Source: an optimization exercise on an open RTL-to-GDS flow (aim: small area). Production flows keep margins and buffers that such runs may drop. Only simulation tests tie the RTL to the original design; equivalence was not proved. The series may have gaps, and a smaller design here may also do less where the tests do not look. Power and IR drop assume default switching activity.

[design/flow/run.sh]
#!/bin/bash
# synth_recipe.tcl (not shown) runs the flow's synth.tcl, then flattens the netlist and writes it again
# the make line also repeats each setting of config.mk as NAME=value (left out here)
make -C /OpenROAD-flow-scripts/flow DESIGN_CONFIG=/design/flow/config.mk WORK_HOME=/design/flow/orfs CLKGATE_MAP_FILE= SYNTH_SCRIPT=/design/flow/synth_recipe.tcl finish
[design/flow/config.mk]
export PLATFORM = sky130hd
export DESIGN_NAME = PICO_MAIN
export DESIGN_NICKNAME = PICO_MAIN
export VERILOG_FILES = /design/flow/design.v
export SDC_FILE = /design/flow/constraint.sdc
export NUM_CORES = 4
export LEC_CHECK = 0
export CAP_MARGIN = 20
export CORE_MARGIN = 2
export CORE_UTILIZATION = 40
export SLEW_MARGIN = 20
[design/flow/constraint.sdc]
create_clock -name core_clock -period 10.0 [get_ports {clock}]
set_input_delay 2.0000 -clock core_clock [delete_from_list [all_inputs] [get_ports {clock}]]
set_output_delay 2.0000 -clock core_clock [all_outputs]
set_load 0.01 [all_outputs]
[design/flow/design.v]
`timescale 1ns / 1ps
module Frequency_Signal_Detection(
    input JB7, JB8, JB9, clock, reset,
    output [1:0] forward_signal, left_signal, right_signal,
    output LED9, LED12, LED13
    );
    reg LED9_temp, LED12_temp, LED13_temp;
    reg [31:0] counter, delay1, delay2, delay3;
    reg [16:0] forward_counter;
    reg [16:0] left_counter;
    reg [16:0] right_counter;
    reg last_forward, last_left, last_right, latch1, latch2, latch3;
    reg [5:0] signal_temp, last_signal, return_signal, previous_signal;
    parameter   friendly_freq_high = 33,
                friendly_freq_low = 8,
                enemy_freq_high = 90,
                enemy_freq_low = 34,
                clock_max = 5000;      
    always@(posedge clock) begin
        if (reset) begin
            counter <= 0;
            last_forward <= 0;
            last_left <= 0;
            last_right <= 0;
            forward_counter <= 0;
            left_counter <= 0;
            right_counter <= 0;
            signal_temp <= 0;
            previous_signal <= 0;
            last_signal <= 0;
            delay1 <= 0;
            delay2 <= 0;
            delay3 <= 0;
            latch1 <= 0;
            latch2 <= 0;
            latch3 <= 0;
            LED9_temp <= 0;
            LED12_temp <= 0;
            LED13_temp <= 0;
            return_signal <= 0;
        end
        else if (counter == 0) begin      
            counter <= clock_max;    
            if(last_signal[1:0] == 2'b00) begin
                LED13_temp <= 1;
                LED12_temp <= 0;
                LED9_temp <= 0; end
            else if(last_signal[1:0] == 2'b01) begin
                LED9_temp <= 1;
                LED13_temp <= 0;
                LED12_temp <= 0; end
            else if(last_signal[1:0] == 2'b10) begin
                LED12_temp <= 1;
                LED9_temp <= 0;
                LED13_temp <= 0; end
            forward_counter <= 0;    
            left_counter <= 0;       
            right_counter <= 0;      
            last_signal[1:0] <= signal_temp[1:0];
            last_signal[3:2] <= signal_temp[3:2];
            last_signal[5:4] <= signal_temp[5:4];
            previous_signal[1:0] <= last_signal[1:0];
            previous_signal[3:2] <= last_signal[3:2];
            previous_signal[5:4] <= last_signal[5:4];
            if(last_signal[1:0] != 2'b00 && delay1 < 2)
                delay1 <= delay1 + 1;     
            else if(last_signal[1:0] == 2'b00 || previous_signal[3:2] != last_signal[3:2]) begin
                delay1 <= 0;
                latch1 <= 0;
            end
            else if(delay1 >= 2)
                latch1 <= 1;
            if(last_signal[3:2] != 2'b00 && delay2 < 2)
                delay2 <= delay2 + 1;     
            else if(last_signal[3:2] == 2'b00 || previous_signal[3:2] != last_signal[3:2]) begin
                delay2 <= 0;    
                latch2 <= 0;
            end
            else if(delay2 >= 2)
                latch2 <= 1;
            if(last_signal[5:4] != 2'b00 && delay3 < 2)
                delay3 <= delay3 + 1;     
            else if(last_signal[5:4] == 2'b00 || previous_signal[5:4] != last_signal[5:4]) begin
                delay3 <= 0;    
                latch3 <= 0;
            end
            else if(delay3 >= 2)
                latch3 <= 1;
            if(latch1 == 1)
                return_signal[1:0] <= last_signal[1:0];
            else if(latch1 == 0)
                return_signal[1:0] <= 2'b00;
            if(latch2 == 1)
                return_signal[3:2] <= last_signal[3:2];
            else if(latch2 == 0)
                return_signal[3:2] <= 2'b00; 
            if(latch3 == 1)
                return_signal[5:4] <= last_signal[5:4];
            else if(latch3 == 0)
                return_signal[5:4] <= 2'b00;
        end
        else begin
            counter <= counter - 1;  
            if (JB7 != last_forward && last_forward == 0)
                forward_counter <= forward_counter + 1;
            if (JB8 != last_left && last_left == 0)
                left_counter <= left_counter + 1;
            if (JB9 != last_right && last_right == 0)
                right_counter <= right_counter + 1;
            last_forward <= JB7;
            last_left <= JB8;
            last_right <= JB9;
            if (((forward_counter <= friendly_freq_high) && (forward_counter >= friendly_freq_low))) begin
                signal_temp[1:0] <= 2'b01;  
                end
            else if ((forward_counter <= enemy_freq_high && forward_counter >= enemy_freq_low)) begin
                signal_temp[1:0] <= 2'b10;  
                end
            else begin
                signal_temp[1:0] <= 2'b00;  
                end
            if ((left_counter <= friendly_freq_high && left_counter >= friendly_freq_low)) begin   
                signal_temp[5:4] <= 2'b01;
                end
            else if ((left_counter >= enemy_freq_low && left_counter <= enemy_freq_high)) begin
                signal_temp[5:4] <= 2'b10;
                end
            else if ((left_counter < friendly_freq_low || left_counter > enemy_freq_high)) begin
                signal_temp[5:4] <= 2'b00;
                end
        if ((right_counter <= friendly_freq_high && right_counter >= friendly_freq_low)) begin
            signal_temp[3:2] <= 2'b01;
            end
        else if ((right_counter <= enemy_freq_high && right_counter >= enemy_freq_low)) begin
            signal_temp[3:2] <= 2'b10;
            end
        else begin
            signal_temp[3:2] <= 2'b00;
            end
        end
    end
    assign LED9 = LED9_temp;
    assign LED12 = LED12_temp;
    assign LED13 = LED13_temp;
    assign forward_signal[1:0] = return_signal[1:0];
    assign right_signal[1:0] = return_signal[3:2];
    assign left_signal[1:0] = return_signal[5:4];
endmodule
`timescale 1ns / 1ps
module servo_controller(
    input clock, reset,
    input [1:0] forward_signal, left_signal, right_signal,
    output aim_servo, fire_servo, aiming
);
    reg [21:0] counter;
    reg [23:0] fire_counter;
    reg [30:0] delay;
    reg aiming_reg, firing_reg, fired, aiming_temp;
    reg [4:0] how_many_times_has_this_fool_fired, fool_next;
    reg [17:0] aim_control;
    reg [17:0] fire_control;
    reg [17:0] release_next;     
    parameter   aim_left = 5,       
                aim_right = 200,       
                aim_forward = 100,    
                release_rband = 48;  
    always @(posedge clock) begin
      if (reset) begin
        counter <= 0;
        aiming_temp <= 0;
        aiming_reg <= 0;
        firing_reg <= 0;
        fired <= 0;
        fire_counter <= 0;
        release_next <= 0;
        aim_control <= 0;
        fire_control <= 0;
        how_many_times_has_this_fool_fired <= 0;
        fool_next <= 1;
        delay <= 0;
      end
      else begin
        counter <= counter  + 1;
        if (counter == 'd1999)  
            counter <= 0;
        if(counter < ('d70 + aim_control))
            aiming_reg <= 1;
        else
            aiming_reg <= 0;
        if(counter < ('d70 + release_next))
            firing_reg <= 1;
        else
            firing_reg <= 0;
        if (fire_counter > 'd100 && !fired) begin
            delay <= 'd0;
            fire_counter <= 'd0;
            fired <= 1;      
            if(how_many_times_has_this_fool_fired < 'd2 && !fired) begin
                how_many_times_has_this_fool_fired <= how_many_times_has_this_fool_fired + 1;
                release_next <= 36;  
            end
            else if(how_many_times_has_this_fool_fired < 'd4 && how_many_times_has_this_fool_fired >= 'd2 && !fired) begin
                how_many_times_has_this_fool_fired <= how_many_times_has_this_fool_fired + 1;
                release_next <= 70;  
            end
            else if(how_many_times_has_this_fool_fired < 'd6 && how_many_times_has_this_fool_fired >= 'd4 && !fired) begin
                how_many_times_has_this_fool_fired <= how_many_times_has_this_fool_fired + 1;
                release_next <= 120;  
            end 
            else if(how_many_times_has_this_fool_fired >= 'd6 && !fired) begin
                if(how_many_times_has_this_fool_fired == 'd6)
                    how_many_times_has_this_fool_fired <= 'd7;
                else if(how_many_times_has_this_fool_fired == 'd7)
                    how_many_times_has_this_fool_fired <= 0;
                release_next <= 0;
            end
        end 
        if (forward_signal == 2'b10  && !fired && aim_control != aim_forward && delay > 'd400000) begin                  
            fire_control <= release_next;                            
            fire_counter <= fire_counter + 1; end
        else if (left_signal == 2'b10 && !fired && delay > 'd100000) begin           
            aim_control <= aim_left;                                 
            aiming_temp <= 1; end                                    
        else if (right_signal == 2'b10 && !fired && delay > 'd100000) begin          
            aim_control <= aim_right;                                
            aiming_temp <= 1; end                                    
        else if ((forward_signal || left_signal || right_signal) && fired)  
            aiming_temp <= 0;                                        
        else begin       
            if(delay < 'd2000000)
                delay <= delay + 1;
            fired <= 0;  
            aiming_temp <= 0;    
            aim_control <= aim_forward;
            end
      end
    end
 assign aiming = aiming_temp;
 assign aim_servo = aiming_reg;
 assign fire_servo = firing_reg;
endmodule
`timescale 1ns / 1ps
module Pico_PWM(
    input clock,
    input reset, btnC,
    input SW0,SW1,SW2,SW3, compA, compB, JB1, aiming,
    output enableA, enableB
);
    reg temp_PWM;
    reg [20:0] counter;
    reg [20:0] speed;
    reg [32:0] bufferCounter_clock, surge_clock;
    reg [5:0] bufferCounter;
    reg compBuffer, stop;
    always@(posedge clock) begin  
    if (reset) begin
        counter <= 0;
        temp_PWM <= 0;
        compBuffer <= 0;
        bufferCounter <= 4;
        bufferCounter_clock <= 0;
        stop <= 0;
        surge_clock <= 0;
    end
    else begin
    if (btnC) begin
    stop <= 0;
    compBuffer <= 0;
    end
        if(stop == 0) begin
            if (!compA || !compB)
            surge_clock <= surge_clock + 1;
            end
        else begin
        surge_clock <= 0;
        end
        if (surge_clock >= 8000)
        stop <= 1;
       else if ((!compA || !compB) && stop) begin      
            if (bufferCounter == 4 && !compBuffer) begin       
            compBuffer <= 1;              
            bufferCounter <= 0;           
            bufferCounter_clock <= 0;     
            end
            else if (bufferCounter != 4) begin        
                bufferCounter_clock <= bufferCounter_clock + 1;      
                if (bufferCounter_clock >= 4) begin        
                    bufferCounter_clock <= 0;                    
                    bufferCounter <= bufferCounter + 1;          
                end
            end
           else if(bufferCounter == 4 && compBuffer) begin       
                bufferCounter_clock <= 0;        
                bufferCounter <= 0;          
                compBuffer <= 0;         
            end
        end
         if (!compBuffer && !aiming) begin      
            if(reset)
                counter <= 0;
            else if (counter >= 1567)     
                counter <= 0;
            else
                counter <= counter + 1;
            if(counter < speed)
                temp_PWM <= 1;
            if (counter > speed)
                temp_PWM <= 0;  
        end
        else if (aiming)
            temp_PWM <= 0;
    end
    end
    always @ (*) begin
        case({SW2,SW0,SW3,SW1})
            4'b0100: speed = 21'd417;  
            4'b0001: speed = 21'd833;  
            4'b1000: speed = 21'd1250;  
            4'b0010: speed = 21'd1567;  
            default : speed= 21'd0;
        endcase
    end
    assign enableA = temp_PWM;
    assign enableB = temp_PWM;
endmodule
`timescale 1ns / 1ps
module Pico_project_switches(
input SW0,SW1,SW2,SW3,SW4,SW5,SW6,SW7,SW15,compA, compB, JB1, JB2,
output reg end_reset,
    output LED0,LED1,LED2,LED3,LED4,LED5,LED6,LED7,LED8, LED14
    );
    always @ (*) begin
                end_reset = SW15;
			end
	assign LED0 = SW0;
    assign LED1 = SW1;
    assign LED2 = SW2;
    assign LED3 = SW3;
    assign LED4 = SW4;
    assign LED5 = SW5;
    assign LED6 = SW6;
    assign LED7 = SW7;
endmodule
`timescale 1ns / 1ps
module Pico_project_MotorDriver(
    input reset,
	input compA, compB, JB1, JB2, JB3, clock,
	output reg [3:0] direction, M, L, R, L2, R2,
    output JA1, JA2, JA3, JA4
    );
        localparam stop = 4'b0000;
		localparam forward = 4'b0001;
		localparam backward = 4'b0010;
		localparam right = 4'b0100;
		localparam left = 4'b1000;
		localparam stop_control = 4'b0000;
		localparam forward_control = 4'b1001; 
		localparam backward_control = 4'b0110;
		localparam right_control = 4'b0101;
		localparam left_control = 4'b1010;
        always @ (posedge clock) begin
            if(reset) begin
                M <= 1;
                L <= 0;
                R <= 0;
                R2 <= 0;
                L2 <= 0;
                direction <= stop_control;
                end
            else if(compA == 0 || compB == 0) begin
                direction <= stop_control;
                end
            else begin
            if ((JB1 && JB2 && JB3) || (!JB1 && !JB2 && !JB3) || (JB1 && !JB2 && !JB3))begin  
            if (R == 1)
            direction <= right_control;
            if (L == 1)
            direction <= left_control;            
            end
            if((!JB1 && JB2 && JB3) || (((!JB1 && !JB2 && JB3) || (!JB1 && JB2 && !JB3)) && (R2 == 0 || L2 == 0)))
            direction <= forward_control;
            if (!JB1 && !JB2 && JB3) begin  
            M <= 0;
            L <= 1;
            R <= 0;
            R2 <= 0;
            L2 <= 0;
            end
            if ((JB1 && !JB2 && JB3)) begin   
            direction <= left_control;
            L2 <= 1;
            end
            if (!JB1 && JB2 && !JB3) begin  
            M <= 0;
            L <= 0;
            R <= 1;
            R2 <= 0;
            L2 <= 0;
            end
            if ((JB1 && JB2 && !JB3)) begin  
            direction <= right_control;
            R2 <= 1;
            end
		  end
        end
	assign JA1 = direction[0];
	assign JA2 = direction[1];
	assign JA3 = direction[2];
	assign JA4 = direction[3];
endmodule
`timescale 1ns / 1ps
module Pico_7seg(
    input clock, reset,
    input SW0,SW1,SW2,SW3,SW4,SW5,SW6,SW7,SW15, compA, compB, btnR,
    output a, b, c, d, e, f, g, dp,
    output [3:0] an,
    input [1:0] forward_signal, left_signal, right_signal
);
    localparam N = 8;    
    reg [3:0] in0, in1, in2, in3;
    reg [N-1:0]countn;
    wire [1:0] resetn = 2'b00;   
    reg [6:0]sseg;
    reg [3:0]an_temp;
    reg [6:0] sseg_temp;
    reg stop1;
    reg [31:0] surge_clock1;
    always@(posedge clock) begin
        if (reset || resetn)             
            countn <= 0;
        else
            countn <= countn + 1; 
    end
always@(posedge clock) begin     
      if (reset) begin
        in0 <= 0;
        in1 <= 0;
        in2 <= 0;
        in3 <= 0;
        stop1 <= 0;
        surge_clock1 <= 0;
      end
      else begin
        if (btnR)
        stop1 <= 0;
        if(stop1 == 0) begin
            if (!compA || !compB)
            surge_clock1 <= surge_clock1 + 1;
            end
        else begin
        surge_clock1 <= 0;
        end
        if (surge_clock1 >= 8000)
        stop1 <= 1;
        if ((compA == 0 || compB == 0) && stop1 == 1)begin
            in0 <= 13;
            in1 <= 13;
            in2 <= 14;
            in3 <= 0;
        end
        if ((forward_signal[1:0] == 2'b01 || left_signal[1:0] == 2'b01 || right_signal[1:0] == 2'b01) && !stop1) begin
            in0 <= 11;
            in1 <= 11;
            in2 <= 11;
            in3 <= 11;
        end
        else if ((forward_signal[1:0] == 2'b10 || left_signal[1:0] == 2'b10 || right_signal[1:0] == 2'b10) && !stop1) begin
            in0 <= 14;
            in1 <= 14;
            in2 <= 14;
            in3 <= 14;
        end
       else if (compA == 1 && compB == 1 && !stop1) begin
        if(SW0)
        begin
            in1 <= 5;
            in2 <= 2;
            in3 <= 15;
        end 
        else if(SW1)
        begin
            in1 <= 0;
            in2 <= 5;
            in3 <= 15;
        end 
        else if(SW2)
        begin
            in1 <= 5;
            in2 <= 7;
            in3 <= 15;
        end 
        else if(SW3)
        begin
            in1 <= 0;
            in2 <= 0;
            in3 <= 1;
        end 
        else 
        begin
            in1 <= 0;
            in2 <= 0;
            in3 <= 0;
        end
    end
        else if(compA == 1 && compB == 1 && !stop1) begin
            if(SW4)begin                             
                in0 <= 11;
            end
            if(SW5)begin                             
                in0 <= 10;
            end    
            if(SW6)begin                             
                in0 <= 13;
            end   
            if(SW7)begin                             
                in0 <= 12;
            end  
            if(~SW4 && ~SW5 && ~SW6 && ~SW7)begin    
                in0 <= 15;
            end
       end
      end
    end
always @ (*)begin        
    case(countn[N-1:N-2])  
        2'b00 :   
        begin
            sseg = in0;
            an_temp = 4'b1110;
        end
        2'b01:   
        begin
            sseg = in1;
            an_temp = 4'b1101;
        end
        2'b10:   
        begin
            sseg = in2;
            an_temp = 4'b1011;
        end
        2'b11:   
        begin
            sseg = in3;
            an_temp = 4'b0111;
        end
    endcase
    end
    assign an = an_temp;     
always @ (*)begin        
    case(sseg)
        4'd0 : sseg_temp = 7'b1000000;  
        4'd1 : sseg_temp = 7'b1111001;  
        4'd2 : sseg_temp = 7'b0100100;  
        4'd3 : sseg_temp = 7'b0110000;  
        4'd4 : sseg_temp = 7'b0011001;  
        4'd5 : sseg_temp = 7'b0010010;  
        4'd6 : sseg_temp = 7'b0000010;  
        4'd7 : sseg_temp = 7'b1111000;  
        4'd8 : sseg_temp = 7'b0000000;  
        4'd9 : sseg_temp = 7'b0010000;  
        4'd10 : sseg_temp = 7'b0000011; 
        4'd11 : sseg_temp = 7'b0001110; 
        4'd12 : sseg_temp = 7'b1000111; 
        4'd13 : sseg_temp = 7'b0101111; 
        4'd14 : sseg_temp = 7'b1000110; 
        default : sseg_temp = 7'b0111111;  
    endcase
    end
    assign {g, f, e, d, c, b, a} = sseg_temp; 
    assign dp = 1'b1; 
endmodule
`timescale 1ns / 1ps
module PICO_MAIN(
input clock,
input reset,
input SW1,SW2,SW3,SW4,SW5,SW6,SW7, SW0,
input compA, compB, btnC, btnR, JB1, JB2, JB3, JB7, JB8, JB9,
	output enableA,enableB,
    output JA1,JA2,JA3,JA4,
    output a, b, c, d, e, f, g, dp,
    output [3:0] an,
    output LED0,LED1,LED2,LED3,LED4,LED5,LED6,LED7,LED9,LED12,LED13,aim_servo,fire_servo
    );
    wire [2:0] speed;
    wire [3:0] direction;
    wire [1:0] forward_signal;
    wire [1:0] left_signal;
    wire [1:0] right_signal;
    wire aiming;
	wire end_reset;
	wire SW15 = 1'b0;   
	servo_controller U2(
	   .reset(reset),
	   .aim_servo(aim_servo), .fire_servo(fire_servo), .clock(clock),
	   .forward_signal(forward_signal[1:0]), .left_signal(left_signal[1:0]), .right_signal(right_signal[1:0]), 
	   .aiming(aiming)
	);
	Frequency_Signal_Detection U1(
        .reset(reset), .JB7(JB7), .JB8(JB8), .JB9(JB9), .clock(clock),
        .forward_signal(forward_signal[1:0]), .left_signal(left_signal[1:0]), .right_signal(right_signal[1:0]),
        .LED9(LED9), .LED12(LED12), .LED13(LED13)
    );
	Pico_PWM PWM1(
		.clock(clock),.reset(reset),
		.aiming(aiming),
		.SW0(SW0),.SW1(SW1), .SW2(SW2), .SW3(SW3),
		.compA(compA), .compB(compB),
		.enableA(enableA), .enableB(enableB), .btnC(btnC), .JB1(JB1)
	);
	Pico_project_switches InputControl1(
		.SW0(SW0), .SW1(SW1), .SW2(SW2), .SW3(SW3),
        .SW4(SW4), .SW5(SW5), .SW6(SW6), .SW7(SW7),.SW15(SW15),
		.LED0(LED0),.LED1(LED1),.LED2(LED2),
		.LED3(LED3),.LED4(LED4),.LED5(LED5),
		.LED6(LED6),.LED7(LED7), .compA(compA), .compB(compB), .JB1(JB1), .JB2(JB2),
		.end_reset(end_reset)
	);
	Pico_project_MotorDriver MotorDriver1(
        .reset(reset), .clock(clock),
        .compA(compA), .compB(compB),
		.direction(direction[3:0]),
        .JA1(JA1), .JA2(JA2),
        .JA3(JA3), .JA4(JA4), .JB1(JB1), .JB2(JB2), .JB3(JB3)
    );
    Pico_7seg display1(
    .clock(clock),.reset(reset),.SW0(SW0), .SW1(SW1), .SW2(SW2), .SW3(SW3), .compA(compA), .compB(compB),
    .SW4(SW4), .SW5(SW5), .SW6(SW6), .SW7(SW7),.SW15(SW15),
    .a(a), .b(b), .c(c), .d(d), .e(e), .f(f), .g(g), .dp(dp), .an(an), .btnR(btnR),
    .forward_signal(forward_signal[1:0]), .left_signal(left_signal[1:0]), .right_signal(right_signal[1:0])
    );
endmodule
==> run_1/metal_density.png <==
Drawn at 1.5 px/um. The die is cut into 24 by 24 equal tiles; black is low, pale yellow is high, scaled to the fullest tile. Values are wire area over tile area, all layers added.
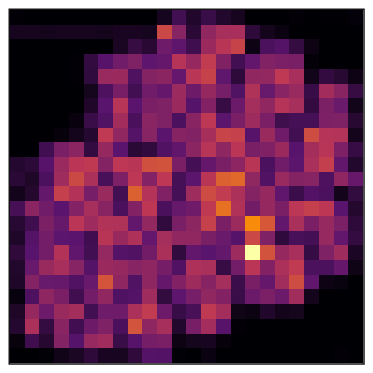
6.4% of the tiles are over half the peak. The mean over all tiles is 0.13. 19% of the tiles are nearly empty. The emptiest ninth of the die: upper left. The densest ninth of the die: center.
total global-route track usage: 16.24%
WL per Instance: 13.91 um

==> run_1/wires.png <==
Drawn at 2 px/um.
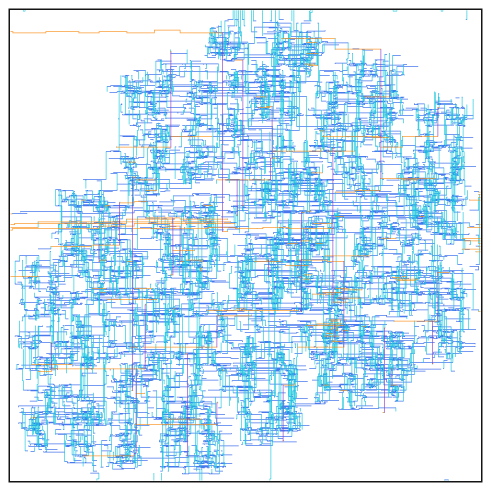
Key: metal 1 = blue [wire length 21.9 mm]; metal 2 = cyan [wire length 21.0 mm]; metal 3 = orange [wire length 1,760 um]; metal 4 = purple [wire length 1,020 um]
WL final: 45,710 um
via count: 17,462

==> results.txt, run 1 <==
met3 wire length=between 1500 and 2000 um; Post-DP Area=around 22,000 um^2; Post-Syn Area=approximately 21,000 um^2; Register Area=between 9000 and 10,000 um^2; Req. time, crit path=~8 ns; register area share after synthesis=between 40% and 50%; Antenna Cells=0; largest net degree at the start of global routing=between 70 and 80; met3 usage=~2.9%; nonclk buf count=just over 50; f_max=roughly 190 MHz; CTS clk-pin slew, worst paths=0.06 ns; cells along the critical path=clkdlybuf4s50_1, clkdlybuf4s50_1; routability cong.=0.8186; power share of the sequential group=~44%; Rows=84; core area=~53,000 um^2; Final setup violation count=0; worst-path maximum fanout=11; most frequent CP cell=clkdlybuf4s50_1; latest clock arrival within the worst-skew pair=~0.6 ns; GRT overflow=0; # clock sinks=about 470; adder-cell share of the synthesized area=between 3 and 4%; Worst Max-Slew Pin Slew=approximately 1 ns; DRC=0; Fin. Hold Viols=0; clkbuf count=between 70 and 80; WP depth=2; total power=about 4.6 mW; Clock-cell share=under 10%; Setup TNS=0 ns; simple-gate share of the synthesized area=28.43%; P_sw=1.259 mW; switching fraction of total power=27.41%; P per Cell Area=about 190 nW/um^2; number of synthesized flops with an enable pin=0; worst r2r src=U1.counter[0]; met1 Use GR=21.14%; Max Used Layer=met4; chip width=roughly 240 um; CP endpoint=LED0; #MultiIn Comb=1,923; vias in the first global route=16,727; Area-dominant class=multi-input gates; largest family of logic cells by synthesized area=simple AND/OR/NAND/NOR gates; first-pass GRT wire length=between 70,000 and 80,000 um; Data buffer area share=~2%; WHS=around 0.45 ns; met2 Use GR=27.32%; Layout Nets=2,640; combinational share of power=14.4%; Num CTS Buffers=50; CTS H-Tree Depth=2; via/cell ratio=5.316; status=finished clean; DRT antenna net count=0; die height=between 200 and 250 um; Slew Limit Fails=0; count of non-CTS inverters in the layout=64; Final Core Density=between 40% and 50%; largest delay contributor family on the critical path=buffers and inverters; CP endpoint kind=primary output; post-synthesis mux area share=less than 1%; CTS tree=done; cell internal pwr=about 3.3 mW; period utilization=roughly 53%; fill count=between 5,000 and 6,000; Hold Startpoint=display1.countn[0]; TAP cells=just under 700; post-CTS sizing=0; Root Buffer=clkbuf_16; reg2reg path depth=9; worst hold stages=1; Yosys cell types=between 80 and 90; Static Leak=8.852 nW; dpl cells=around 3,200; Post-Layout Cell Count=3,285; most common cell after layout, fill and taps aside=dfxtp_1; dpl hpwl=a little over 30,000 um; yosys warns=6; register-to-register setup slack=roughly 6.7 ns; Hold Buf Count CTS=0; worst slack, placed=4.697 ns; initial cell density of the core=between 40% and 50%; initial antenna violation count=1; CP Launch Type=input port; FFs & Latches=465; Slew headroom=between 30% and 40%; port bufs=41; total die area=roughly 55,000 um^2; syn_nets=~2,700; M1 WL=between 20,000 and 25,000 um; Worst EP arrival=3.30 ns; peak supply drop=0.0001731 V; Ports=between 50 and 60
==> run_1/sizes.png <==
Drawn at 2 px/um.
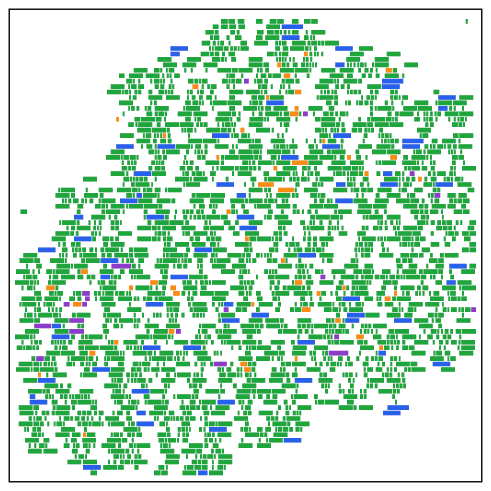
Key: _0 and _1 cells = green [cells 2,455, share 95%, most used dfxtp_1]; _2 cells = orange [cells 50, share 1.9%, most used or2_2]; _6 and larger = blue [cells 72, share 2.8%, most used clkbuf_16]; _3 and _4 cells = purple [cells 20, share 0.77%, most used buf_4]
cell area after layout: 23,990 um^2
area grow syn2layout: 11.91%

## run 1: Yosys cell counts (6+ instances only)
cell type,n,area (um^2)
a31oi_1,32,200.2
nand4_1,56,350.3
nand2_1,243,912.1
and3_1,60,375.4
dfxtp_1,465,9309
o41ai_1,6,52.55
inv_1,64,240.2
nor2b_1,25,156.4
clkbuf_1,71,266.5
nor4_1,77,481.7
mux2i_1,10,100.1
nand2b_1,18,112.6
o21ai_0,70,350.3
a41oi_1,18,157.7
a2111oi_0,6,52.55
or2_2,14,87.58
buf_2,15,75.07
o211ai_1,13,97.59
nor2_1,435,1633
nor3_1,66,330.3
buf_1,9,33.78
and2_1,31,193.9
o21a_1,16,120.1
ha_1,65,813.3
and4_1,23,201.4
xnor2_1,71,621.9
or4_1,15,112.6
a211oi_1,19,142.6
xor2_1,126,1104
a21o_1,7,52.55
buf_4,15,112.6
or3_1,22,137.6
a21oi_1,150,750.7
nor3b_1,14,105.1
nand3_1,120,600.6
## run 1: power by group through the flow
stage,clock network [mW],registers [mW],logic [mW]
after floorplan,0,2.05,0.545
after global placement,0,2.06,0.647
after detailed placement,0,2.07,0.663
after CTS,1.96,2.03,0.668
after global routing,2.04,2.04,0.753
final,1.90,2.03,0.662
==> run_1/clock_tree.png <==
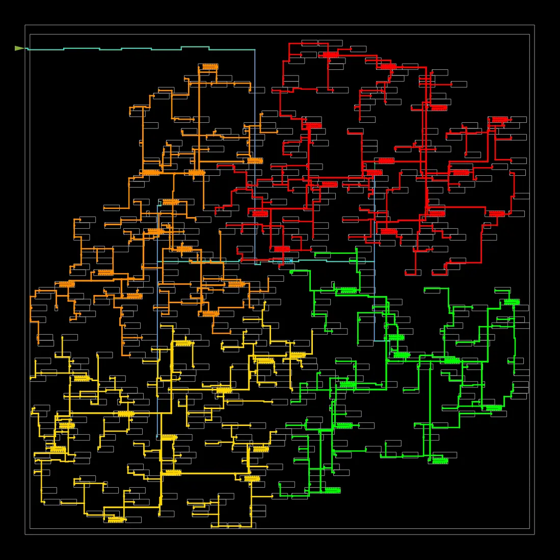

--- run 2 (changed files replaced; the others as in run 1) ---
removed: design/flow/run.sh
==> design/flow/design.v <==
`timescale 1ns / 1ps
module PICO_MAIN(
input clock,
input reset,
input SW1,SW2,SW3,SW4,SW5,SW6,SW7, SW0,
input compA, compB, btnC, btnR, JB1, JB2, JB3, JB7, JB8, JB9,
	output enableA,enableB,
    output JA1,JA2,JA3,JA4,
    output a, b, c, d, e, f, g, dp,
    output [3:0] an,
    output LED0,LED1,LED2,LED3,LED4,LED5,LED6,LED7,LED9,LED12,LED13,aim_servo,fire_servo
    );
    wire over = !compA || !compB;
    reg [12:0] wcnt;
    reg [6:0] cntF, cntL, cntR;
    reg lastF, lastL, lastR;
    reg [1:0] sigF, sigL, sigR;          
    reg chgL, chgR;                      
    reg [1:0] stF, stL, stR;             
    reg [1:0] retF, retL, retR;          
    reg LED9_r, LED12_r, LED13_r;
    wire wz = (wcnt == 13'd0);
    wire w1 = (wcnt == 13'd1);
    function [1:0] cls(input [6:0] n);
        cls = (n >= 7'd8 && n <= 7'd33) ? 2'b01 :
              (n >= 7'd34 && n <= 7'd90) ? 2'b10 : 2'b00;
    endfunction
    function [1:0] conf(input [1:0] st, input [1:0] sig, input chg);
        if (sig != 2'b00 && !st[1])
            conf = st + 2'd1;
        else if (sig == 2'b00 || chg)
            conf = 2'd0;
        else
            conf = 2'd3;
    endfunction
    wire [1:0] nF = cls(cntF);
    wire [1:0] nL = cls(cntL);
    wire [1:0] nR = cls(cntR);
    always @(posedge clock) begin
        if (reset) begin
            wcnt <= 0;
            cntF <= 0; cntL <= 0; cntR <= 0;
            lastF <= 0; lastL <= 0; lastR <= 0;
            sigF <= 0; sigL <= 0; sigR <= 0;
            chgL <= 0; chgR <= 0;
            stF <= 0; stL <= 0; stR <= 0;
            retF <= 0; retL <= 0; retR <= 0;
            LED9_r <= 0; LED12_r <= 0; LED13_r <= 0;
        end else if (wz) begin
            wcnt <= 13'd5000;
            cntF <= 0; cntL <= 0; cntR <= 0;
            if (sigF == 2'b00) begin
                LED13_r <= 1; LED12_r <= 0; LED9_r <= 0;
            end else if (sigF == 2'b01) begin
                LED9_r <= 1; LED13_r <= 0; LED12_r <= 0;
            end else if (sigF == 2'b10) begin
                LED12_r <= 1; LED9_r <= 0; LED13_r <= 0;
            end
            sigF <= nF; sigL <= nL; sigR <= nR;
            chgL <= (nL != sigL);
            chgR <= (nR != sigR);
            stF <= conf(stF, sigF, chgR);
            stL <= conf(stL, sigL, chgL);
            stR <= conf(stR, sigR, chgR);
            retF <= (stF == 2'd3) ? sigF : 2'b00;
            retL <= (stL == 2'd3) ? sigL : 2'b00;
            retR <= (stR == 2'd3) ? sigR : 2'b00;
        end else begin
            wcnt <= wcnt - 13'd1;
            if (!w1) begin
                if (JB7 && !lastF && !(&cntF)) cntF <= cntF + 7'd1;
                if (JB8 && !lastL && !(&cntL)) cntL <= cntL + 7'd1;
                if (JB9 && !lastR && !(&cntR)) cntR <= cntR + 7'd1;
            end
            lastF <= JB7; lastL <= JB8; lastR <= JB9;
        end
    end
    assign LED9 = LED9_r;
    assign LED12 = LED12_r;
    assign LED13 = LED13_r;
    reg [7:0] countn;
    reg [6:0] shi;
    always @(posedge clock) begin
        if (reset) begin
            countn <= 0;
            shi <= 0;
        end else begin
            countn <= countn + 8'd1;
            if (&countn[3:0])
                shi <= (shi == 7'd124) ? 7'd0 : shi + 7'd1;
        end
    end
    wire [10:0] scnt = {shi, countn[3:0]};
    reg [6:0] fire_counter;              
    reg [20:0] delay;                    
    reg aiming_reg, firing_reg, fired, aiming_temp;
    reg [2:0] shots;
    reg [1:0] aim;                       
    reg [10:0] aim_lim, fire_lim;
    always @(*) begin
        case (aim)
            2'd0: aim_lim = 11'd70;
            2'd1: aim_lim = 11'd75;
            2'd2: aim_lim = 11'd270;
            default: aim_lim = 11'd170;
        endcase
        case (shots)
            3'd1, 3'd2: fire_lim = 11'd106;
            3'd3, 3'd4: fire_lim = 11'd140;
            3'd5, 3'd6: fire_lim = 11'd190;
            default: fire_lim = 11'd70;
        endcase
    end
    always @(posedge clock) begin
        if (reset) begin
            aiming_temp <= 0;
            aiming_reg <= 0;
            firing_reg <= 0;
            fired <= 0;
            fire_counter <= 0;
            aim <= 0;
            shots <= 0;
            delay <= 0;
        end else begin
            aiming_reg <= scnt < aim_lim;
            firing_reg <= scnt < fire_lim;
            if (fire_counter > 7'd100 && !fired) begin
                delay <= 0;
                fire_counter <= 0;
                fired <= 1;
                shots <= shots + 3'd1;
            end
            if (retF == 2'b10 && !fired && aim != 2'd3 && delay > 21'd400000)
                fire_counter <= fire_counter + 7'd1;
            else if (retL == 2'b10 && !fired && delay > 21'd100000) begin
                aim <= 2'd1;
                aiming_temp <= 1;
            end
            else if (retR == 2'b10 && !fired && delay > 21'd100000) begin
                aim <= 2'd2;
                aiming_temp <= 1;
            end
            else if ((retF != 0 || retL != 0 || retR != 0) && fired)
                aiming_temp <= 0;
            else begin
                if (delay < 21'd2000000)
                    delay <= delay + 21'd1;
                fired <= 0;
                aiming_temp <= 0;
                aim <= 2'd3;
            end
        end
    end
    assign aim_servo = aiming_reg;
    assign fire_servo = firing_reg;
    reg temp_PWM;
    reg [10:0] pcnt;
    reg [12:0] surge;
    reg [4:0] bcnt;
    reg compBuffer, stop;
    reg [10:0] speed;
    always @(*) begin
        case ({SW2,SW0,SW3,SW1})
            4'b0100: speed = 11'd417;
            4'b0001: speed = 11'd833;
            4'b1000: speed = 11'd1250;
            4'b0010: speed = 11'd1567;
            default: speed = 11'd0;
        endcase
    end
    always @(posedge clock) begin
        if (reset) begin
            pcnt <= 0;
            temp_PWM <= 0;
            compBuffer <= 0;
            bcnt <= 5'd20;
            stop <= 0;
            surge <= 0;
        end else begin
            if (btnC) begin
                stop <= 0;
                compBuffer <= 0;
            end
            if (stop == 0) begin
                if (over)
                    surge <= surge + 13'd1;
            end else
                surge <= 0;
            if (surge >= 13'd8000)
                stop <= 1;
            else if (over && stop) begin
                if (bcnt == 5'd20) begin
                    bcnt <= 0;
                    compBuffer <= !compBuffer;
                end else
                    bcnt <= bcnt + 5'd1;
            end
            if (!compBuffer && !aiming_temp) begin
                if (pcnt >= 11'd1567)
                    pcnt <= 0;
                else
                    pcnt <= pcnt + 11'd1;
                if (pcnt < speed)
                    temp_PWM <= 1;
                if (pcnt > speed)
                    temp_PWM <= 0;
            end else if (aiming_temp)
                temp_PWM <= 0;
        end
    end
    assign enableA = temp_PWM;
    assign enableB = temp_PWM;
    reg [1:0] dir;
    reg L, R, L2, R2;
    localparam D_STOP = 2'b00, D_FWD = 2'b11, D_RIGHT = 2'b01, D_LEFT = 2'b10;
    always @(posedge clock) begin
        if (reset) begin
            L <= 0; R <= 0; R2 <= 0; L2 <= 0;
            dir <= D_STOP;
        end else if (over) begin
            dir <= D_STOP;
        end else begin
            if ((JB1 && JB2 && JB3) || (!JB1 && !JB2 && !JB3) || (JB1 && !JB2 && !JB3)) begin
                if (R) dir <= D_RIGHT;
                if (L) dir <= D_LEFT;
            end
            if ((!JB1 && JB2 && JB3) || (((!JB1 && !JB2 && JB3) || (!JB1 && JB2 && !JB3)) && (R2 == 0 || L2 == 0)))
                dir <= D_FWD;
            if (!JB1 && !JB2 && JB3) begin
                L <= 1; R <= 0; R2 <= 0; L2 <= 0;
            end
            if (JB1 && !JB2 && JB3) begin
                dir <= D_LEFT; L2 <= 1;
            end
            if (!JB1 && JB2 && !JB3) begin
                L <= 0; R <= 1; R2 <= 0; L2 <= 0;
            end
            if (JB1 && JB2 && !JB3) begin
                dir <= D_RIGHT; R2 <= 1;
            end
        end
    end
    assign JA1 = dir[0];
    assign JA2 = dir[1] & !dir[0];
    assign JA3 = dir[0] & !dir[1];
    assign JA4 = dir[1];
    reg [1:0] d0;
    reg [2:0] d13;
    reg stop1;
    reg [12:0] surge1;
    always @(posedge clock) begin
        if (reset) begin
            d0 <= 0;
            d13 <= 0;
            stop1 <= 0;
            surge1 <= 0;
        end else begin
            if (btnR)
                stop1 <= 0;
            if (stop1 == 0) begin
                if (over)
                    surge1 <= surge1 + 13'd1;
            end else
                surge1 <= 0;
            if (surge1 >= 13'd8000)
                stop1 <= 1;
            if (over && stop1) begin
                d0 <= 2'd1; d13 <= 3'd1;
            end
            if ((retF == 2'b01 || retL == 2'b01 || retR == 2'b01) && !stop1) begin
                d0 <= 2'd2; d13 <= 3'd2;
            end else if ((retF == 2'b10 || retL == 2'b10 || retR == 2'b10) && !stop1) begin
                d0 <= 2'd3; d13 <= 3'd3;
            end else if (!over && !stop1) begin
                if (SW0) d13 <= 3'd4;
                else if (SW1) d13 <= 3'd5;
                else if (SW2) d13 <= 3'd6;
                else if (SW3) d13 <= 3'd7;
                else d13 <= 3'd0;
            end
        end
    end
    reg [3:0] digit;
    reg [3:0] an_temp;
    always @(*) begin
        case (countn[7:6])
            2'b00: begin
                an_temp = 4'b1110;
                case (d0)
                    2'd0: digit = 4'd0;
                    2'd1: digit = 4'd13;
                    2'd2: digit = 4'd11;
                    default: digit = 4'd14;
                endcase
            end
            2'b01: begin
                an_temp = 4'b1101;
                case (d13)
                    3'd1: digit = 4'd13;
                    3'd2: digit = 4'd11;
                    3'd3: digit = 4'd14;
                    3'd4: digit = 4'd5;
                    3'd6: digit = 4'd5;
                    default: digit = 4'd0;
                endcase
            end
            2'b10: begin
                an_temp = 4'b1011;
                case (d13)
                    3'd1: digit = 4'd14;
                    3'd2: digit = 4'd11;
                    3'd3: digit = 4'd14;
                    3'd4: digit = 4'd2;
                    3'd5: digit = 4'd5;
                    3'd6: digit = 4'd7;
                    default: digit = 4'd0;
                endcase
            end
            default: begin
                an_temp = 4'b0111;
                case (d13)
                    3'd2: digit = 4'd11;
                    3'd3: digit = 4'd14;
                    3'd4, 3'd5, 3'd6: digit = 4'd15;
                    3'd7: digit = 4'd1;
                    default: digit = 4'd0;
                endcase
            end
        endcase
    end
    reg [6:0] sseg_temp;
    always @(*) begin
        case (digit)
            4'd0 : sseg_temp = 7'b1000000;
            4'd1 : sseg_temp = 7'b1111001;
            4'd2 : sseg_temp = 7'b0100100;
            4'd5 : sseg_temp = 7'b0010010;
            4'd7 : sseg_temp = 7'b1111000;
            4'd11: sseg_temp = 7'b0001110;
            4'd13: sseg_temp = 7'b0101111;
            4'd14: sseg_temp = 7'b1000110;
            default: sseg_temp = 7'b0111111;
        endcase
    end
    assign an = an_temp;
    assign {g, f, e, d, c, b, a} = sseg_temp;
    assign dp = 1'b1;
    assign LED0 = SW0;
    assign LED1 = SW1;
    assign LED2 = SW2;
    assign LED3 = SW3;
    assign LED4 = SW4;
    assign LED5 = SW5;
    assign LED6 = SW6;
    assign LED7 = SW7;
endmodule
==> design/flow/flow/run.sh <==
#!/bin/bash
bash standard.sh > standard.log 2>&1
==> design/flow/standard.sh <==
#!/bin/bash
# synth_recipe.tcl (not shown) runs the flow's synth.tcl, then flattens the netlist and writes it again
# the make line also repeats each setting of config.mk as NAME=value (left out here)
make -C /OpenROAD-flow-scripts/flow DESIGN_CONFIG=/design/flow/config.mk WORK_HOME=/design/flow/orfs CLKGATE_MAP_FILE= SYNTH_SCRIPT=/design/flow/synth_recipe.tcl "${@:-finish}"
==> run_2/clock_tree.png <==
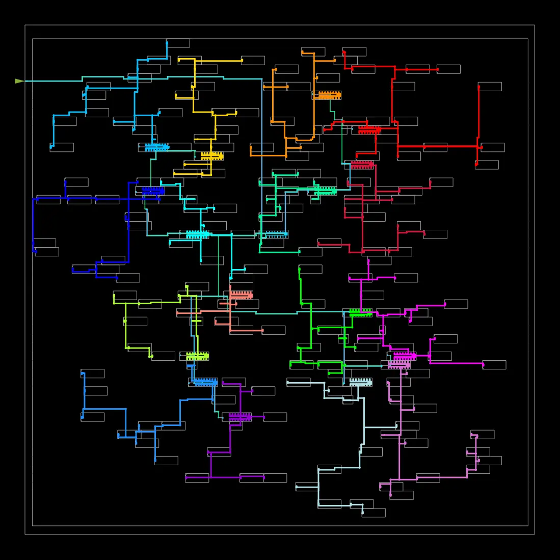
FFs & Latches: 169
Root Buffer: clkbuf_16
# clock sinks: 169
Num CTS Buffers: 17

==> run_2/sizes.png <==
Drawn at 4 px/um.
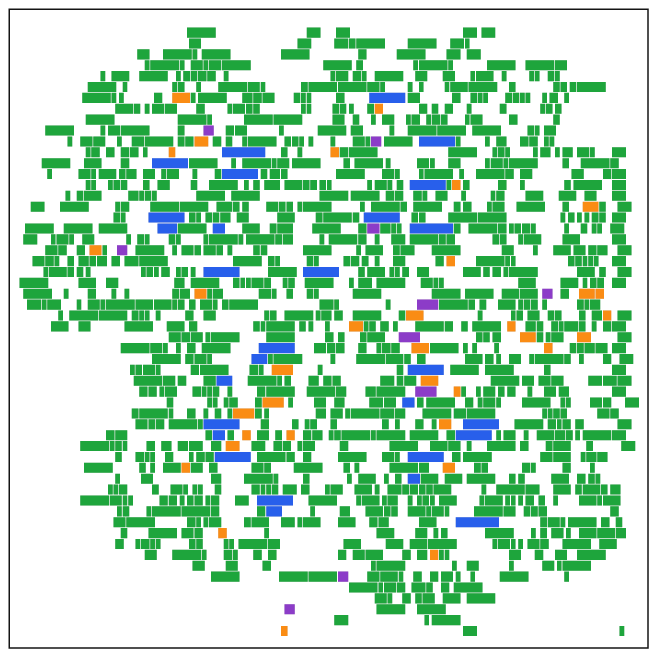
Key: _3 and _4 cells = purple [cells 10, share 0.83%, most used buf_4]; _2 cells = orange [cells 34, share 2.8%, most used or2_2]; _6 and larger = blue [cells 28, share 2.3%, most used clkbuf_16]; _0 and _1 cells = green [cells 1,135, share 94%, most used dfxtp_1]
Worst Slack Setup Final: 4.626 ns
area grow syn2layout: 11.78%
nonclk buf count: 46

==> run 2 against run 1 <==
Net effect:
- still clean on timing, DRC and antenna
- combinational power fell by 51%
- routed wire length fell by 56%
- first-iteration DRC count fell by 32%
- worst hold slack improved by 0.00098 ns
- die area fell by 54%
- critical path type is now register to primary output
- critical endpoint is now g
==> results.txt, run 2 <==
Synth area leader=dfxtp_1; DRC=0; post-CTS sizing=0; dpl hpwl=13,680 um; RSZ-0062 raised after global routing=no; comb pwr=322 uW; cells after synthesis=roughly 1,200; Post-DP Area=a little over 10,000 um^2; Req. time, crit path=around 8.0 ns; count leader, synth=dfxtp_1; Syn Area/Cell=just over 8 um^2; min cycle time layout=between 5 and 6 ns; WL final=around 20,000 um; via count=between 8,000 and 9,000; initial cell density of the core=40.88%; P per Cell Area=approximately 170 nW/um^2; Synth Flop Type=dfxtp_1; total power=1.804 mW; CP endpoint kind=primary output; WHS=0.4497 ns; yosys warns=1; CTS tree=done; f_max=186.1 MHz; dpl cells=roughly 1,500; most frequent cells in the layout=dfxtp_1, nor2_1, nand2_1; 1st-iter DRT viols=between 600 and 700; cell area after layout=between 10,000 and 15,000 um^2; die height=159.3 um; switching fraction of total power=29.97%; CTS H-Tree Depth=4; chip width=between 150 and 200 um; CP Launch Type=register; number of synthesized flops with an enable pin=0; combinational share of power=between 10% and 20%; peak supply drop=approximately 0.00011 V; syn_nets=around 1,300; CTS clk-pin slew, worst paths=~0.07 ns; port bufs=approximately 40; Synth Register Bits=roughly 170; crit path kind=register to primary output; worst slack, placed=4.707 ns; status=finished clean; WL per Instance=13.12 um; max reg flops=21; Slew headroom=between 30% and 40%; latest clock arrival within the worst-skew pair=roughly 0.43 ns; skew final=about 0.0095 ns; Buffers & Inverters on Critical Path=2; max-cap viol count=0; power share of the sequential group=a little over two fifths; Layout Nets=around 1,300; CP max stage cell=or4b_2; total die area=between 20,000 and 30,000 um^2; CTS max path bufs=2; period utilization=roughly 54%; Post-Syn Area=a little under 10,000 um^2; share of cells above drive strength 1=under 10%; Final setup violation count=0; register area share after synthesis=a little over a third; vias in the first global route=7,378; Worst path max stage delay=about 0.62 ns; Hold Buf Count CTS=0; first-pass GRT wire length=around 35,000 um; Synth top area share=between 30% and 40%; via/cell ratio=approximately 5.3; largest delay contributor family on the critical path=simple AND/OR/NAND/NOR gates; Synth async-reset ratio=0%; Fin. Hold Viols=0; Synth top cells by count=dfxtp_1, nor2_1, nand2_1, a21oi_1, ha_1; Synth area leaders=dfxtp_1, ha_1, nor2_1, xor2_1, nand2_1; Worst EP arrival=between 3 and 4 ns; cells along the critical path=or4b_2, a21oi_1, nor3_1, nand2b_1, inv_1, ha_1, mux2_2, nand2_1, o21ai_0, clkdlybuf4s50_1; Ports=between 50 and 60; largest net degree at the start of global routing=55; Clk pwr share=38.7%; Yosys cell types=77; TritonRoute pass-1 iters=5; Setup TNS=0 ns; most common cell after layout, fill and taps aside=dfxtp_1; Post-Layout Cell Count=1,526; total global-route track usage=between 10% and 20%; Top reg by flops=delay; GRT overflow=0; worst-path maximum fanout=15; cell internal pwr=~1.3 mW; Rows=56; Worst Max-Slew Pin Slew=slightly above 1 ns; DRT antenna net count=0; Slew Limit Fails=0; Post-CTS Setup Bufs=0; Static Leak=4.007 nW; Pwr top=registers; routability cong.=between 0.7 and 0.8; Clock net power=~700 uW; Antenna Cells=0; core area=between 20,000 and 25,000 um^2; HP Class=register to register; initial antenna violation count=0; P_sw=roughly 540 uW
==> run_2/flops_by_reg.png <==
Drawn at 4 px/um.
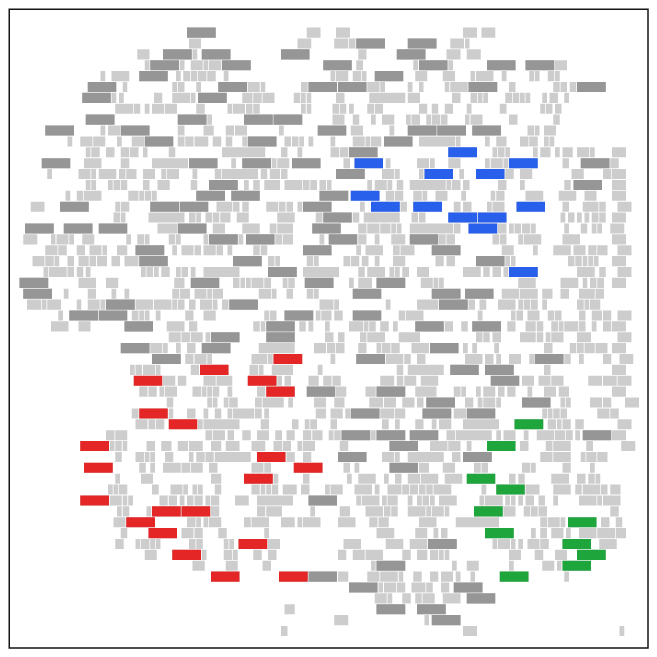
Key: delay = red [sequential cells 21]; surge = blue [sequential cells 13]; pcnt = green [sequential cells 11, where lower right]
Final Core Density: 45.69%
Power Sequential: 783 uW
Register Area: 3383 um^2
sequential share of cell area: 31.36%

==> run 2: worst paths after layout <==
| check | endpoint | slack [ns] | startpoint | cells after the start |
|---|---|---|---|---|
| worst max-delay path | g | 4.63 | countn[7] | 10 |
| worst min-delay path | lastR | 0.45 | lastR | 2 |
| worst max register to register | delay[8] | 6.33 | delay[0] | 8 |
| worst min register to register | lastR | 0.45 | lastR | 2 |
==> run 2: cell type report <==
class / instances / area, um^2
clock inverter: 14 / 185.2
tap: 319 / 399.1
inverter: 63 / 236.5
timing repair buffer: 46 / 442.9
clock buffer: 18 / 439.2
sequential: 169 / 3383
fill: 2355 / 12820
multi-input combinational: 897 / 5703
==> run 2: cells by family after synthesis <==
logic type               count (synthesis)  synth area share, %
multiplexers                            13                1.543
adder cells (fa/ha/maj)                 66                8.556
XOR/XNOR                                72                6.534
AND/OR/NAND/NOR                        497                25.42
flip-flops                             169                35.05
buffers and inverters                  131                5.911
AO/OA/AOI/OAI                          248                16.94
other                                    1              0.03885
==> run 2: layer usage <==
layer	vias to the layer above	global-route usage, %	part of all wire, %
met5	-	0	0
met2	105	26.26	45
met1	3733	21.78	52
met4	0	3.760	0.69
met3	16	2.553	2.6
li1	4208	-	-
--- run 3 (diff from run 2) ---
==> design/flow/run.sh (new file) <==
#!/bin/bash
# synth_recipe.tcl (not shown) runs the flow's synth.tcl, then flattens the netlist and writes it again
# the make line also repeats each setting of config.mk as NAME=value (left out here)
make -C /OpenROAD-flow-scripts/flow DESIGN_CONFIG=/design/flow/config.mk WORK_HOME=/design/flow/orfs CLKGATE_MAP_FILE= SYNTH_SCRIPT=/design/flow/synth_recipe.tcl finish
removed: design/flow/flow/run.sh
removed: design/flow/standard.sh
==> run_3/wires.png <==
Drawn at 4 px/um.
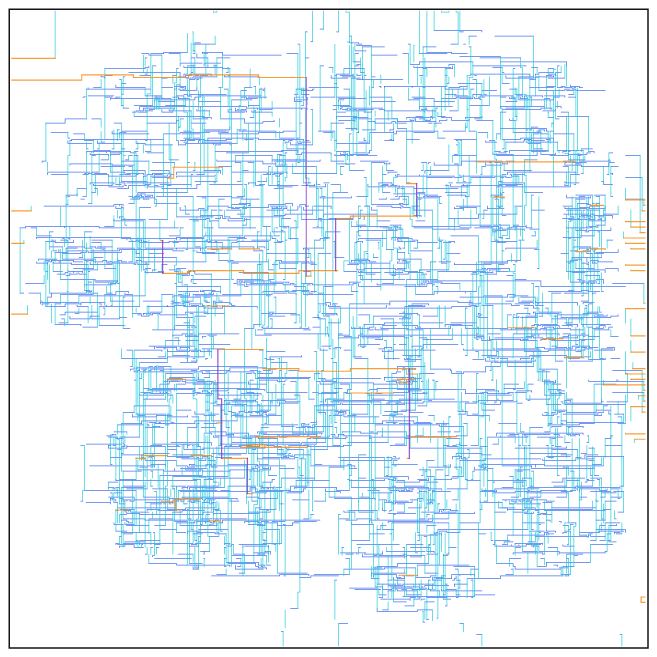
Key: metal 4 = purple [wire length 138 um]; metal 3 = orange [wire length 517 um]; metal 2 = cyan [wire length 9,010 um]; metal 1 = blue [wire length 10,400 um]
WL per Instance: 13.12 um
total global-route track usage: 15.89%

==> run_3/layout.png <==
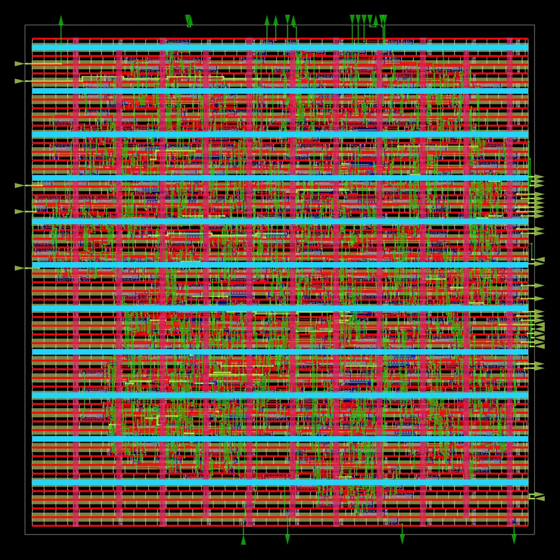
chip width: 159.3 um
Rows: 56
cell area after layout: 10,790 um^2
total die area: 25,390 um^2
WL final: 20,020 um

==> run_3/metal_density.png <==
Drawn at 2 px/um. The die is cut into 32 by 32 equal tiles; black is low, pale yellow is high, scaled to the fullest tile. Values are wire area over tile area, all layers added.
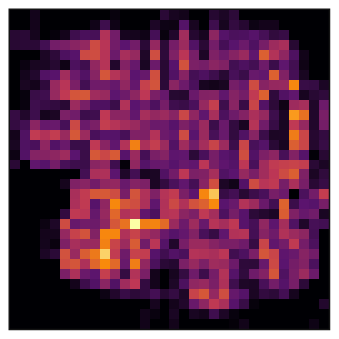
The fullest tile reaches 0.51. The mean over all tiles is 0.12. The densest ninth of the die: center.
via count: 8,062

==> run 3 against run 2 <==
Net effect:
- clock skew unchanged
- clock-buffer cell count did not move
- sequential power is essentially flat
- via count unchanged
- global-route usage unchanged
- maximum frequency stayed put
- cell area stayed put
- sequential share of layout area unchanged
- non-clock buffer count unchanged
- sequential cell count stayed put
- routed wire length unchanged
- utilization is the same
- highest routed layer unchanged
==> results.txt, run 3 <==
via/cell ratio=5.283; 1st-iter DRT viols=611; port bufs=around 40; first-pass GRT wire length=between 30,000 and 40,000 um; Post-Layout Cell Count=between 1,500 and 2,000; register-to-register setup slack=6.33 ns; Worst Slack Setup Final=approximately 4.6 ns; status=finished clean; peak supply drop=roughly 0.00011 V; TritonRoute pass-1 iters=5; Req. time, crit path=roughly 8 ns; Clk pwr share=~39%; cells along the critical path=or4b_2, a21oi_1, nor3_1, nand2b_1, inv_1, ha_1, mux2_2, nand2_1, o21ai_0, clkdlybuf4s50_1; met3 usage=under 10%; total power=roughly 1.8 mW; Worst path max stage delay=between 0.6 and 0.7 ns; CP Launch Type=register; worst r2r src=delay[0]; DRC=0; number of synthesized flops with an enable pin=0; WHS=~0.45 ns; met1 Use GR=a little over a fifth; routability cong.=0.7876; Pwr top=registers; share of cells above drive strength 1=under 10%; Setup TNS=0 ns; P_sw=about 540 uW; CTS H-Tree Depth=4; register area share after synthesis=between 30% and 40%; P per Cell Area=167.2 nW/um^2; Post-DP Area=10,160 um^2; RSZ-0062 raised after global routing=no; Synth Flop Type=dfxtp_1; largest delay contributor family on the critical path=simple AND/OR/NAND/NOR gates; r2r endpoint=delay[8]; GRT overflow=0; syn_nets=1,283; Power Sequential=about 780 uW; Antenna Cells=0; Syn Area/Cell=slightly above 8 um^2; Final setup violation count=0; combinational share of power=around 18%; count leader, synth=dfxtp_1; CP max stage cell=or4b_2; CTS clk-pin slew, worst paths=0.07 ns; Slew Limit Fails=0; initial antenna violation count=0; CP endpoint kind=primary output; most common cell after layout, fill and taps aside=dfxtp_1; initial cell density of the core=40.88%; Num CTS Buffers=17; min cycle time layout=approximately 5.4 ns; HP Class=register to register; dpl cells=1,494; Hold Startpoint=lastR; Synth async-reset ratio=0%; crit path kind=register to primary output; dpl hpwl=roughly 14,000 um; Root Buffer=clkbuf_16; CTS max path bufs=2; DRT antenna net count=0; cell internal pwr=approximately 1.3 mW; post-CTS sizing=0; Slew headroom=30.83%; most frequent cells in the layout=dfxtp_1, nor2_1, nand2_1; Post-Syn Area=between 9000 and 10,000 um^2; largest net degree at the start of global routing=55; met2 Use GR=26.26%; max reg flops=21; Ports=51; cells after synthesis=1,197; Synth area leader=dfxtp_1; Clock net power=roughly 700 uW; reg2reg path depth=8; Hold Path Sink=lastR; Hold Buf Count CTS=0; Static Leak=4.007 nW; Buffers & Inverters on Critical Path=2; period utilization=between 50 and 60%; Synth Register Bits=169; worst-path maximum fanout=15; comb pwr=322 uW; switching fraction of total power=~30%; f_max=roughly 190 MHz; Post-CTS Setup Bufs=0; Final Core Density=between 40% and 50%; power share of the sequential group=a little over two fifths; Top reg by flops=delay; yosys warns=1; max-cap viol count=0; # clock sinks=~170; Synth top cells by count=dfxtp_1, nor2_1, nand2_1, a21oi_1, ha_1; Synth top area share=a little over a third; vias in the first global route=between 7,000 and 8,000
[run 3: cells by family (layout without fill, tap and decap cells)]
kind of cell	Yosys count	count (layout)	share of synthesized area, %
compound gates	248	248	16.94
xor+xnor	72	72	6.534
fa+ha+maj	66	66	8.556
buf+inv	131	141	5.911
flops	169	169	35.05
mux	13	13	1.543
other cells	1	1	0.03885
simple gates	497	497	25.42
[run 3: worst max-delay path by stage]
stage	start	end	slack, ns	cells after the start
finish	countn[7]	g	4.63	10
global route	countn[7]	g	4.43	10
CTS	countn[6]	a	4.52	7
detailed placement	SW0	LED0	4.71	2
global placement	SW2	LED2	4.74	2
floorplan	SW0	LED0	5.88	1
[run 3: final cells by class]
cell class                      count  area (um^2)
Inverter                           63        236.5
Timing Repair Buffer               46        442.9
Clock inverter                     14        185.2
Multi-Input combinational cell    897         5703
Tap cell                          319        399.1
Clock buffer                       18        439.2
Fill cell                        2355        12820
Sequential cell                   169         3383
[run 3: metal layers]
layer	up-vias	routed length [um]
li1	4208	-
met1	3733	10350
met2	105	9008
met3	16	517
met4	0	138
met5	-	0
--- run 4 (diff from run 3) ---
==> design/flow/flow/run.sh (new file) <==
#!/bin/bash
export BUFFER_PORTS_ARGS="-buffer_cell sky130_fd_sc_hd__buf_1"
export CTS_ARGS="-sink_clustering_enable -repair_clock_nets -dont_use_dummy_load -buf_list sky130_fd_sc_hd__clkbuf_8 -sink_clustering_size 30 -sink_clustering_max_diameter 100"
bash standard.sh > standard.log 2>&1
==> design/flow/standard.sh (new file) <==
#!/bin/bash
# synth_recipe.tcl (not shown) runs the flow's synth.tcl, then flattens the netlist and writes it again
# the make line also repeats each setting of config.mk as NAME=value (left out here)
make -C /OpenROAD-flow-scripts/flow DESIGN_CONFIG=/design/flow/config.mk WORK_HOME=/design/flow/orfs CLKGATE_MAP_FILE= SYNTH_SCRIPT=/design/flow/synth_recipe.tcl "${@:-finish}"
removed: design/flow/run.sh
==> run_4/metal_density.png <==
Drawn at 2 px/um. The die is cut into 32 by 32 equal tiles; black is low, pale yellow is high, scaled to the fullest tile. Values are wire area over tile area, all layers added.
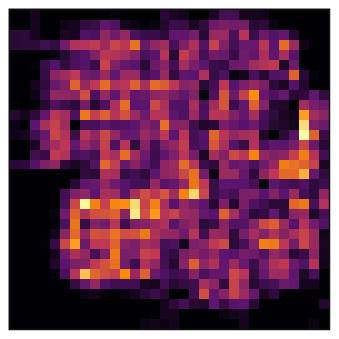
The densest ninth of the die: center. The emptiest ninth of the die: lower left. 12% of the tiles are over half the peak. The fullest tile reaches 0.48.
WL final: 19,590 um
WL per Instance: 12.96 um

==> run_4/wires.png <==
Drawn at 4 px/um.
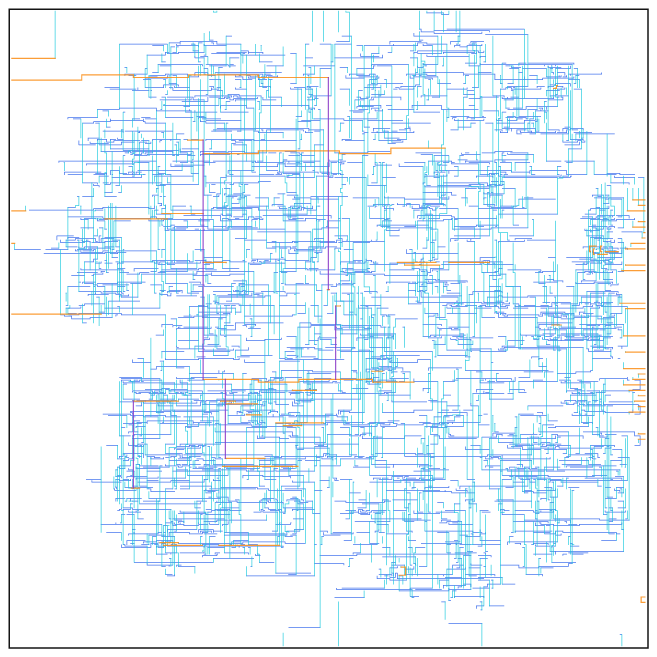
Key: metal 4 = purple [wire length 173 um]; metal 3 = orange [wire length 526 um]; metal 2 = cyan [wire length 8,920 um]; metal 1 = blue [wire length 9,970 um]
total global-route track usage: 15.59%
via count: 8,031

==> run_4/sizes.png <==
Drawn at 4 px/um.
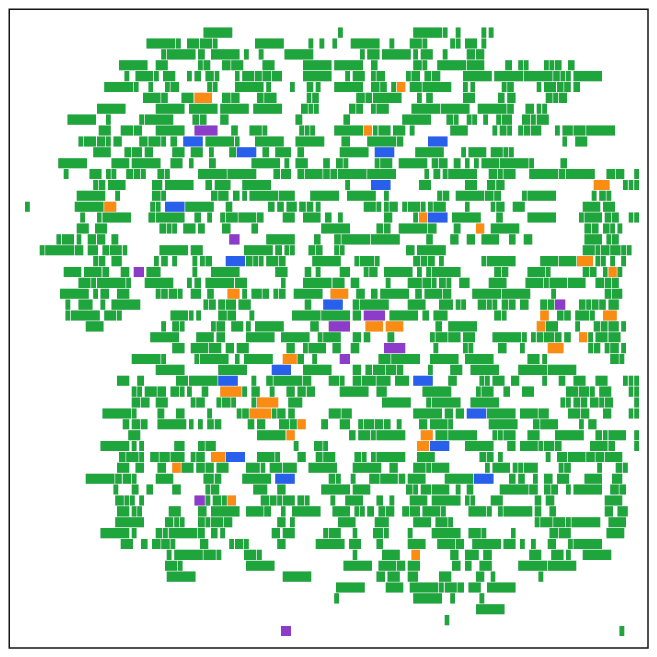
Key: _0 and _1 cells = green [cells 1,135, share 95%, most used dfxtp_1]; _3 and _4 cells = purple [cells 10, share 0.84%, most used buf_4]; _2 cells = orange [cells 30, share 2.5%, most used or2_2]; _6 and larger = blue [cells 17, share 1.4%, most used clkbuf_8]
cell area after layout: 10,160 um^2
area grow syn2layout: 5.237%
Worst Slack Setup Final: 4.961 ns

==> run 4 against run 3 <==
Net effect:
- setup slack improved by 0.34 ns
- non-clock buffer count unchanged
- via count decreased by 0.38%
- sequential power about the same
- largest cell class unchanged
- cell area decreased by 5.9%
- critical endpoint unchanged
- largest power group unchanged
- die area unchanged
- synthesized cell count unchanged
- sequential share of layout area increased by 2.0 points
- sequential cell count unchanged
- global-route usage decreased by 0.30 points
- critical path depth unchanged
==> results.txt, run 4 <==
DRT antenna net count=0; Hold Buf Count CTS=0; status=finished clean; largest family of logic cells by synthesized area=simple AND/OR/NAND/NOR gates; Worst Max-Slew Pin Slew=slightly below 1 ns; RSZ-0062 raised after global routing=no; Register Area=between 3000 and 4000 um^2; Setup TNS=0 ns; # clock sinks=around 170; crit path launch=countn[7]; CTS H-Tree Depth=4; CP endpoint=g; Req. time, crit path=8.00 ns; simple-gate share of the synthesized area=between 20% and 30%; reg2reg path depth=8; Antenna Cells=0; TritonRoute pass-1 iters=4; Synth async-reset ratio=0%; switching fraction of total power=about a third; chip width=roughly 160 um; Synth area leader=dfxtp_1; most frequent cells in the layout=dfxtp_1, nor2_1, nand2_1; Yosys cell types=77; register area share after synthesis=a little over a third; routability cong.=between 0.7 and 0.8; Post-DP Area=between 9000 and 10,000 um^2; initial antenna violation count=0; Compound-Gate Fraction of Synth Area=around 17%; latest clock arrival within the worst-skew pair=0.46 ns; count leader, synth=dfxtp_1; GRT overflow=0; multi-input logic area=5709 um^2; post-synthesis mux area share=under 10%; initial cell density of the core=slightly above 40%; period utilization=between 50% and 60%; Post-Layout Cell Count=around 1,500; CTS tree=done; vias in the first global route=roughly 7,300; Num CTS Buffers=17; cells after synthesis=between 1,000 and 1,500; Hold Startpoint=countn[0]; core area=23,610 um^2; first-pass GRT wire length=33,910 um; skew final=between 0.03 and 0.04 ns; via/cell ratio=between 5 and 6; combinational share of power=a little over a fifth; CP Launch Type=register; share of cells above drive strength 1=4.782%; worst hold stages=1; dpl hpwl=between 10,000 and 15,000 um; Clk pwr share=between 20% and 30%; max reg flops=21; Fin. Hold Viols=0; die height=approximately 160 um; Synth Register Bits=roughly 170; most common cell after layout, fill and taps aside=dfxtp_1; Post-CTS Setup Bufs=0; Final setup violation count=0; Layout Nets=between 1,000 and 1,500; P_sw=between 400 and 500 uW; total power=1.456 mW; HP Class=register to register; CTS max path bufs=2; r2r endpoint=delay[2]; number of synthesized flops with an enable pin=0; port bufs=slightly above 40; Synth top cells by count=dfxtp_1, nor2_1, nand2_1, a21oi_1, ha_1; peak supply drop=approximately 0.000066 V; Post-Syn Area=9652 um^2; Slew headroom=between 30% and 40%
## run 4: layout make-up
type	count	share of cell area, %
multi-input combinational	897	56.21
tap	319	3.930
sequential	169	33.31
clock buffer	17	2.304
inverter	63	2.328
timing repair buffer	46	1.922
## run 4: stage by stage
step,hold slack (ns),setup WS [ns]
2_1_floorplan,0.4217,5.881
3_3_place_gp,0.4391,5.487
3_5_place_dp,0.4454,5.455
4_1_cts,0.4603,4.943
5_1_grt,0.4874,4.742
6_report,0.4594,4.961
## run 4: power groups by stage
stage	registers, mW	logic, mW	clock network (mW)
after floorplan	0.786	0.251	0
after global placement	0.797	0.307	0
after detailed placement	0.798	0.309	0
after CTS	0.783	0.312	0.384
after global routing	0.793	0.361	0.412
final	0.783	0.309	0.364
## run 4: critical path, cell delays in order, from the launching register on
cell      delay (ns)
dfxtp_1         0.63
or4b_2          0.62
a21oi_1         0.16
nor3_1          0.08
nand2b_1        0.18
inv_1           0.14
ha_1            0.23
mux2_2          0.26
nand2_1         0.07
o21ai_0         0.08
buf_1           0.14
## run 4: routing by layer
metal	GRT usage [%]	share of wire, %	up-vias
li1	-	-	4196
met1	20.93	51	3725
met2	25.93	46	97
met3	2.917	2.7	13
met4	3.843	0.88	0
met5	0	0	-
==> run_4/clock_tree.png <==
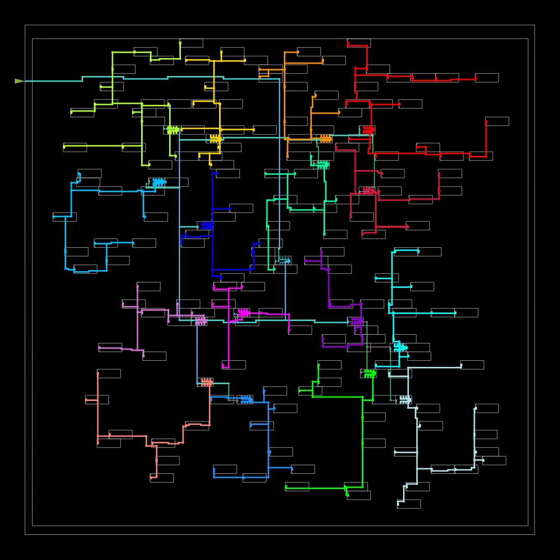

==> run 5: a larger rewrite; changed files in full <==
==> design/flow/design.v <==
`timescale 1ns / 1ps
module Frequency_Signal_Detection(
    input clock, reset, JB7, JB8, JB9,
    output reg [1:0] retF, retL, retR,
    output LED9, LED12, LED13
);
    reg [12:0] wcnt;
    reg [6:0] cntF, cntL, cntR;
    reg lastF, lastL, lastR;
    reg [1:0] sigF, sigL, sigR;          
    reg chgL, chgR;                      
    reg [1:0] stF, stL, stR;             
    reg LED9_r, LED12_r, LED13_r;
    wire wz = (wcnt == 13'h0001);
    wire w1 = (wcnt == 13'h1000);
    function [1:0] cls(input [6:0] n);
        cls = (n >= 7'd8 && n <= 7'd33) ? 2'b01 :
              (n >= 7'd34 && n <= 7'd90) ? 2'b10 : 2'b00;
    endfunction
    function [1:0] conf(input [1:0] st, input [1:0] sig, input chg);
        if (sig != 2'b00 && !st[1])
            conf = st + 2'd1;
        else if (sig == 2'b00 || chg)
            conf = 2'd0;
        else
            conf = 2'd3;
    endfunction
    wire [1:0] nF = cls(cntF);
    wire [1:0] nL = cls(cntL);
    wire [1:0] nR = cls(cntR);
    always @(posedge clock) begin
        if (reset) begin
            wcnt <= 13'h0001;
            cntF <= 0; cntL <= 0; cntR <= 0;
            lastF <= 0; lastL <= 0; lastR <= 0;
            sigF <= 0; sigL <= 0; sigR <= 0;
            chgL <= 0; chgR <= 0;
            stF <= 0; stL <= 0; stR <= 0;
            retF <= 0; retL <= 0; retR <= 0;
            LED9_r <= 0; LED12_r <= 0; LED13_r <= 0;
        end else if (wz) begin
            wcnt <= 13'hC70;
            cntF <= 0; cntL <= 0; cntR <= 0;
            if (sigF == 2'b00) begin
                LED13_r <= 1; LED12_r <= 0; LED9_r <= 0;
            end else if (sigF == 2'b01) begin
                LED9_r <= 1; LED13_r <= 0; LED12_r <= 0;
            end else if (sigF == 2'b10) begin
                LED12_r <= 1; LED9_r <= 0; LED13_r <= 0;
            end
            sigF <= nF; sigL <= nL; sigR <= nR;
            chgL <= (nL != sigL);
            chgR <= (nR != sigR);
            stF <= conf(stF, sigF, chgR);
            stL <= conf(stL, sigL, chgL);
            stR <= conf(stR, sigR, chgR);
            retF <= (stF == 2'd3) ? sigF : 2'b00;
            retL <= (stL == 2'd3) ? sigL : 2'b00;
            retR <= (stR == 2'd3) ? sigR : 2'b00;
        end else begin
            wcnt <= {wcnt[11:0], wcnt[12] ^ wcnt[3] ^ wcnt[2] ^ wcnt[0]};
            if (!w1) begin
                if (JB7 && !lastF && !(&cntF)) cntF <= cntF + 7'd1;
                if (JB8 && !lastL && !(&cntL)) cntL <= cntL + 7'd1;
                if (JB9 && !lastR && !(&cntR)) cntR <= cntR + 7'd1;
            end
            lastF <= JB7; lastL <= JB8; lastR <= JB9;
        end
    end
    assign LED9 = LED9_r;
    assign LED12 = LED12_r;
    assign LED13 = LED13_r;
endmodule
`timescale 1ns / 1ps
module servo_controller(
    input clock, reset,
    input [10:0] scnt,
    input [1:0] retF, retL, retR,
    output aim_servo, fire_servo,
    output reg aiming_temp
);
    reg [6:0] fire_counter;              
    reg [20:0] delay;                    
    reg aiming_reg, firing_reg, fired;
    reg [2:0] shots;
    reg [1:0] aim;                       
    reg [10:0] aim_lim, fire_lim;
    always @(*) begin
        case (aim)
            2'd0: aim_lim = 11'd70;
            2'd1: aim_lim = 11'd75;
            2'd2: aim_lim = 11'd270;
            default: aim_lim = 11'd170;
        endcase
        case (shots)
            3'd1, 3'd2: fire_lim = 11'd106;
            3'd3, 3'd4: fire_lim = 11'd140;
            3'd5, 3'd6: fire_lim = 11'd190;
            default: fire_lim = 11'd70;
        endcase
    end
    always @(posedge clock) begin
        if (reset) begin
            aiming_temp <= 0;
            aiming_reg <= 0;
            firing_reg <= 0;
            fired <= 0;
            fire_counter <= 0;
            aim <= 0;
            shots <= 0;
            delay <= 0;
        end else begin
            aiming_reg <= scnt < aim_lim;
            firing_reg <= scnt < fire_lim;
            if (fire_counter > 7'd100 && !fired) begin
                delay <= 0;
                fire_counter <= 0;
                fired <= 1;
                shots <= shots + 3'd1;
            end
            if (retF == 2'b10 && !fired && aim != 2'd3 && delay > 21'd400000)
                fire_counter <= fire_counter + 7'd1;
            else if (retL == 2'b10 && !fired && delay > 21'd100000) begin
                aim <= 2'd1;
                aiming_temp <= 1;
            end
            else if (retR == 2'b10 && !fired && delay > 21'd100000) begin
                aim <= 2'd2;
                aiming_temp <= 1;
            end
            else if ((retF != 0 || retL != 0 || retR != 0) && fired)
                aiming_temp <= 0;
            else begin
                if (delay < 21'd2000000)
                    delay <= delay + 21'd1;
                fired <= 0;
                aiming_temp <= 0;
                aim <= 2'd3;
            end
        end
    end
    assign aim_servo = aiming_reg;
    assign fire_servo = firing_reg;
endmodule
`timescale 1ns / 1ps
module Pico_PWM(
    input clock, reset, btnC, SW0, SW1, SW2, SW3, over, aiming_temp,
    output enableA, enableB
);
    reg temp_PWM;
    reg [10:0] pcnt;
    reg [12:0] surge;
    reg [4:0] bcnt;
    reg compBuffer, stop;
    reg [10:0] speed;
    always @(*) begin
        case ({SW2,SW0,SW3,SW1})
            4'b0100: speed = 11'd417;
            4'b0001: speed = 11'd833;
            4'b1000: speed = 11'd1250;
            4'b0010: speed = 11'd1567;
            default: speed = 11'd0;
        endcase
    end
    always @(posedge clock) begin
        if (reset) begin
            pcnt <= 0;
            temp_PWM <= 0;
            compBuffer <= 0;
            bcnt <= 5'd20;
            stop <= 0;
            surge <= 0;
        end else begin
            if (btnC) begin
                stop <= 0;
                compBuffer <= 0;
            end
            if (stop == 0) begin
                if (over)
                    surge <= surge + 13'd1;
            end else
                surge <= 0;
            if (surge >= 13'd8000)
                stop <= 1;
            else if (over && stop) begin
                if (bcnt == 5'd20) begin
                    bcnt <= 0;
                    compBuffer <= !compBuffer;
                end else
                    bcnt <= bcnt + 5'd1;
            end
            if (!compBuffer && !aiming_temp) begin
                if (pcnt >= 11'd1567)
                    pcnt <= 0;
                else
                    pcnt <= pcnt + 11'd1;
                if (pcnt < speed)
                    temp_PWM <= 1;
                if (pcnt > speed)
                    temp_PWM <= 0;
            end else if (aiming_temp)
                temp_PWM <= 0;
        end
    end
    assign enableA = temp_PWM;
    assign enableB = temp_PWM;
endmodule
`timescale 1ns / 1ps
module Pico_timebase(
    input clock, reset,
    output reg [7:0] countn,
    output [10:0] scnt
);
    reg [6:0] shi;
    always @(posedge clock) begin
        if (reset) begin
            countn <= 0;
            shi <= 0;
        end else begin
            countn <= countn + 8'd1;
            if (&countn[3:0])
                shi <= (shi == 7'd124) ? 7'd0 : shi + 7'd1;
        end
    end
    assign scnt = {shi, countn[3:0]};
endmodule
`timescale 1ns / 1ps
module Pico_project_MotorDriver(
    input clock, reset, over, JB1, JB2, JB3,
    output JA1, JA2, JA3, JA4
);
    reg [1:0] dir;
    reg L, R, L2, R2;
    localparam D_STOP = 2'b00, D_FWD = 2'b11, D_RIGHT = 2'b01, D_LEFT = 2'b10;
    always @(posedge clock) begin
        if (reset) begin
            L <= 0; R <= 0; R2 <= 0; L2 <= 0;
            dir <= D_STOP;
        end else if (over) begin
            dir <= D_STOP;
        end else begin
            if ((JB1 && JB2 && JB3) || (!JB1 && !JB2 && !JB3) || (JB1 && !JB2 && !JB3)) begin
                if (R) dir <= D_RIGHT;
                if (L) dir <= D_LEFT;
            end
            if ((!JB1 && JB2 && JB3) || (((!JB1 && !JB2 && JB3) || (!JB1 && JB2 && !JB3)) && (R2 == 0 || L2 == 0)))
                dir <= D_FWD;
            if (!JB1 && !JB2 && JB3) begin
                L <= 1; R <= 0; R2 <= 0; L2 <= 0;
            end
            if (JB1 && !JB2 && JB3) begin
                dir <= D_LEFT; L2 <= 1;
            end
            if (!JB1 && JB2 && !JB3) begin
                L <= 0; R <= 1; R2 <= 0; L2 <= 0;
            end
            if (JB1 && JB2 && !JB3) begin
                dir <= D_RIGHT; R2 <= 1;
            end
        end
    end
    assign JA1 = dir[0];
    assign JA2 = dir[1] & !dir[0];
    assign JA3 = dir[0] & !dir[1];
    assign JA4 = dir[1];
endmodule
`timescale 1ns / 1ps
module Pico_7seg(
    input clock, reset, btnR, over, SW0, SW1, SW2, SW3,
    input [1:0] countn_hi,
    input [1:0] retF, retL, retR,
    output a, b, c, d, e, f, g, dp,
    output [3:0] an
);
    reg [1:0] d0;
    reg [2:0] d13;
    reg stop1;
    reg [12:0] surge1;
    always @(posedge clock) begin
        if (reset) begin
            d0 <= 2'd0;
            d13 <= 3'd0;
            stop1 <= 0;
            surge1 <= 0;
        end else begin
            if (btnR)
                stop1 <= 0;
            if (stop1 == 0) begin
                if (over)
                    surge1 <= surge1 + 13'd1;
            end else
                surge1 <= 0;
            if (surge1 >= 13'd8000)
                stop1 <= 1;
            if (over && stop1) begin
                d0 <= 2'd1; d13 <= 3'd1;
            end
            if ((retF == 2'b01 || retL == 2'b01 || retR == 2'b01) && !stop1) begin
                d0 <= 2'd2; d13 <= 3'd2;
            end else if ((retF == 2'b10 || retL == 2'b10 || retR == 2'b10) && !stop1) begin
                d0 <= 2'd3; d13 <= 3'd3;
            end else if (!over && !stop1) begin
                if (SW0) d13 <= 3'd4;
                else if (SW1) d13 <= 3'd5;
                else if (SW2) d13 <= 3'd6;
                else if (SW3) d13 <= 3'd7;
                else d13 <= 3'd0;
            end
        end
    end
    reg [6:0] sseg_temp;
    reg [3:0] an_temp;
    always @(*) begin
        case (countn_hi)
            2'b00: an_temp = 4'b1110;
            2'b01: an_temp = 4'b1101;
            2'b10: an_temp = 4'b1011;
            default: an_temp = 4'b0111;
        endcase
        case (countn_hi)
            2'b00:
                case (d0)
                    2'd0: sseg_temp = 7'b1000000;
                    2'd1: sseg_temp = 7'b0101111;
                    2'd2: sseg_temp = 7'b0001110;
                    2'd3: sseg_temp = 7'b1000110;
                endcase
            2'd1:
                case (d13)
                    3'd0: sseg_temp = 7'b1000000;
                    3'd1: sseg_temp = 7'b0101111;
                    3'd2: sseg_temp = 7'b0001110;
                    3'd3: sseg_temp = 7'b1000110;
                    3'd4: sseg_temp = 7'b0010010;
                    3'd5: sseg_temp = 7'b1000000;
                    3'd6: sseg_temp = 7'b0010010;
                    3'd7: sseg_temp = 7'b1000000;
                endcase
            2'd2:
                case (d13)
                    3'd0: sseg_temp = 7'b1000000;
                    3'd1: sseg_temp = 7'b1000110;
                    3'd2: sseg_temp = 7'b0001110;
                    3'd3: sseg_temp = 7'b1000110;
                    3'd4: sseg_temp = 7'b0100100;
                    3'd5: sseg_temp = 7'b0010010;
                    3'd6: sseg_temp = 7'b1111000;
                    3'd7: sseg_temp = 7'b1000000;
                endcase
            2'd3:
                case (d13)
                    3'd0: sseg_temp = 7'b1000000;
                    3'd1: sseg_temp = 7'b1000000;
                    3'd2: sseg_temp = 7'b0001110;
                    3'd3: sseg_temp = 7'b1000110;
                    3'd4: sseg_temp = 7'b0111111;
                    3'd5: sseg_temp = 7'b0111111;
                    3'd6: sseg_temp = 7'b0111111;
                    3'd7: sseg_temp = 7'b1111001;
                endcase
        endcase
    end
    assign an = an_temp;
    assign {g, f, e, d, c, b, a} = sseg_temp;
    assign dp = 1'b1;
endmodule
`timescale 1ns / 1ps
module PICO_MAIN(
input clock,
input reset,
input SW1,SW2,SW3,SW4,SW5,SW6,SW7, SW0,
input compA, compB, btnC, btnR, JB1, JB2, JB3, JB7, JB8, JB9,
	output enableA,enableB,
    output JA1,JA2,JA3,JA4,
    output a, b, c, d, e, f, g, dp,
    output [3:0] an,
    output LED0,LED1,LED2,LED3,LED4,LED5,LED6,LED7,LED9,LED12,LED13,aim_servo,fire_servo
    );
    wire over = !compA || !compB;
    wire [1:0] retF, retL, retR;
    wire [7:0] countn;
    wire [10:0] scnt;
    wire aiming_temp;
    Frequency_Signal_Detection U1(.clock(clock), .reset(reset), .JB7(JB7), .JB8(JB8), .JB9(JB9),
        .retF(retF), .retL(retL), .retR(retR), .LED9(LED9), .LED12(LED12), .LED13(LED13));
    Pico_timebase TB(.clock(clock), .reset(reset), .countn(countn), .scnt(scnt));
    servo_controller U2(.clock(clock), .reset(reset), .scnt(scnt), .retF(retF), .retL(retL), .retR(retR),
        .aim_servo(aim_servo), .fire_servo(fire_servo), .aiming_temp(aiming_temp));
    Pico_PWM PWM1(.clock(clock), .reset(reset), .btnC(btnC), .SW0(SW0), .SW1(SW1), .SW2(SW2), .SW3(SW3),
        .over(over), .aiming_temp(aiming_temp), .enableA(enableA), .enableB(enableB));
    Pico_project_MotorDriver MotorDriver1(.clock(clock), .reset(reset), .over(over), .JB1(JB1), .JB2(JB2), .JB3(JB3),
        .JA1(JA1), .JA2(JA2), .JA3(JA3), .JA4(JA4));
    Pico_7seg display1(.clock(clock), .reset(reset), .btnR(btnR), .over(over), .SW0(SW0), .SW1(SW1), .SW2(SW2), .SW3(SW3),
        .countn_hi(countn[7:6]), .retF(retF), .retL(retL), .retR(retR),
        .a(a), .b(b), .c(c), .d(d), .e(e), .f(f), .g(g), .dp(dp), .an(an));
    assign LED0 = SW0;
    assign LED1 = SW1;
    assign LED2 = SW2;
    assign LED3 = SW3;
    assign LED4 = SW4;
    assign LED5 = SW5;
    assign LED6 = SW6;
    assign LED7 = SW7;
endmodule
==> run_5/clock_tree.png <==
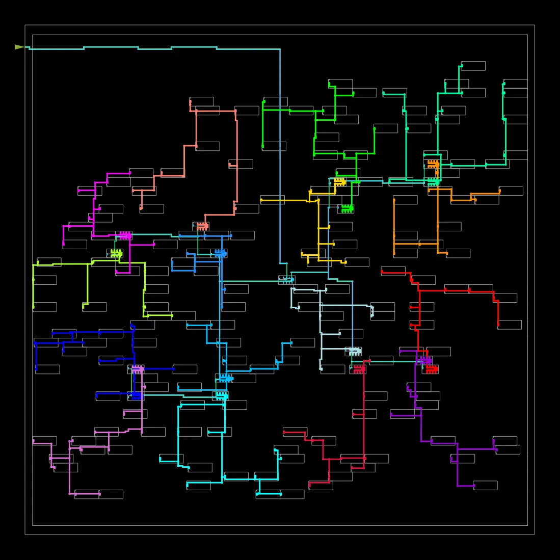
Root Buffer: clkbuf_8
CTS H-Tree Depth: 4

==> run_5/layout.png <==
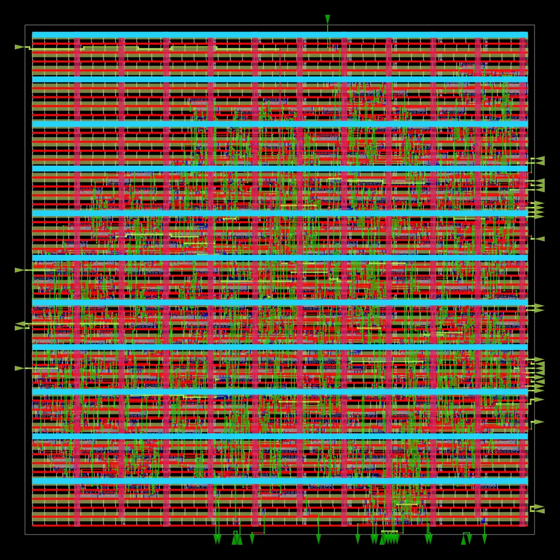
WL final: 18,290 um
Post-Layout Cell Count: 1,424
Rows: 55
chip width: 155.3 um

==> run_5/wires.png <==
Drawn at 4 px/um.
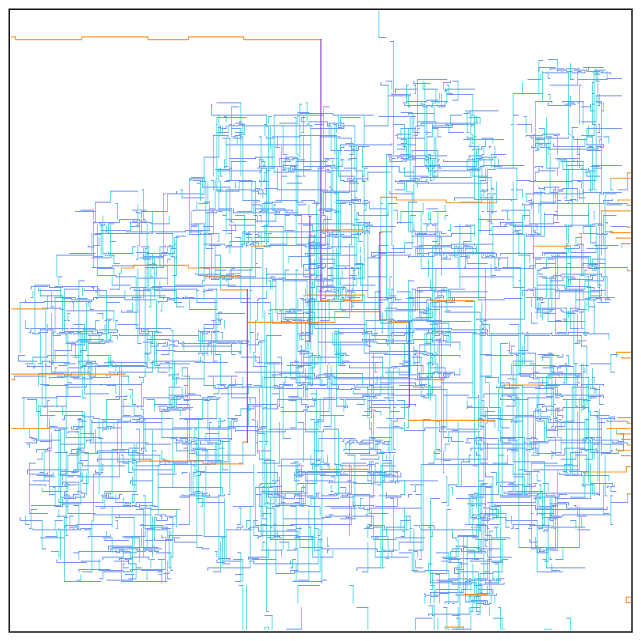
Key: metal 4 = purple [wire length 178 um]; metal 3 = orange [wire length 462 um]; metal 2 = cyan [wire length 8,700 um]; metal 1 = blue [wire length 8,950 um]
via count: 7,530
WL per Instance: 12.84 um
total global-route track usage: 15.34%

==> run 5 against run 4 <==
Net effect:
- routed wire length fell by 6.6%
- critical endpoint is now LED1
- clock-buffer cell count unchanged
- clock skew down 0.0080 ns
- final cell count decreased by 5.8%
- via count is 6.2% lower
- critical path depth fell by 8
- still clean on timing, DRC and antenna
- highest routed layer unchanged
- non-clock buffer count grew 1
- cell area fell by 4.7%
==> results.txt, run 5 <==
status=finished clean; min cycle time layout=between 4 and 5 ns; Num CTS Buffers=17; most frequent CP cell=buf_1; Synth Register Bits=around 170; Buffers & Inverters on Critical Path=2; most frequent cells in the layout=dfxtp_1, nor2_1, nand2_1; Layout Nets=between 1,000 and 1,500; Post-Syn Area=around 9200 um^2; Slew headroom=between 30% and 40%; Yosys cell types=69; most common cell after layout, fill and taps aside=dfxtp_1; core area=22,570 um^2; WHS=between 0.4 and 0.5 ns; port bufs=41; total die area=roughly 24,000 um^2; count of non-CTS inverters in the layout=45; share of cells above drive strength 1=3.424%; Hold Buf Count CTS=0; Hold Path Sink=U1.lastR; largest delay contributor family on the critical path=buffers and inverters; multi-input gate share of total cell area=a little under three fifths; TAP cells=285; TritonRoute pass-1 iters=5; Post-CTS Setup Bufs=0; period utilization=between 40% and 50%; Compound-Gate Fraction of Synth Area=approximately 15%; clkbuf count=17; Final setup violation count=0; yosys warns=6; Top reg by flops=U2.delay; FFs & Latches=between 150 and 200; cell internal pwr=around 990 uW; P_sw=~440 uW; met2 wire len=8699 um; switching fraction of total power=31.06%; cells after synthesis=approximately 1,100; CTS clk-pin slew, worst paths=~0.08 ns; Req. time, crit path=8.00 ns; met2 Use GR=approximately 27%; latest clock arrival within the worst-skew pair=0.45 ns; Clk pwr share=approximately 25%; met3 usage=about 3%; Synth top cells by count=dfxtp_1, nor2_1, nand2_1, a21oi_1, ha_1; DRC=0; r2r endpoint=U2.delay[17]; Synth area leaders=dfxtp_1, ha_1, nor2_1, nand2_1, a21oi_1; simple-gate share of the synthesized area=between 20% and 30%; worst-path maximum fanout=10; largest net degree at the start of global routing=80; dpl hpwl=around 13,000 um; area grow syn2layout=5.699%
[run 5: cell count changes after synthesis, sizes merged, moves of 6 or more]
| cell | change |
|---|---|
| inv | -18 |
| nand4 | -17 |
| buf | -14 |
| nand3 | +14 |
| o221ai | -12 |
| nand3b | +10 |
| o311ai | +10 |
| a21o | -8 |
| clkbuf | +8 |
| nand2b | -6 |
| o2111ai | -6 |
[run 5: worst max path at each step]
stage,startpoint,end,slack [ns],depth (start not counted)
after floorplan,SW0,LED0,5.88,1
after global placement,SW1,LED1,5.48,2
after detailed placement,SW1,LED1,5.45,2
after CTS,SW1,LED1,5.45,2
after global routing,SW1,LED1,5.40,2
final,SW1,LED1,5.45,2
[run 5: stage by stage]
step	power (mW)	setup WS, ns	std cells
floorplan	1.022	5.881	1137
global placement	1.081	5.477	1406
detailed placement	1.085	5.445	1406
CTS	1.450	5.446	1423
global route	1.533	5.398	1424
finish	1.433	5.447	1424
[run 5: power groups by stage]
stage                     combinational, mW  clock, mW  sequential (mW)
after floorplan                       0.234          0            0.788
after global placement                0.284          0            0.796
after detailed placement              0.288          0            0.797
after CTS                             0.290      0.379            0.781
after global routing                  0.336      0.405            0.792
final                                 0.292      0.360            0.781
==> run_5/sizes.png <==
Drawn at 4 px/um.
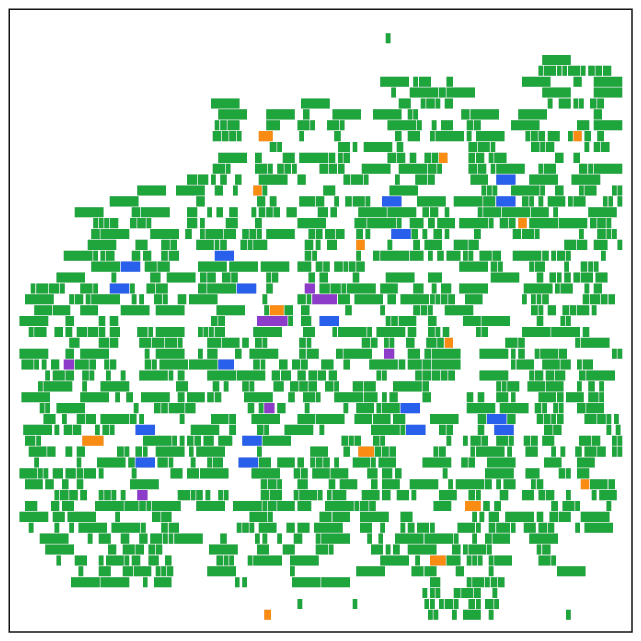

--- run 6 (diff from run 5) ---
==> design/flow/flow/run.sh (replaced) <==
#!/bin/bash
# The standard layout (standard.sh), with three changes:
#  - synthesis maps the logic with an area-oriented ABC script (flow/abc_area.script)
#    instead of ORFS's delay-oriented one; everything else in synthesis, including the
#    -nofsm -noshare wrapper, the flattening and the renaming, is synth_recipe.tcl's;
#  - port buffers are the smallest buffer cell;
#  - the clock tree uses clkbuf_8 sink clusters and no dummy loads.
set -euo pipefail
HERE=$(pwd)
sed 's#^  log_cmd abc {\*}$abc_args$#  set abc_args [lreplace $abc_args 1 1 '"$HERE"'/flow/abc_area.script]\n  log_cmd abc {*}$abc_args#' \
    "$FLOW_HOME/scripts/synth.tcl" > "$HERE/synth_area.tcl"
grep -q 'abc_area.script' "$HERE/synth_area.tcl"
sed 's#source $::env(SCRIPTS_DIR)/synth.tcl#source '"$HERE"'/synth_area.tcl#' synth_recipe.tcl > "$HERE/my_synth.tcl"
grep -q 'synth_area.tcl' "$HERE/my_synth.tcl"
sed 's#SYNTH_SCRIPT=[^ ]*#SYNTH_SCRIPT='"$HERE"'/my_synth.tcl#' standard.sh > "$HERE/my_standard.sh"
grep -q 'my_synth.tcl' "$HERE/my_standard.sh"
export BUFFER_PORTS_ARGS="-buffer_cell sky130_fd_sc_hd__buf_1"
export CTS_ARGS="-sink_clustering_enable -repair_clock_nets -dont_use_dummy_load -buf_list sky130_fd_sc_hd__clkbuf_8 -sink_clustering_size 30 -sink_clustering_max_diameter 100"
bash "$HERE/my_standard.sh" > standard.log 2>&1
==> design/flow/flow/abc_area.script (new file) <==
&get -n
&deepsyn -T 60 -S 7
&put
strash
dch -f
amap
topo
==> run_6/sizes.png <==
Drawn at 4 px/um.
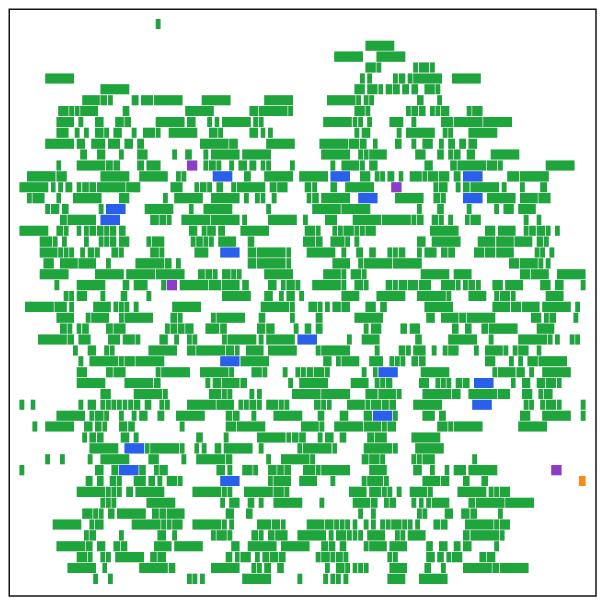
Key: _0 and _1 cells = green [cells 1,039, share 98%, most used nor2_1]; _6 and larger = blue [cells 17, share 1.6%, most used clkbuf_8]; _3 and _4 cells = purple [cells 4, share 0.38%, most used buf_4]; _2 cells = orange [cells 1, share 0.094%, most used clkbuf_2]
cell area after layout: 8775 um^2
Worst Slack Setup Final: 5.418 ns
nonclk buf count: 45

==> run_6/layout.png <==
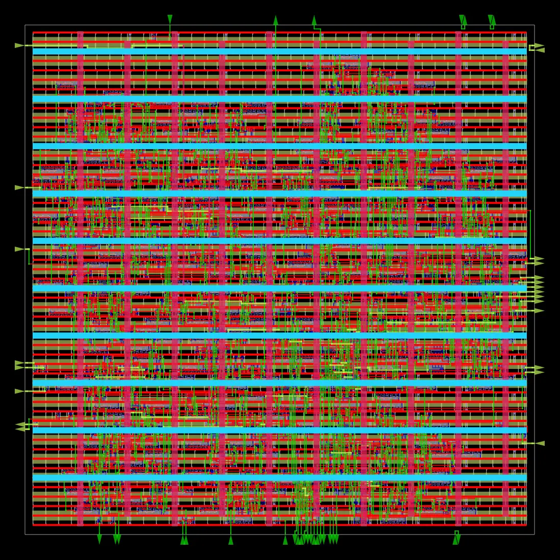
Post-Layout Cell Count: 1,331
chip width: 146.3 um
Rows: 52

==> run_6/metal_density.png <==
Drawn at 2 px/um. The die is cut into 29 by 29 equal tiles; black is low, pale yellow is high, scaled to the fullest tile. Values are wire area over tile area, all layers added.
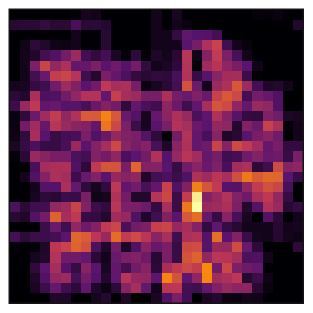
The mean over all tiles is 0.12. The fullest tile reaches 0.52. 9.6% of the tiles are over half the peak. The emptiest ninth of the die: upper right.
WL per Instance: 12.60 um
via count: 6,830
WL final: 16,770 um
total global-route track usage: 16.20%

==> run 6 against run 5 <==
Net effect:
- clock-buffer cell count stayed put
- clock skew decreased by 0.0037 ns
- register-to-register slack got worse by 0.80 ns
- synthesized cell count decreased by 11%
- sequential cell count unchanged
- maximum frequency is 0.62% lower
- largest power group unchanged
==> results.txt, run 6 <==
worst slack, placed=5.207 ns; Final Core Density=a little over two fifths; CTS H-Tree Depth=4; Hold Buf Count CTS=0; dpl hpwl=~12,000 um; Top reg by flops=U2.delay; 1st-iter DRT viols=275; count leader, synth=nor2_1; Syn Area/Cell=about 8.0 um^2; combinational share of power=a little under a fifth; P per Cell Area=roughly 150 nW/um^2; status=finished clean; WHS=just over 0.4 ns; Hold Startpoint=U1.wcnt[6]; Static Leak=3.129 nW; Worst Max-Slew Pin Slew=0.7543 ns; Buffers & Inverters on Critical Path=3; Synth Register Bits=approximately 170; largest delay contributor family on the critical path=compound AO/OA/AOI/OAI gates; WP depth=6; register-to-register setup slack=5.55 ns; fill count=2,077; Yosys cell types=47; Clk pwr share=26.8%; most frequent cells in the layout=nor2_1, dfxtp_1, clkinv_1; worst-path maximum fanout=6; power share of the sequential group=a little under three fifths; Root Buffer=clkbuf_8; HP Class=register to register; port bufs=41; period utilization=a little under half; Synth top cells by count=nor2_1, dfxtp_1, clkinv_1, nand2_1, ha_1; CTS clk-pin slew, worst paths=approximately 0.090 ns; latest clock arrival within the worst-skew pair=approximately 0.44 ns; Layout Nets=about 1,100; GRT overflow=0; most frequent CP cell=clkinv_1; skew final=roughly 0.024 ns; f_max=218.2 MHz; initial cell density of the core=approximately 40%; CP Launch Type=register; Power Sequential=747 uW; multi-input logic area=4094 um^2; Post-Syn Area=~8100 um^2; DRC=0; Slew Limit Fails=0; most common cell after layout, fill and taps aside=nor2_1; Post-CTS Setup Bufs=0; TritonRoute pass-1 iters=5; CTS tree=done; Setup TNS=0 ns; # clock sinks=~170; first-pass GRT wire length=28,810 um; CP endpoint kind=primary output; CP endpoint=g; r2r endpoint=U2.delay[19]; initial antenna violation count=0; share of cells above drive strength 1=under 10%; Synth area leader=dfxtp_1; crit path launch=display1.d13[1]; cells after synthesis=1,011; area grow syn2layout=8.326%; core area=between 20,000 and 25,000 um^2
run 6: cell types whose count changed after synthesis, moves of 24 or more:
cell / delta
a211oi_1: +37
a21oi_1: -26
clkbuf_1: -47
clkinv_1: +143
inv_1: -44
nand2_1: -44
nand3_1: -27
nor2_1: +30
xnor2_1: -24
xor2_1: -42
run 6: final cells by class:
| class | count | area share, % |
|---|---|---|
| flip-flops and latches | 169 | 38.56 |
| clock buffers | 17 | 2.666 |
| inverters | 144 | 6.160 |
| multi-input cells | 686 | 46.66 |
| repair buffers | 45 | 2.110 |
| well taps | 270 | 3.850 |
run 6: logic make-up (layout without fill, tap and decap cells):
kind of cell / Yosys count / after routing / synth area share, %
compound gates: 254 / 254 / 20.84
simple gates: 369 / 369 / 20.08
other cells: 1 / 1 / 0.04629
flops: 169 / 169 / 41.77
buf+inv: 156 / 206 / 7.692
fa+ha+maj: 62 / 62 / 9.577
run 6: metal layers:
layer | vias to the layer above | wire [um] | track usage, %
met1 | 3053 | 8706 | 22.73
met4 | 0 | 169 | 4.369
met3 | 13 | 548 | 3.469
li1 | 3678 | - | -
met2 | 86 | 7347 | 25.35
met5 | - | 0 | 0
==> run_6/flops_by_reg.png <==
Drawn at 4 px/um.
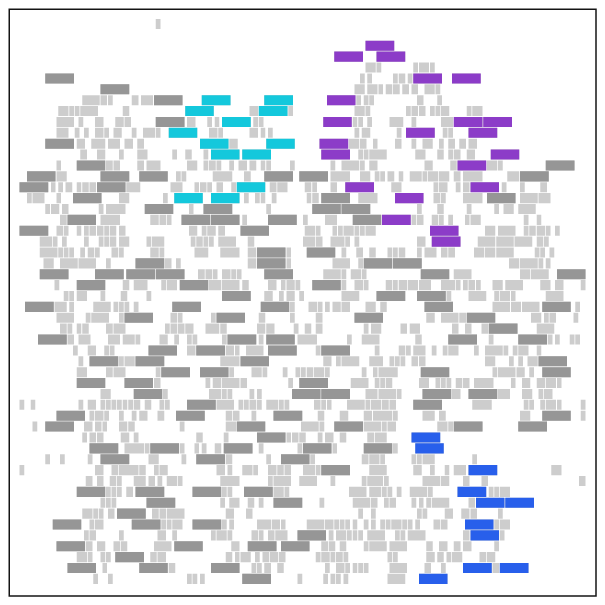

--- run 7 (diff from run 6) ---
--- a/design/flow/design.v
+++ b/design/flow/design.v
@@ -112,7 +112,7 @@
         end else begin
             aiming_reg <= scnt < aim_lim;
             firing_reg <= scnt < fire_lim;
-            if (fire_counter > 7'd100 && !fired) begin
+            if (fire_counter[6] && fire_counter[5] && fire_counter[2] && (fire_counter[1] || fire_counter[0]) && !fired) begin    
                 delay <= 0;
                 fire_counter <= 0;
                 fired <= 1;
@@ -180,17 +180,17 @@
                     surge <= surge + 13'd1;
             end else
                 surge <= 0;
-            if (surge >= 13'd8000)
+            if (&surge[12:8] && surge[6])      
                 stop <= 1;
             else if (over && stop) begin
-                if (bcnt == 5'd20) begin
+                if (bcnt[4] && bcnt[2]) begin       
                     bcnt <= 0;
                     compBuffer <= !compBuffer;
                 end else
                     bcnt <= bcnt + 5'd1;
             end
             if (!compBuffer && !aiming_temp) begin
-                if (pcnt >= 11'd1567)
+                if (pcnt[10] && pcnt[9] && &pcnt[4:0])      
                     pcnt <= 0;
                 else
                     pcnt <= pcnt + 11'd1;
@@ -219,7 +219,7 @@
         end else begin
             countn <= countn + 8'd1;
             if (&countn[3:0])
-                shi <= (shi == 7'd124) ? 7'd0 : shi + 7'd1;
+                shi <= (&shi[6:2]) ? 7'd0 : shi + 7'd1;
         end
     end
     assign scnt = {shi, countn[3:0]};
@@ -290,7 +290,7 @@
                     surge1 <= surge1 + 13'd1;
             end else
                 surge1 <= 0;
-            if (surge1 >= 13'd8000)
+            if (&surge1[12:8] && surge1[6])      
                 stop1 <= 1;
             if (over && stop1) begin
                 d0 <= 2'd1; d13 <= 3'd1;
==> run_7/flops_by_reg.png <==
Drawn at 4 px/um.
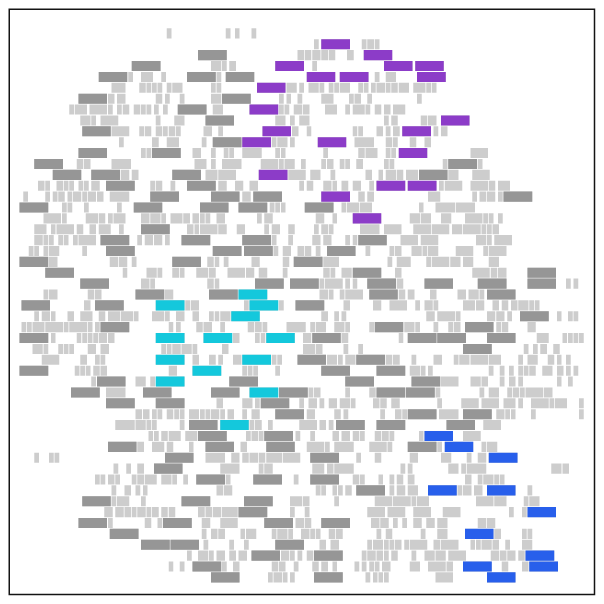
Key: U2.delay = purple [sequential cells 21, where top center]; PWM1.pcnt = blue [sequential cells 11, where lower right]; U1.wcnt = cyan [sequential cells 13, where center]
Another 124 sequential cells are not colored.
sequential share of cell area: 38.79%
Power Sequential: 746 uW
Final Core Density: 44.52%

==> run_7/sizes.png <==
Drawn at 4 px/um.
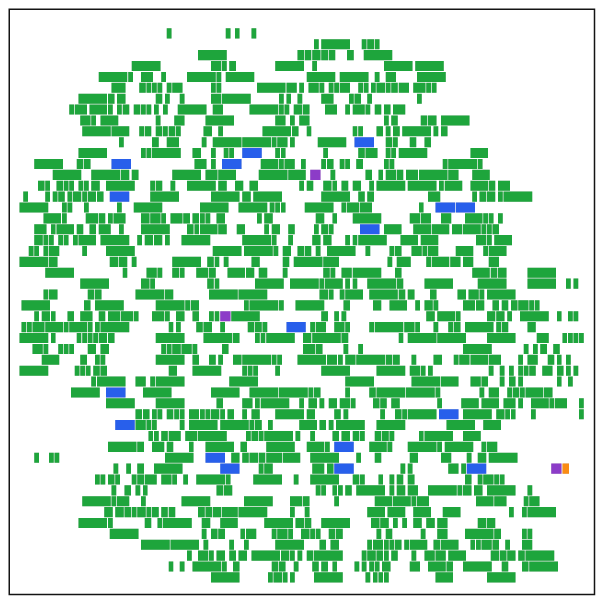
Key: _6 and larger = blue [cells 17, share 1.6%, most used clkbuf_8]; _0 and _1 cells = green [cells 1,034, share 98%, most used dfxtp_1]; _3 and _4 cells = purple [cells 3, share 0.28%, most used buf_4]; _2 cells = orange [cells 1, share 0.095%, most used clkbuf_2]
nonclk buf count: 44
cell area after layout: 8722 um^2
Worst Slack Setup Final: 5.183 ns
area grow syn2layout: 8.245%

==> run_7/metal_density.png <==
Drawn at 2 px/um. The die is cut into 29 by 29 equal tiles; black is low, pale yellow is high, scaled to the fullest tile. Values are wire area over tile area, all layers added.
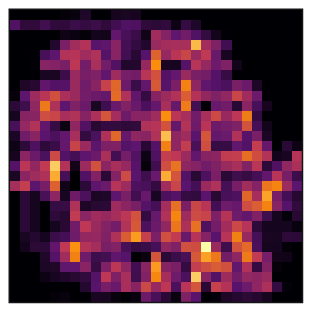
20% of the tiles are nearly empty. 12% of the tiles are over half the peak. The densest ninth of the die: bottom center. The emptiest ninth of the die: upper right.
total global-route track usage: 15.52%
WL per Instance: 12.23 um
via count: 6,733
WL final: 16,140 um

==> run 7 against run 6 <==
Net effect:
- non-clock buffer count is 1 lower
- sequential power hardly changed
- final cell count is 0.83% lower
- synthesized area is 0.53% lower
- global-route usage is 0.68 points lower
- worst hold slack better by 0.018 ns
- utilization is 0.74 points higher
- setup slack worse by 0.23 ns
- maximum frequency is 4.9% lower
==> results.txt, run 7 <==
status=finished clean; combinational share of power=between 15 and 20%; most common cell after layout, fill and taps aside=dfxtp_1; post-synthesis mux area share=0%; Req. time, crit path=between 10 and 15 ns; port bufs=41; Synth Register Bits=about 170; dpl hpwl=11,930 um; Hold Buf Count CTS=0; routability cong.=about 0.84; Synth top area share=41.99%; vias in the first global route=approximately 6,200; die height=between 100 and 150 um; Worst Max-Slew Pin Slew=~0.77 ns; Post-Layout Cell Count=approximately 1,300; Top reg by flops=U2.delay; CTS clk-pin slew, worst paths=around 0.09 ns; GRT overflow=0; Slew headroom=between 40% and 50%; period utilization=roughly half; HP Class=register to register; post-CTS sizing=0; max-cap viol count=0; Compound-Gate Fraction of Synth Area=20.93%; number of synthesized flops with an enable pin=0; Synth Area in XOR/XNOR=0%; largest family of logic cells by synthesized area=compound AO/OA/AOI/OAI gates; share of cells above drive strength 1=approximately 2.0%; core area=slightly below 20,000 um^2; Max Used Layer=met4; met2 wire len=a little over 7000 um; worst hold stages=2; CTS H-Tree Depth=4; first-pass GRT wire length=approximately 28,000 um; Setup TNS=0 ns; Layout Nets=approximately 1,100; Synth area leader=dfxtp_1; 1st-iter DRT viols=346; WHS=approximately 0.43 ns; Synth async-reset ratio=0%; Post-CTS Setup Bufs=0; syn_nets=roughly 1,100; latest clock arrival within the worst-skew pair=~0.45 ns; Synth top cells by count=dfxtp_1, nor2_1, clkinv_1, ha_1, nand2_1; Root Buffer=clkbuf_8; CTS tree=done; Register Area=~3400 um^2; register area share after synthesis=a little over two fifths; comb pwr=211 uW; skew final=slightly below 0.03 ns; total die area=21,300 um^2; Pwr top=registers; Worst EP arrival=between 5 and 6 ns; CP Launch Type=register; # clock sinks=169; Antenna Cells=0; multi-input logic area=4018 um^2; yosys warns=6; P_sw=376.8 uW; cell internal pwr=roughly 940 uW; Synth area leaders=dfxtp_1, ha_1, nor2_1, clkinv_1, a211oi_1; TritonRoute pass-1 iters=4; Num CTS Buffers=17; most frequent CP cell=nor2_1; Yosys cell types=46; largest delay contributor family on the critical path=simple AND/OR/NAND/NOR gates; total power=roughly 1.3 mW; DRC=0; Syn Area/Cell=~8 um^2; met3 wire length=between 400 and 500 um; most frequent cells in the layout=dfxtp_1, nor2_1, clkinv_1; cells after synthesis=between 1,000 and 1,500; Final setup violation count=0; CP endpoint kind=register; initial antenna violation count=0; M1 WL=around 8400 um; WP depth=29; Rows=51; Buffers & Inverters on Critical Path=3; simple-gate share of the synthesized area=between 10% and 20%; Ports=around 50; fill count=1,990; max reg flops=21; P per Cell Area=~150 nW/um^2; RSZ-0062 raised after global routing=no; via/cell ratio=around 5.1; dpl cells=1,303; count leader, synth=dfxtp_1; peak supply drop=slightly above 0.00009 V; worst-path maximum fanout=6; worst slack, placed=4.880 ns; Slew Limit Fails=0; f_max=between 200 and 250 MHz; chip width=between 100 and 150 um; power share of the sequential group=around 57%; reg2reg path depth=29; Static Leak=around 3.1 nW; CP max stage cell=o2111ai_1; Synth Flop Type=dfxtp_1; crit path kind=register to register; DRT antenna net count=0; CTS max path bufs=2; Clk pwr share=27.3%; min cycle time layout=~4.8 ns; Worst path max stage delay=~0.45 ns; largest net degree at the start of global routing=40
[run 7: cell count changes in the layout (fill, tap and decap cells not counted), moves of 8 or more]
cell,before,now
a211oi_1,49,41
o22ai_1,23,31
o21ai_0,45,55
clkinv_1,144,154
nand2_1,66,58
nor2_1,172,157
[run 7: kinds of logic after synthesis]
| kind of cell | after synthesis |
|---|---|
| fa+ha+maj | 59 |
| other cells | 1 |
| buf+inv | 165 |
| flops | 169 |
| simple gates | 354 |
| compound gates | 257 |
[run 7: per-layer routing]
layer	up-vias	GRT usage, %
met4	0	4.461
met5	-	0
met1	3015	20.60
li1	3637	-
met3	14	3.668
met2	67	25.21
[run 7: final timing paths]
path                            slack [ns]   startpoint      endpoint
worst max-delay path                  5.18  U2.delay[0]  U2.delay[20]
worst max register to register        5.18  U2.delay[0]  U2.delay[20]
worst min-delay path                  0.43   U1.wcnt[7]    U1.wcnt[8]
worst min register to register        0.43   U1.wcnt[7]    U1.wcnt[8]
[run 7: layout make-up]
| class | count | area share [%] |
|---|---|---|
| multi-input cells | 671 | 46.06 |
| flip-flops and latches | 169 | 38.79 |
| inverters | 154 | 6.627 |
| well taps | 265 | 3.801 |
| clock buffers | 17 | 2.683 |
| repair buffers | 44 | 2.037 |
==> run_7/wires.png <==
Drawn at 4 px/um.
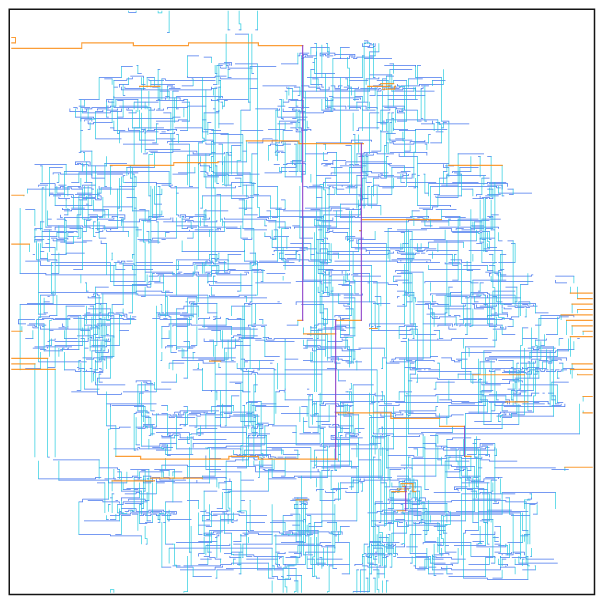

--- run 8 (diff from run 7) ---
--- a/design/flow/flow/run.sh
+++ b/design/flow/flow/run.sh
@@ -1,15 +1,19 @@
 #!/bin/bash
 # The standard layout (standard.sh), with three changes:
 #  - synthesis maps the logic with an area-oriented ABC script (flow/abc_area.script)
-#    instead of ORFS's delay-oriented one; everything else in synthesis, including the
+#    instead of ORFS's delay-oriented one, and leaves adders to ABC instead of
+#    mapping them to half-adder cells first; everything else in synthesis, including the
 #    -nofsm -noshare wrapper, the flattening and the renaming, is synth_recipe.tcl's;
 #  - port buffers are the smallest buffer cell;
 #  - the clock tree uses clkbuf_8 sink clusters and no dummy loads.
 set -euo pipefail
 HERE=$(pwd)
 sed 's#^  log_cmd abc {\*}$abc_args$#  set abc_args [lreplace $abc_args 1 1 '"$HERE"'/flow/abc_area.script]\n  log_cmd abc {*}$abc_args#' \
-    "$FLOW_HOME/scripts/synth.tcl" > "$HERE/synth_area.tcl"
+    "$FLOW_HOME/scripts/synth.tcl" > "$HERE/synth_area.tcl.tmp"
+# no half-adder cells: leave adders to ABC with the rest of the logic
+sed 's#^  \[dont_use_adder_kinds\] ne "none"$#  0#' "$HERE/synth_area.tcl.tmp" > "$HERE/synth_area.tcl"
 grep -q 'abc_area.script' "$HERE/synth_area.tcl"
+grep -q '^  0$' "$HERE/synth_area.tcl"
 sed 's#source $::env(SCRIPTS_DIR)/synth.tcl#source '"$HERE"'/synth_area.tcl#' synth_recipe.tcl > "$HERE/my_synth.tcl"
 grep -q 'synth_area.tcl' "$HERE/my_synth.tcl"
 sed 's#SYNTH_SCRIPT=[^ ]*#SYNTH_SCRIPT='"$HERE"'/my_synth.tcl#' standard.sh > "$HERE/my_standard.sh"
==> run_8/wires.png <==
Drawn at 4 px/um.
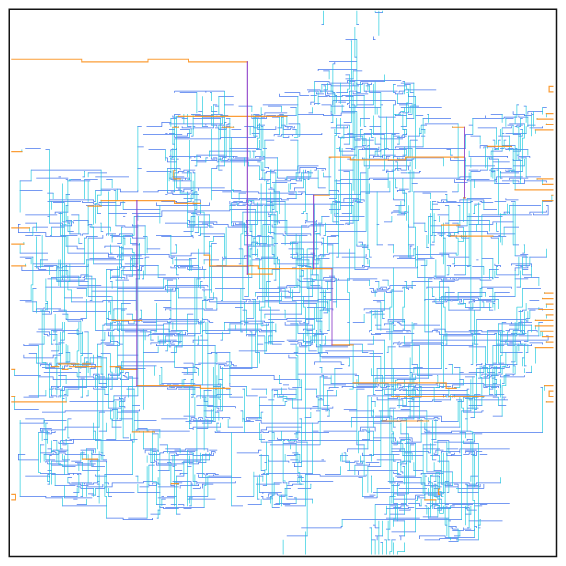
Key: metal 3 = orange [wire length 471 um]; metal 1 = blue [wire length 6,920 um]; metal 4 = purple [wire length 154 um]; metal 2 = cyan [wire length 6,130 um]
WL final: 13,680 um
total global-route track usage: 15.57%
WL per Instance: 11.62 um

==> run_8/sizes.png <==
Drawn at 4 px/um.
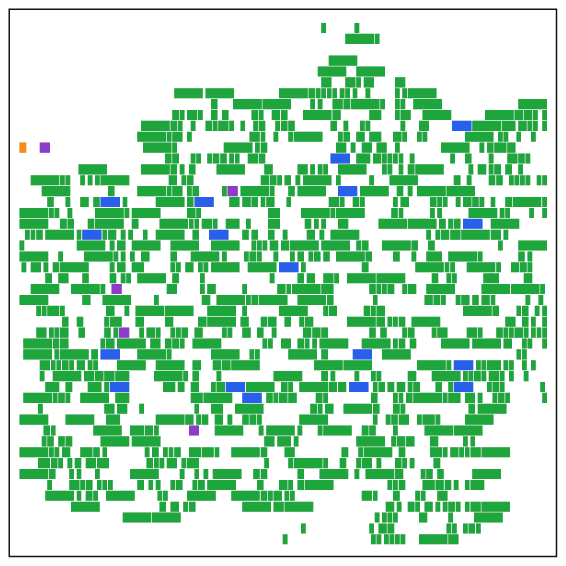
Key: _0 and _1 cells = green [cells 929, share 98%, most used dfxtp_1]; _6 and larger = blue [cells 17, share 1.8%, most used clkbuf_8]; _3 and _4 cells = purple [cells 5, share 0.53%, most used buf_4]; _2 cells = orange [cells 1, share 0.11%, most used clkbuf_2]
area grow syn2layout: 9.028%
nonclk buf count: 46
cell area after layout: 7646 um^2
Worst Slack Setup Final: 4.351 ns

==> run_8/metal_density.png <==
Drawn at 3 px/um. The die is cut into 27 by 27 equal tiles; black is low, pale yellow is high, scaled to the fullest tile. Values are wire area over tile area, all layers added.
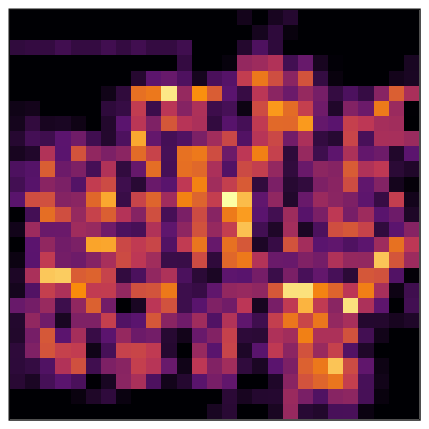
The densest ninth of the die: center. The emptiest ninth of the die: upper left. The fullest tile reaches 0.42.
via count: 6,027

==> run 8 against run 7 <==
Net effect:
- sequential power shrank 0.5%
- cell area shrank 12%
- setup slack lost 0.83 ns
- largest cell class is now flip-flops and latches
- critical path depth grew 5
- critical path type unchanged
- still clean
- global-route usage grew 0.050 points
- combinational power shrank 15%
==> results.txt, run 8 <==
status=finished clean; Post-CTS Setup Bufs=0; post-synthesis mux area share=0%; number of synthesized flops with an enable pin=0; crit path launch=U2.delay[8]; reg2reg path depth=34; syn_nets=~920; most frequent CP cell=nor2_1; Layout Nets=974; worst slack, placed=roughly 4.5 ns; Slew Limit Fails=0; yosys warns=6; Worst EP arrival=6.02 ns; first-pass GRT wire length=roughly 24,000 um; Worst path max stage delay=~0.33 ns; DRT antenna net count=0; HP Class=register to register; Synth area leader=dfxtp_1; dpl cells=approximately 1,200; Slew headroom=a little under half; Syn Area/Cell=~7.8 um^2; Synth Flop Type=dfxtp_1; largest net degree at the start of global routing=between 40 and 50; post-CTS sizing=0; Synth top cells by count=dfxtp_1, nor2_1, clkinv_1, nor3_1, nand2_1; power share of the sequential group=roughly 58%; switching fraction of total power=27.41%; Yosys cell types=45; Post-DP Area=~7400 um^2; Antenna Cells=0; worst hold stages=2; Ports=between 50 and 60; Synth area leaders=dfxtp_1, nor2_1, clkinv_1, nor3_1, o21ai_0; P per Cell Area=167.0 nW/um^2; vias in the first global route=5,419; most common cell after layout, fill and taps aside=dfxtp_1; Clock net power=355 uW; CP max stage cell=dfxtp_1; worst-path maximum fanout=4; RSZ-0062 raised after global routing=no; min cycle time layout=roughly 5.6 ns; Fin. Hold Viols=0; Top reg by flops=U2.delay; CTS H-Tree Depth=4; adder-cell share of the synthesized area=0%; WHS=0.4297 ns; skew final=just over 0.02 ns; port bufs=41; Hold Path Sink=U1.wcnt[7]; largest delay contributor family on the critical path=simple AND/OR/NAND/NOR gates; worst r2r src=U2.delay[8]; Post-Syn Area=roughly 7000 um^2; CTS clk-pin slew, worst paths=approximately 0.070 ns; register-to-register setup slack=approximately 4.4 ns; max-cap viol count=0; peak supply drop=roughly 0.00015 V; period utilization=about 56%; dpl hpwl=~10,000 um; Final setup violation count=0; P_sw=around 350 uW; Num CTS Buffers=17; register area share after synthesis=between 40% and 50%; Synth Area in XOR/XNOR=0%; GRT overflow=0; CP Launch Type=register; Pwr top=registers; max reg flops=21; Compound-Gate Fraction of Synth Area=19.71%; r2r endpoint=U2.delay[19]; # clock sinks=approximately 170; TritonRoute pass-1 iters=4; Power Sequential=~740 uW; largest family of logic cells by synthesized area=simple AND/OR/NAND/NOR gates; latest clock arrival within the worst-skew pair=approximately 0.46 ns; Final Core Density=44.36%; Synth Register Bits=169; Hold Startpoint=U1.wcnt[6]; Rows=48; Root Buffer=clkbuf_8; initial antenna violation count=0; Static Leak=2.499 nW; via/cell ratio=roughly 5
[run 8: changes by cell type after synthesis, moves of 10 or more]
cell / delta
nor2_1: +10
a211oi_1: -11
nor3_1: +21
clkinv_1: -22
ha_1: -59
[run 8: cells by family after synthesis]
family                 Yosys count
buffers and inverters          142
flip-flops                     169
AND/OR/NAND/NOR                374
AO/OA/AOI/OAI                  213
other                            1
[run 8: worst max path at each step]
stage                   end  slack [ns]  depth (start not counted)
2_1_floorplan  U2.delay[19]        5.18                         34
3_3_place_gp   U2.delay[19]        4.58                         34
3_5_place_dp   U2.delay[19]        4.50                         34
4_1_cts        U2.delay[19]        4.45                         34
5_1_grt        U2.delay[19]        3.52                         34
6_report       U2.delay[19]        4.35                         34
[run 8: metal layers]
layer  GRT usage [%]  vias up  routed length, um
met2           25.80       94               6130
met3           3.766       12                471
met1           20.00     2689               6920
li1                -     3232                  -
met4           4.861        0                154
met5               0        -                  0
[run 8: layout make-up]
class	count	share of cell area [%]
repair buffers	46	2.520
clock buffers	17	3.060
flip-flops and latches	169	44.25
multi-input cells	588	40.01
well taps	225	3.682
inverters	132	6.480
==> run_8/clock_tree.png <==
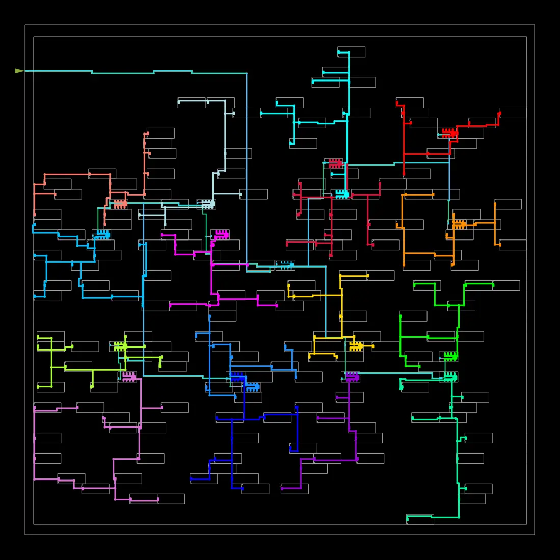

--- run 9: outline of the changes from run 8 ---
design/flow/design.v: 404 -> 431 lines; modules unchanged: 5
  Frequency_Signal_Detection: edited, 72 -> 87 lines
  servo_controller: edited, 70 -> 82 lines
==> run_9/clock_tree.png <==
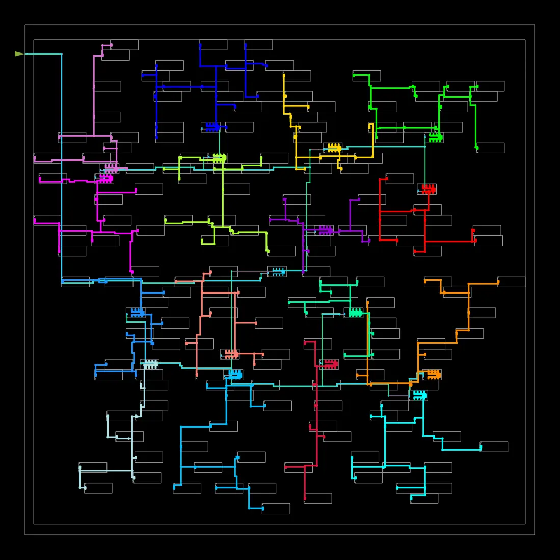
# clock sinks: 167
FFs & Latches: 167

==> run_9/layout.png <==
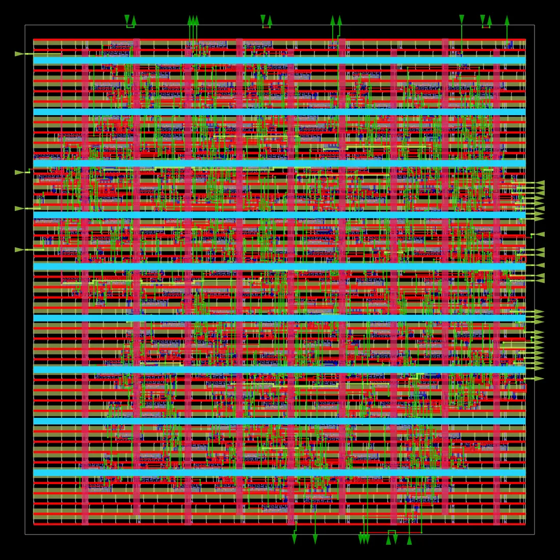
cell area after layout: 7418 um^2
Ports: 51
Final Core Density: 44.73%
die height: 134.4 um

==> run_9/clk_routes.png <==
Drawn at 4 px/um.
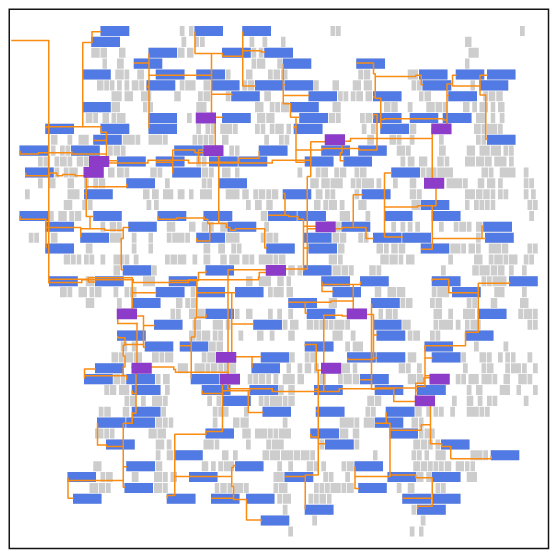
Key: flip-flops = blue [count 167]; clock drivers = purple [count 17]; clock wires = orange [length 1,870 um]
There are 18 routed clock nets. Position of the flops: all over the die.
Clk pwr share: 26.7%
skew final: 0.02588 ns
Clock net power: 352 uW
latest clock arrival within the worst-skew pair: 0.45 ns

==> run 9 against run 8 <==
Net effect:
- clock skew up 0.0057 ns
- utilization up 0.37 points
- total power up 3.2%
- still clean on timing, DRC and antenna
- clock power about the same
- via count down 6.1%
- critical path depth down 32
- clock-buffer cell count unchanged
==> results.txt, run 9 <==
M1 WL=around 6700 um; worst r2r src=U1.jF[1]; post-CTS sizing=0; most frequent CP cell=buf_1; Post-CTS Setup Bufs=0; Synth async-reset ratio=0%; period utilization=between 40% and 50%; Synth area leaders=dfxtp_1, nor2_1, clkinv_1, o21ai_0, nor3_1; count of non-CTS inverters in the layout=between 100 and 150; Most Crowded Layer GR=met2; Synth Flop Type=dfxtp_1; status=finished clean; Antenna Cells=0; total power=approximately 1.3 mW; largest family of logic cells by synthesized area=simple AND/OR/NAND/NOR gates; CP max stage cell=buf_1; max reg flops=17; CP endpoint kind=primary output; min cycle time layout=4.391 ns; TAP cells=between 200 and 250; simple-gate share of the synthesized area=between 20% and 30%; Layout Nets=949; Synth top area share=49.12%; Req. time, crit path=8.00 ns; Worst path max stage delay=between 0.2 and 0.25 ns; met1 Use GR=roughly a fifth; Synth top cells by count=nor2_1, dfxtp_1, clkinv_1, o21ai_0, nor3_1; chip width=approximately 130 um; CTS tree=done; Worst Max-Slew Pin Slew=between 0.9 and 1 ns; peak supply drop=~0.00012 V; Register Area=between 3000 and 4000 um^2; Root Buffer=clkbuf_8; Hold Buf Count CTS=0; Worst Slack Setup Final=about 5.6 ns; HP Class=register to register; largest net degree at the start of global routing=just over 40; Yosys cell types=47; crit path launch=SW1; Fin. Hold Viols=0; dpl hpwl=9259 um; worst slack, placed=approximately 5.6 ns; port bufs=just over 40; Post-Syn Area=a little under 7000 um^2; DRT antenna net count=0; initial antenna violation count=0; cells along the critical path=buf_1, buf_1; cells after synthesis=between 800 and 900; area grow syn2layout=8.989%; RSZ-0062 raised after global routing=no; Data buffer area share=between 2 and 2.5%; Compound-Gate Fraction of Synth Area=approximately 17%; met2 wire len=about 5800 um; crit path kind=input port to primary output; Max Used Layer=met4
## run 9: cell count changes in the layout (fill, tap and decap cells not counted), moves of 4 or more
| cell | previous run | this run |
|---|---|---|
| clkinv_1 | 132 | 109 |
| o21ai_0 | 51 | 74 |
| nor2_1 | 167 | 189 |
| o22ai_1 | 27 | 7 |
| a21oi_1 | 43 | 30 |
| and3_1 | 10 | 21 |
| a211oi_1 | 30 | 23 |
| nand3_1 | 15 | 8 |
| and2_0 | 10 | 16 |
| o211a_1 | 6 | 2 |
| or2_0 | 6 | 2 |
## run 9: report_power, final
part | leakage [nW] | internal, mW | total [mW] | switching, mW
Clock | 0.122 | 0.150 | 0.352 | 0.202
Combinational | 1.08 | 0.0706 | 0.210 | 0.140
Sequential | 1.36 | 0.720 | 0.755 | 0.0345
Total | 2.56 | 0.941 | 1.32 | 0.377
## run 9: worst paths after layout
check | endpoint | slack (ns) | cells after the start
worst max-delay path | LED1 | 5.61 | 2
worst min-delay path | U1.wcnt[7] | 0.41 | 2
worst max register to register | U2.dlo[16] | 5.92 | 21
worst min register to register | U1.wcnt[7] | 0.41 | 2

==> layout pictures side by side <==
Full-chip view from the flow's report step.
shot_01.png
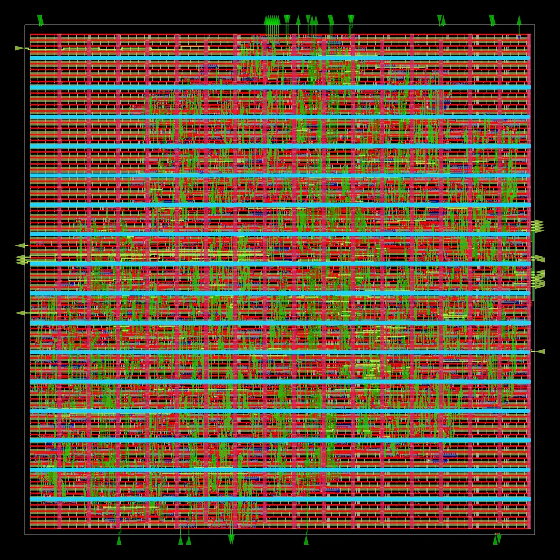
shot_02.png
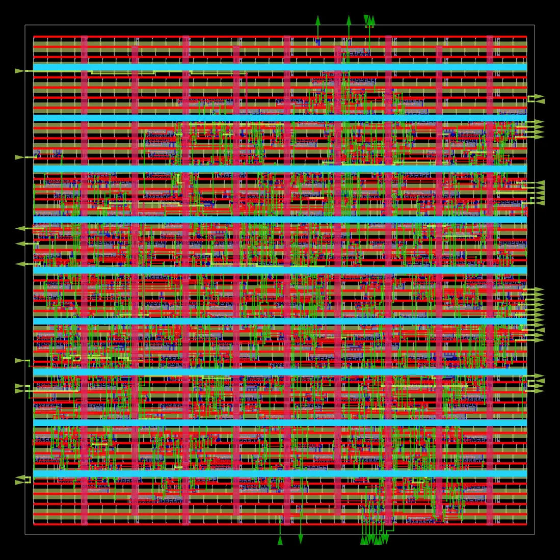
shot_03.png
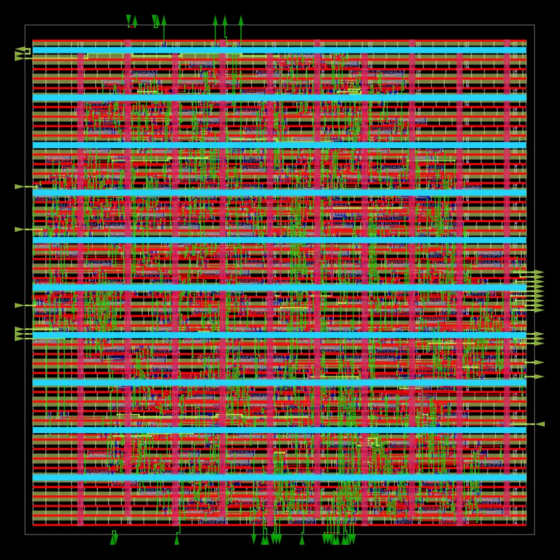
shot_04.png
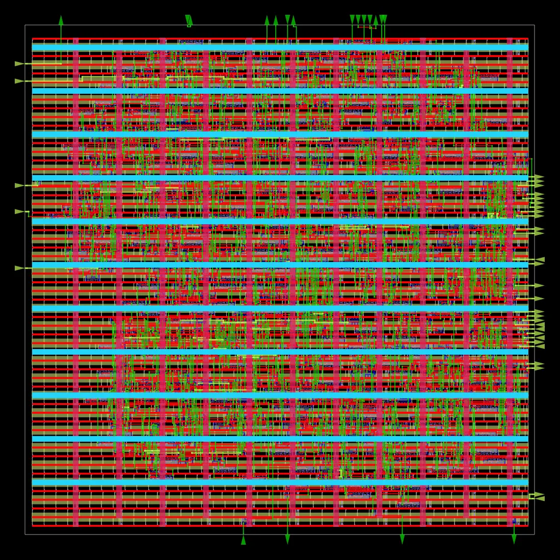
For run 1, see shot_01.png.
For run 7, see shot_03.png.
For run 8, see shot_02.png.
For run 4, see shot_04.png.
The one with the largest die is shot_01.png.
The one with the most wire is shot_01.png.


==> notes/layouts.md <==
Pictures saved along the way, in no particular order.

Register map, names as in the netlist.
Drawn at 4 px/um.
(a)
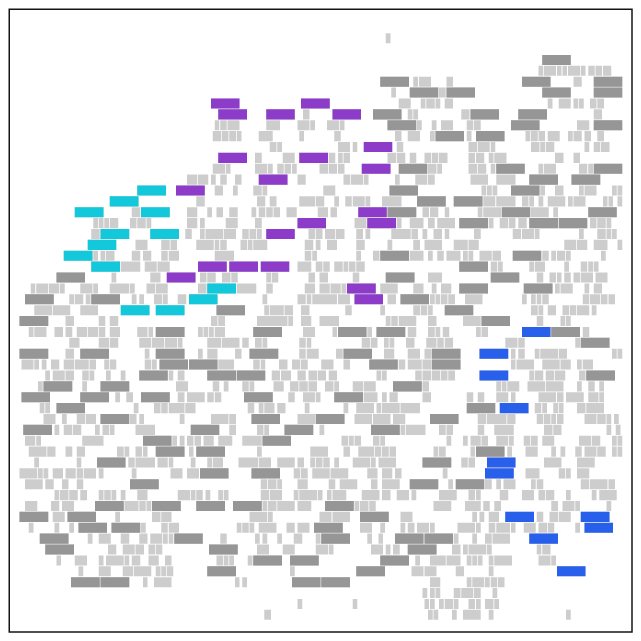
(b)
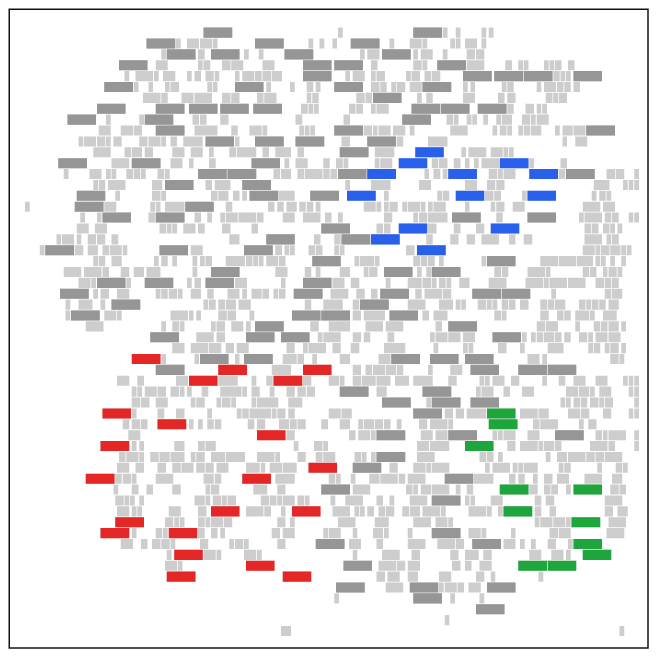
- run 5 = (a)
- run 4 = (b)

Key to (b):
Key: pcnt = green [sequential cells 11, where lower right]; delay = red [sequential cells 21]; surge = blue [sequential cells 13]

==> re-timing with driven ports <==
Ports are ideal in the flow. The routed layouts listed here were re-timed in OpenROAD.
Step 1 assumes that a clkbuf_16 drives the clock port and a buf_2 every other input.
Step 2 moves the port delays by t, midway between the first and last clock arrival at a register: inputs arrive t later, outputs are due t later. That takes back most of the time a late clock gives input paths.
a / b / c = no drivers / after step 1 / after step 2; a / b = the first two.
run | shift t [ns] | slack for setup (ns) | hold slack, ns | worst setup path after step 2 | worst register clock-pin slew, ns
run 1 | 0.637 | 4.696 / 4.671 / 4.671 | 0.449 / 0.449 / 0.449 | input to output | 0.06 / 0.06
run 2 | 0.466 | 4.626 / 4.583 / 4.676 | 0.450 / 0.450 / 0.450 | input to output | 0.07 / 0.07
run 3 | 0.466 | 4.626 / 4.583 / 4.676 | 0.450 / 0.450 / 0.450 | input to output | 0.07 / 0.07
run 4 | 0.485 | 4.961 / 4.921 / 5.406 | 0.459 / 0.459 / 0.459 | register to output | 0.11 / 0.11
run 5 | 0.469 | 5.447 / 5.421 / 5.421 | 0.455 / 0.455 / 0.455 | input to output | 0.10 / 0.10
run 6 | 0.476 | 5.418 / 5.376 / 5.105 | 0.408 / 0.408 / 0.408 | input to register | 0.09 / 0.09
run 7 | 0.482 | 5.183 / 5.183 / 4.854 | 0.427 / 0.427 / 0.427 | input to register | 0.09 / 0.09
run 8 | 0.482 | 4.351 / 4.351 / 4.351 | 0.430 / 0.430 / 0.430 | register to register | 0.09 / 0.09
run 9 | 0.471 | 5.609 / 5.586 / 5.577 | 0.409 / 0.409 / 0.409 | input to register | 0.09 / 0.09
After both steps setup and hold are still met in every run listed. The setup slack of run 7, which loses most, moves by 0.000 ns with the drivers and by -0.329 ns with both steps.
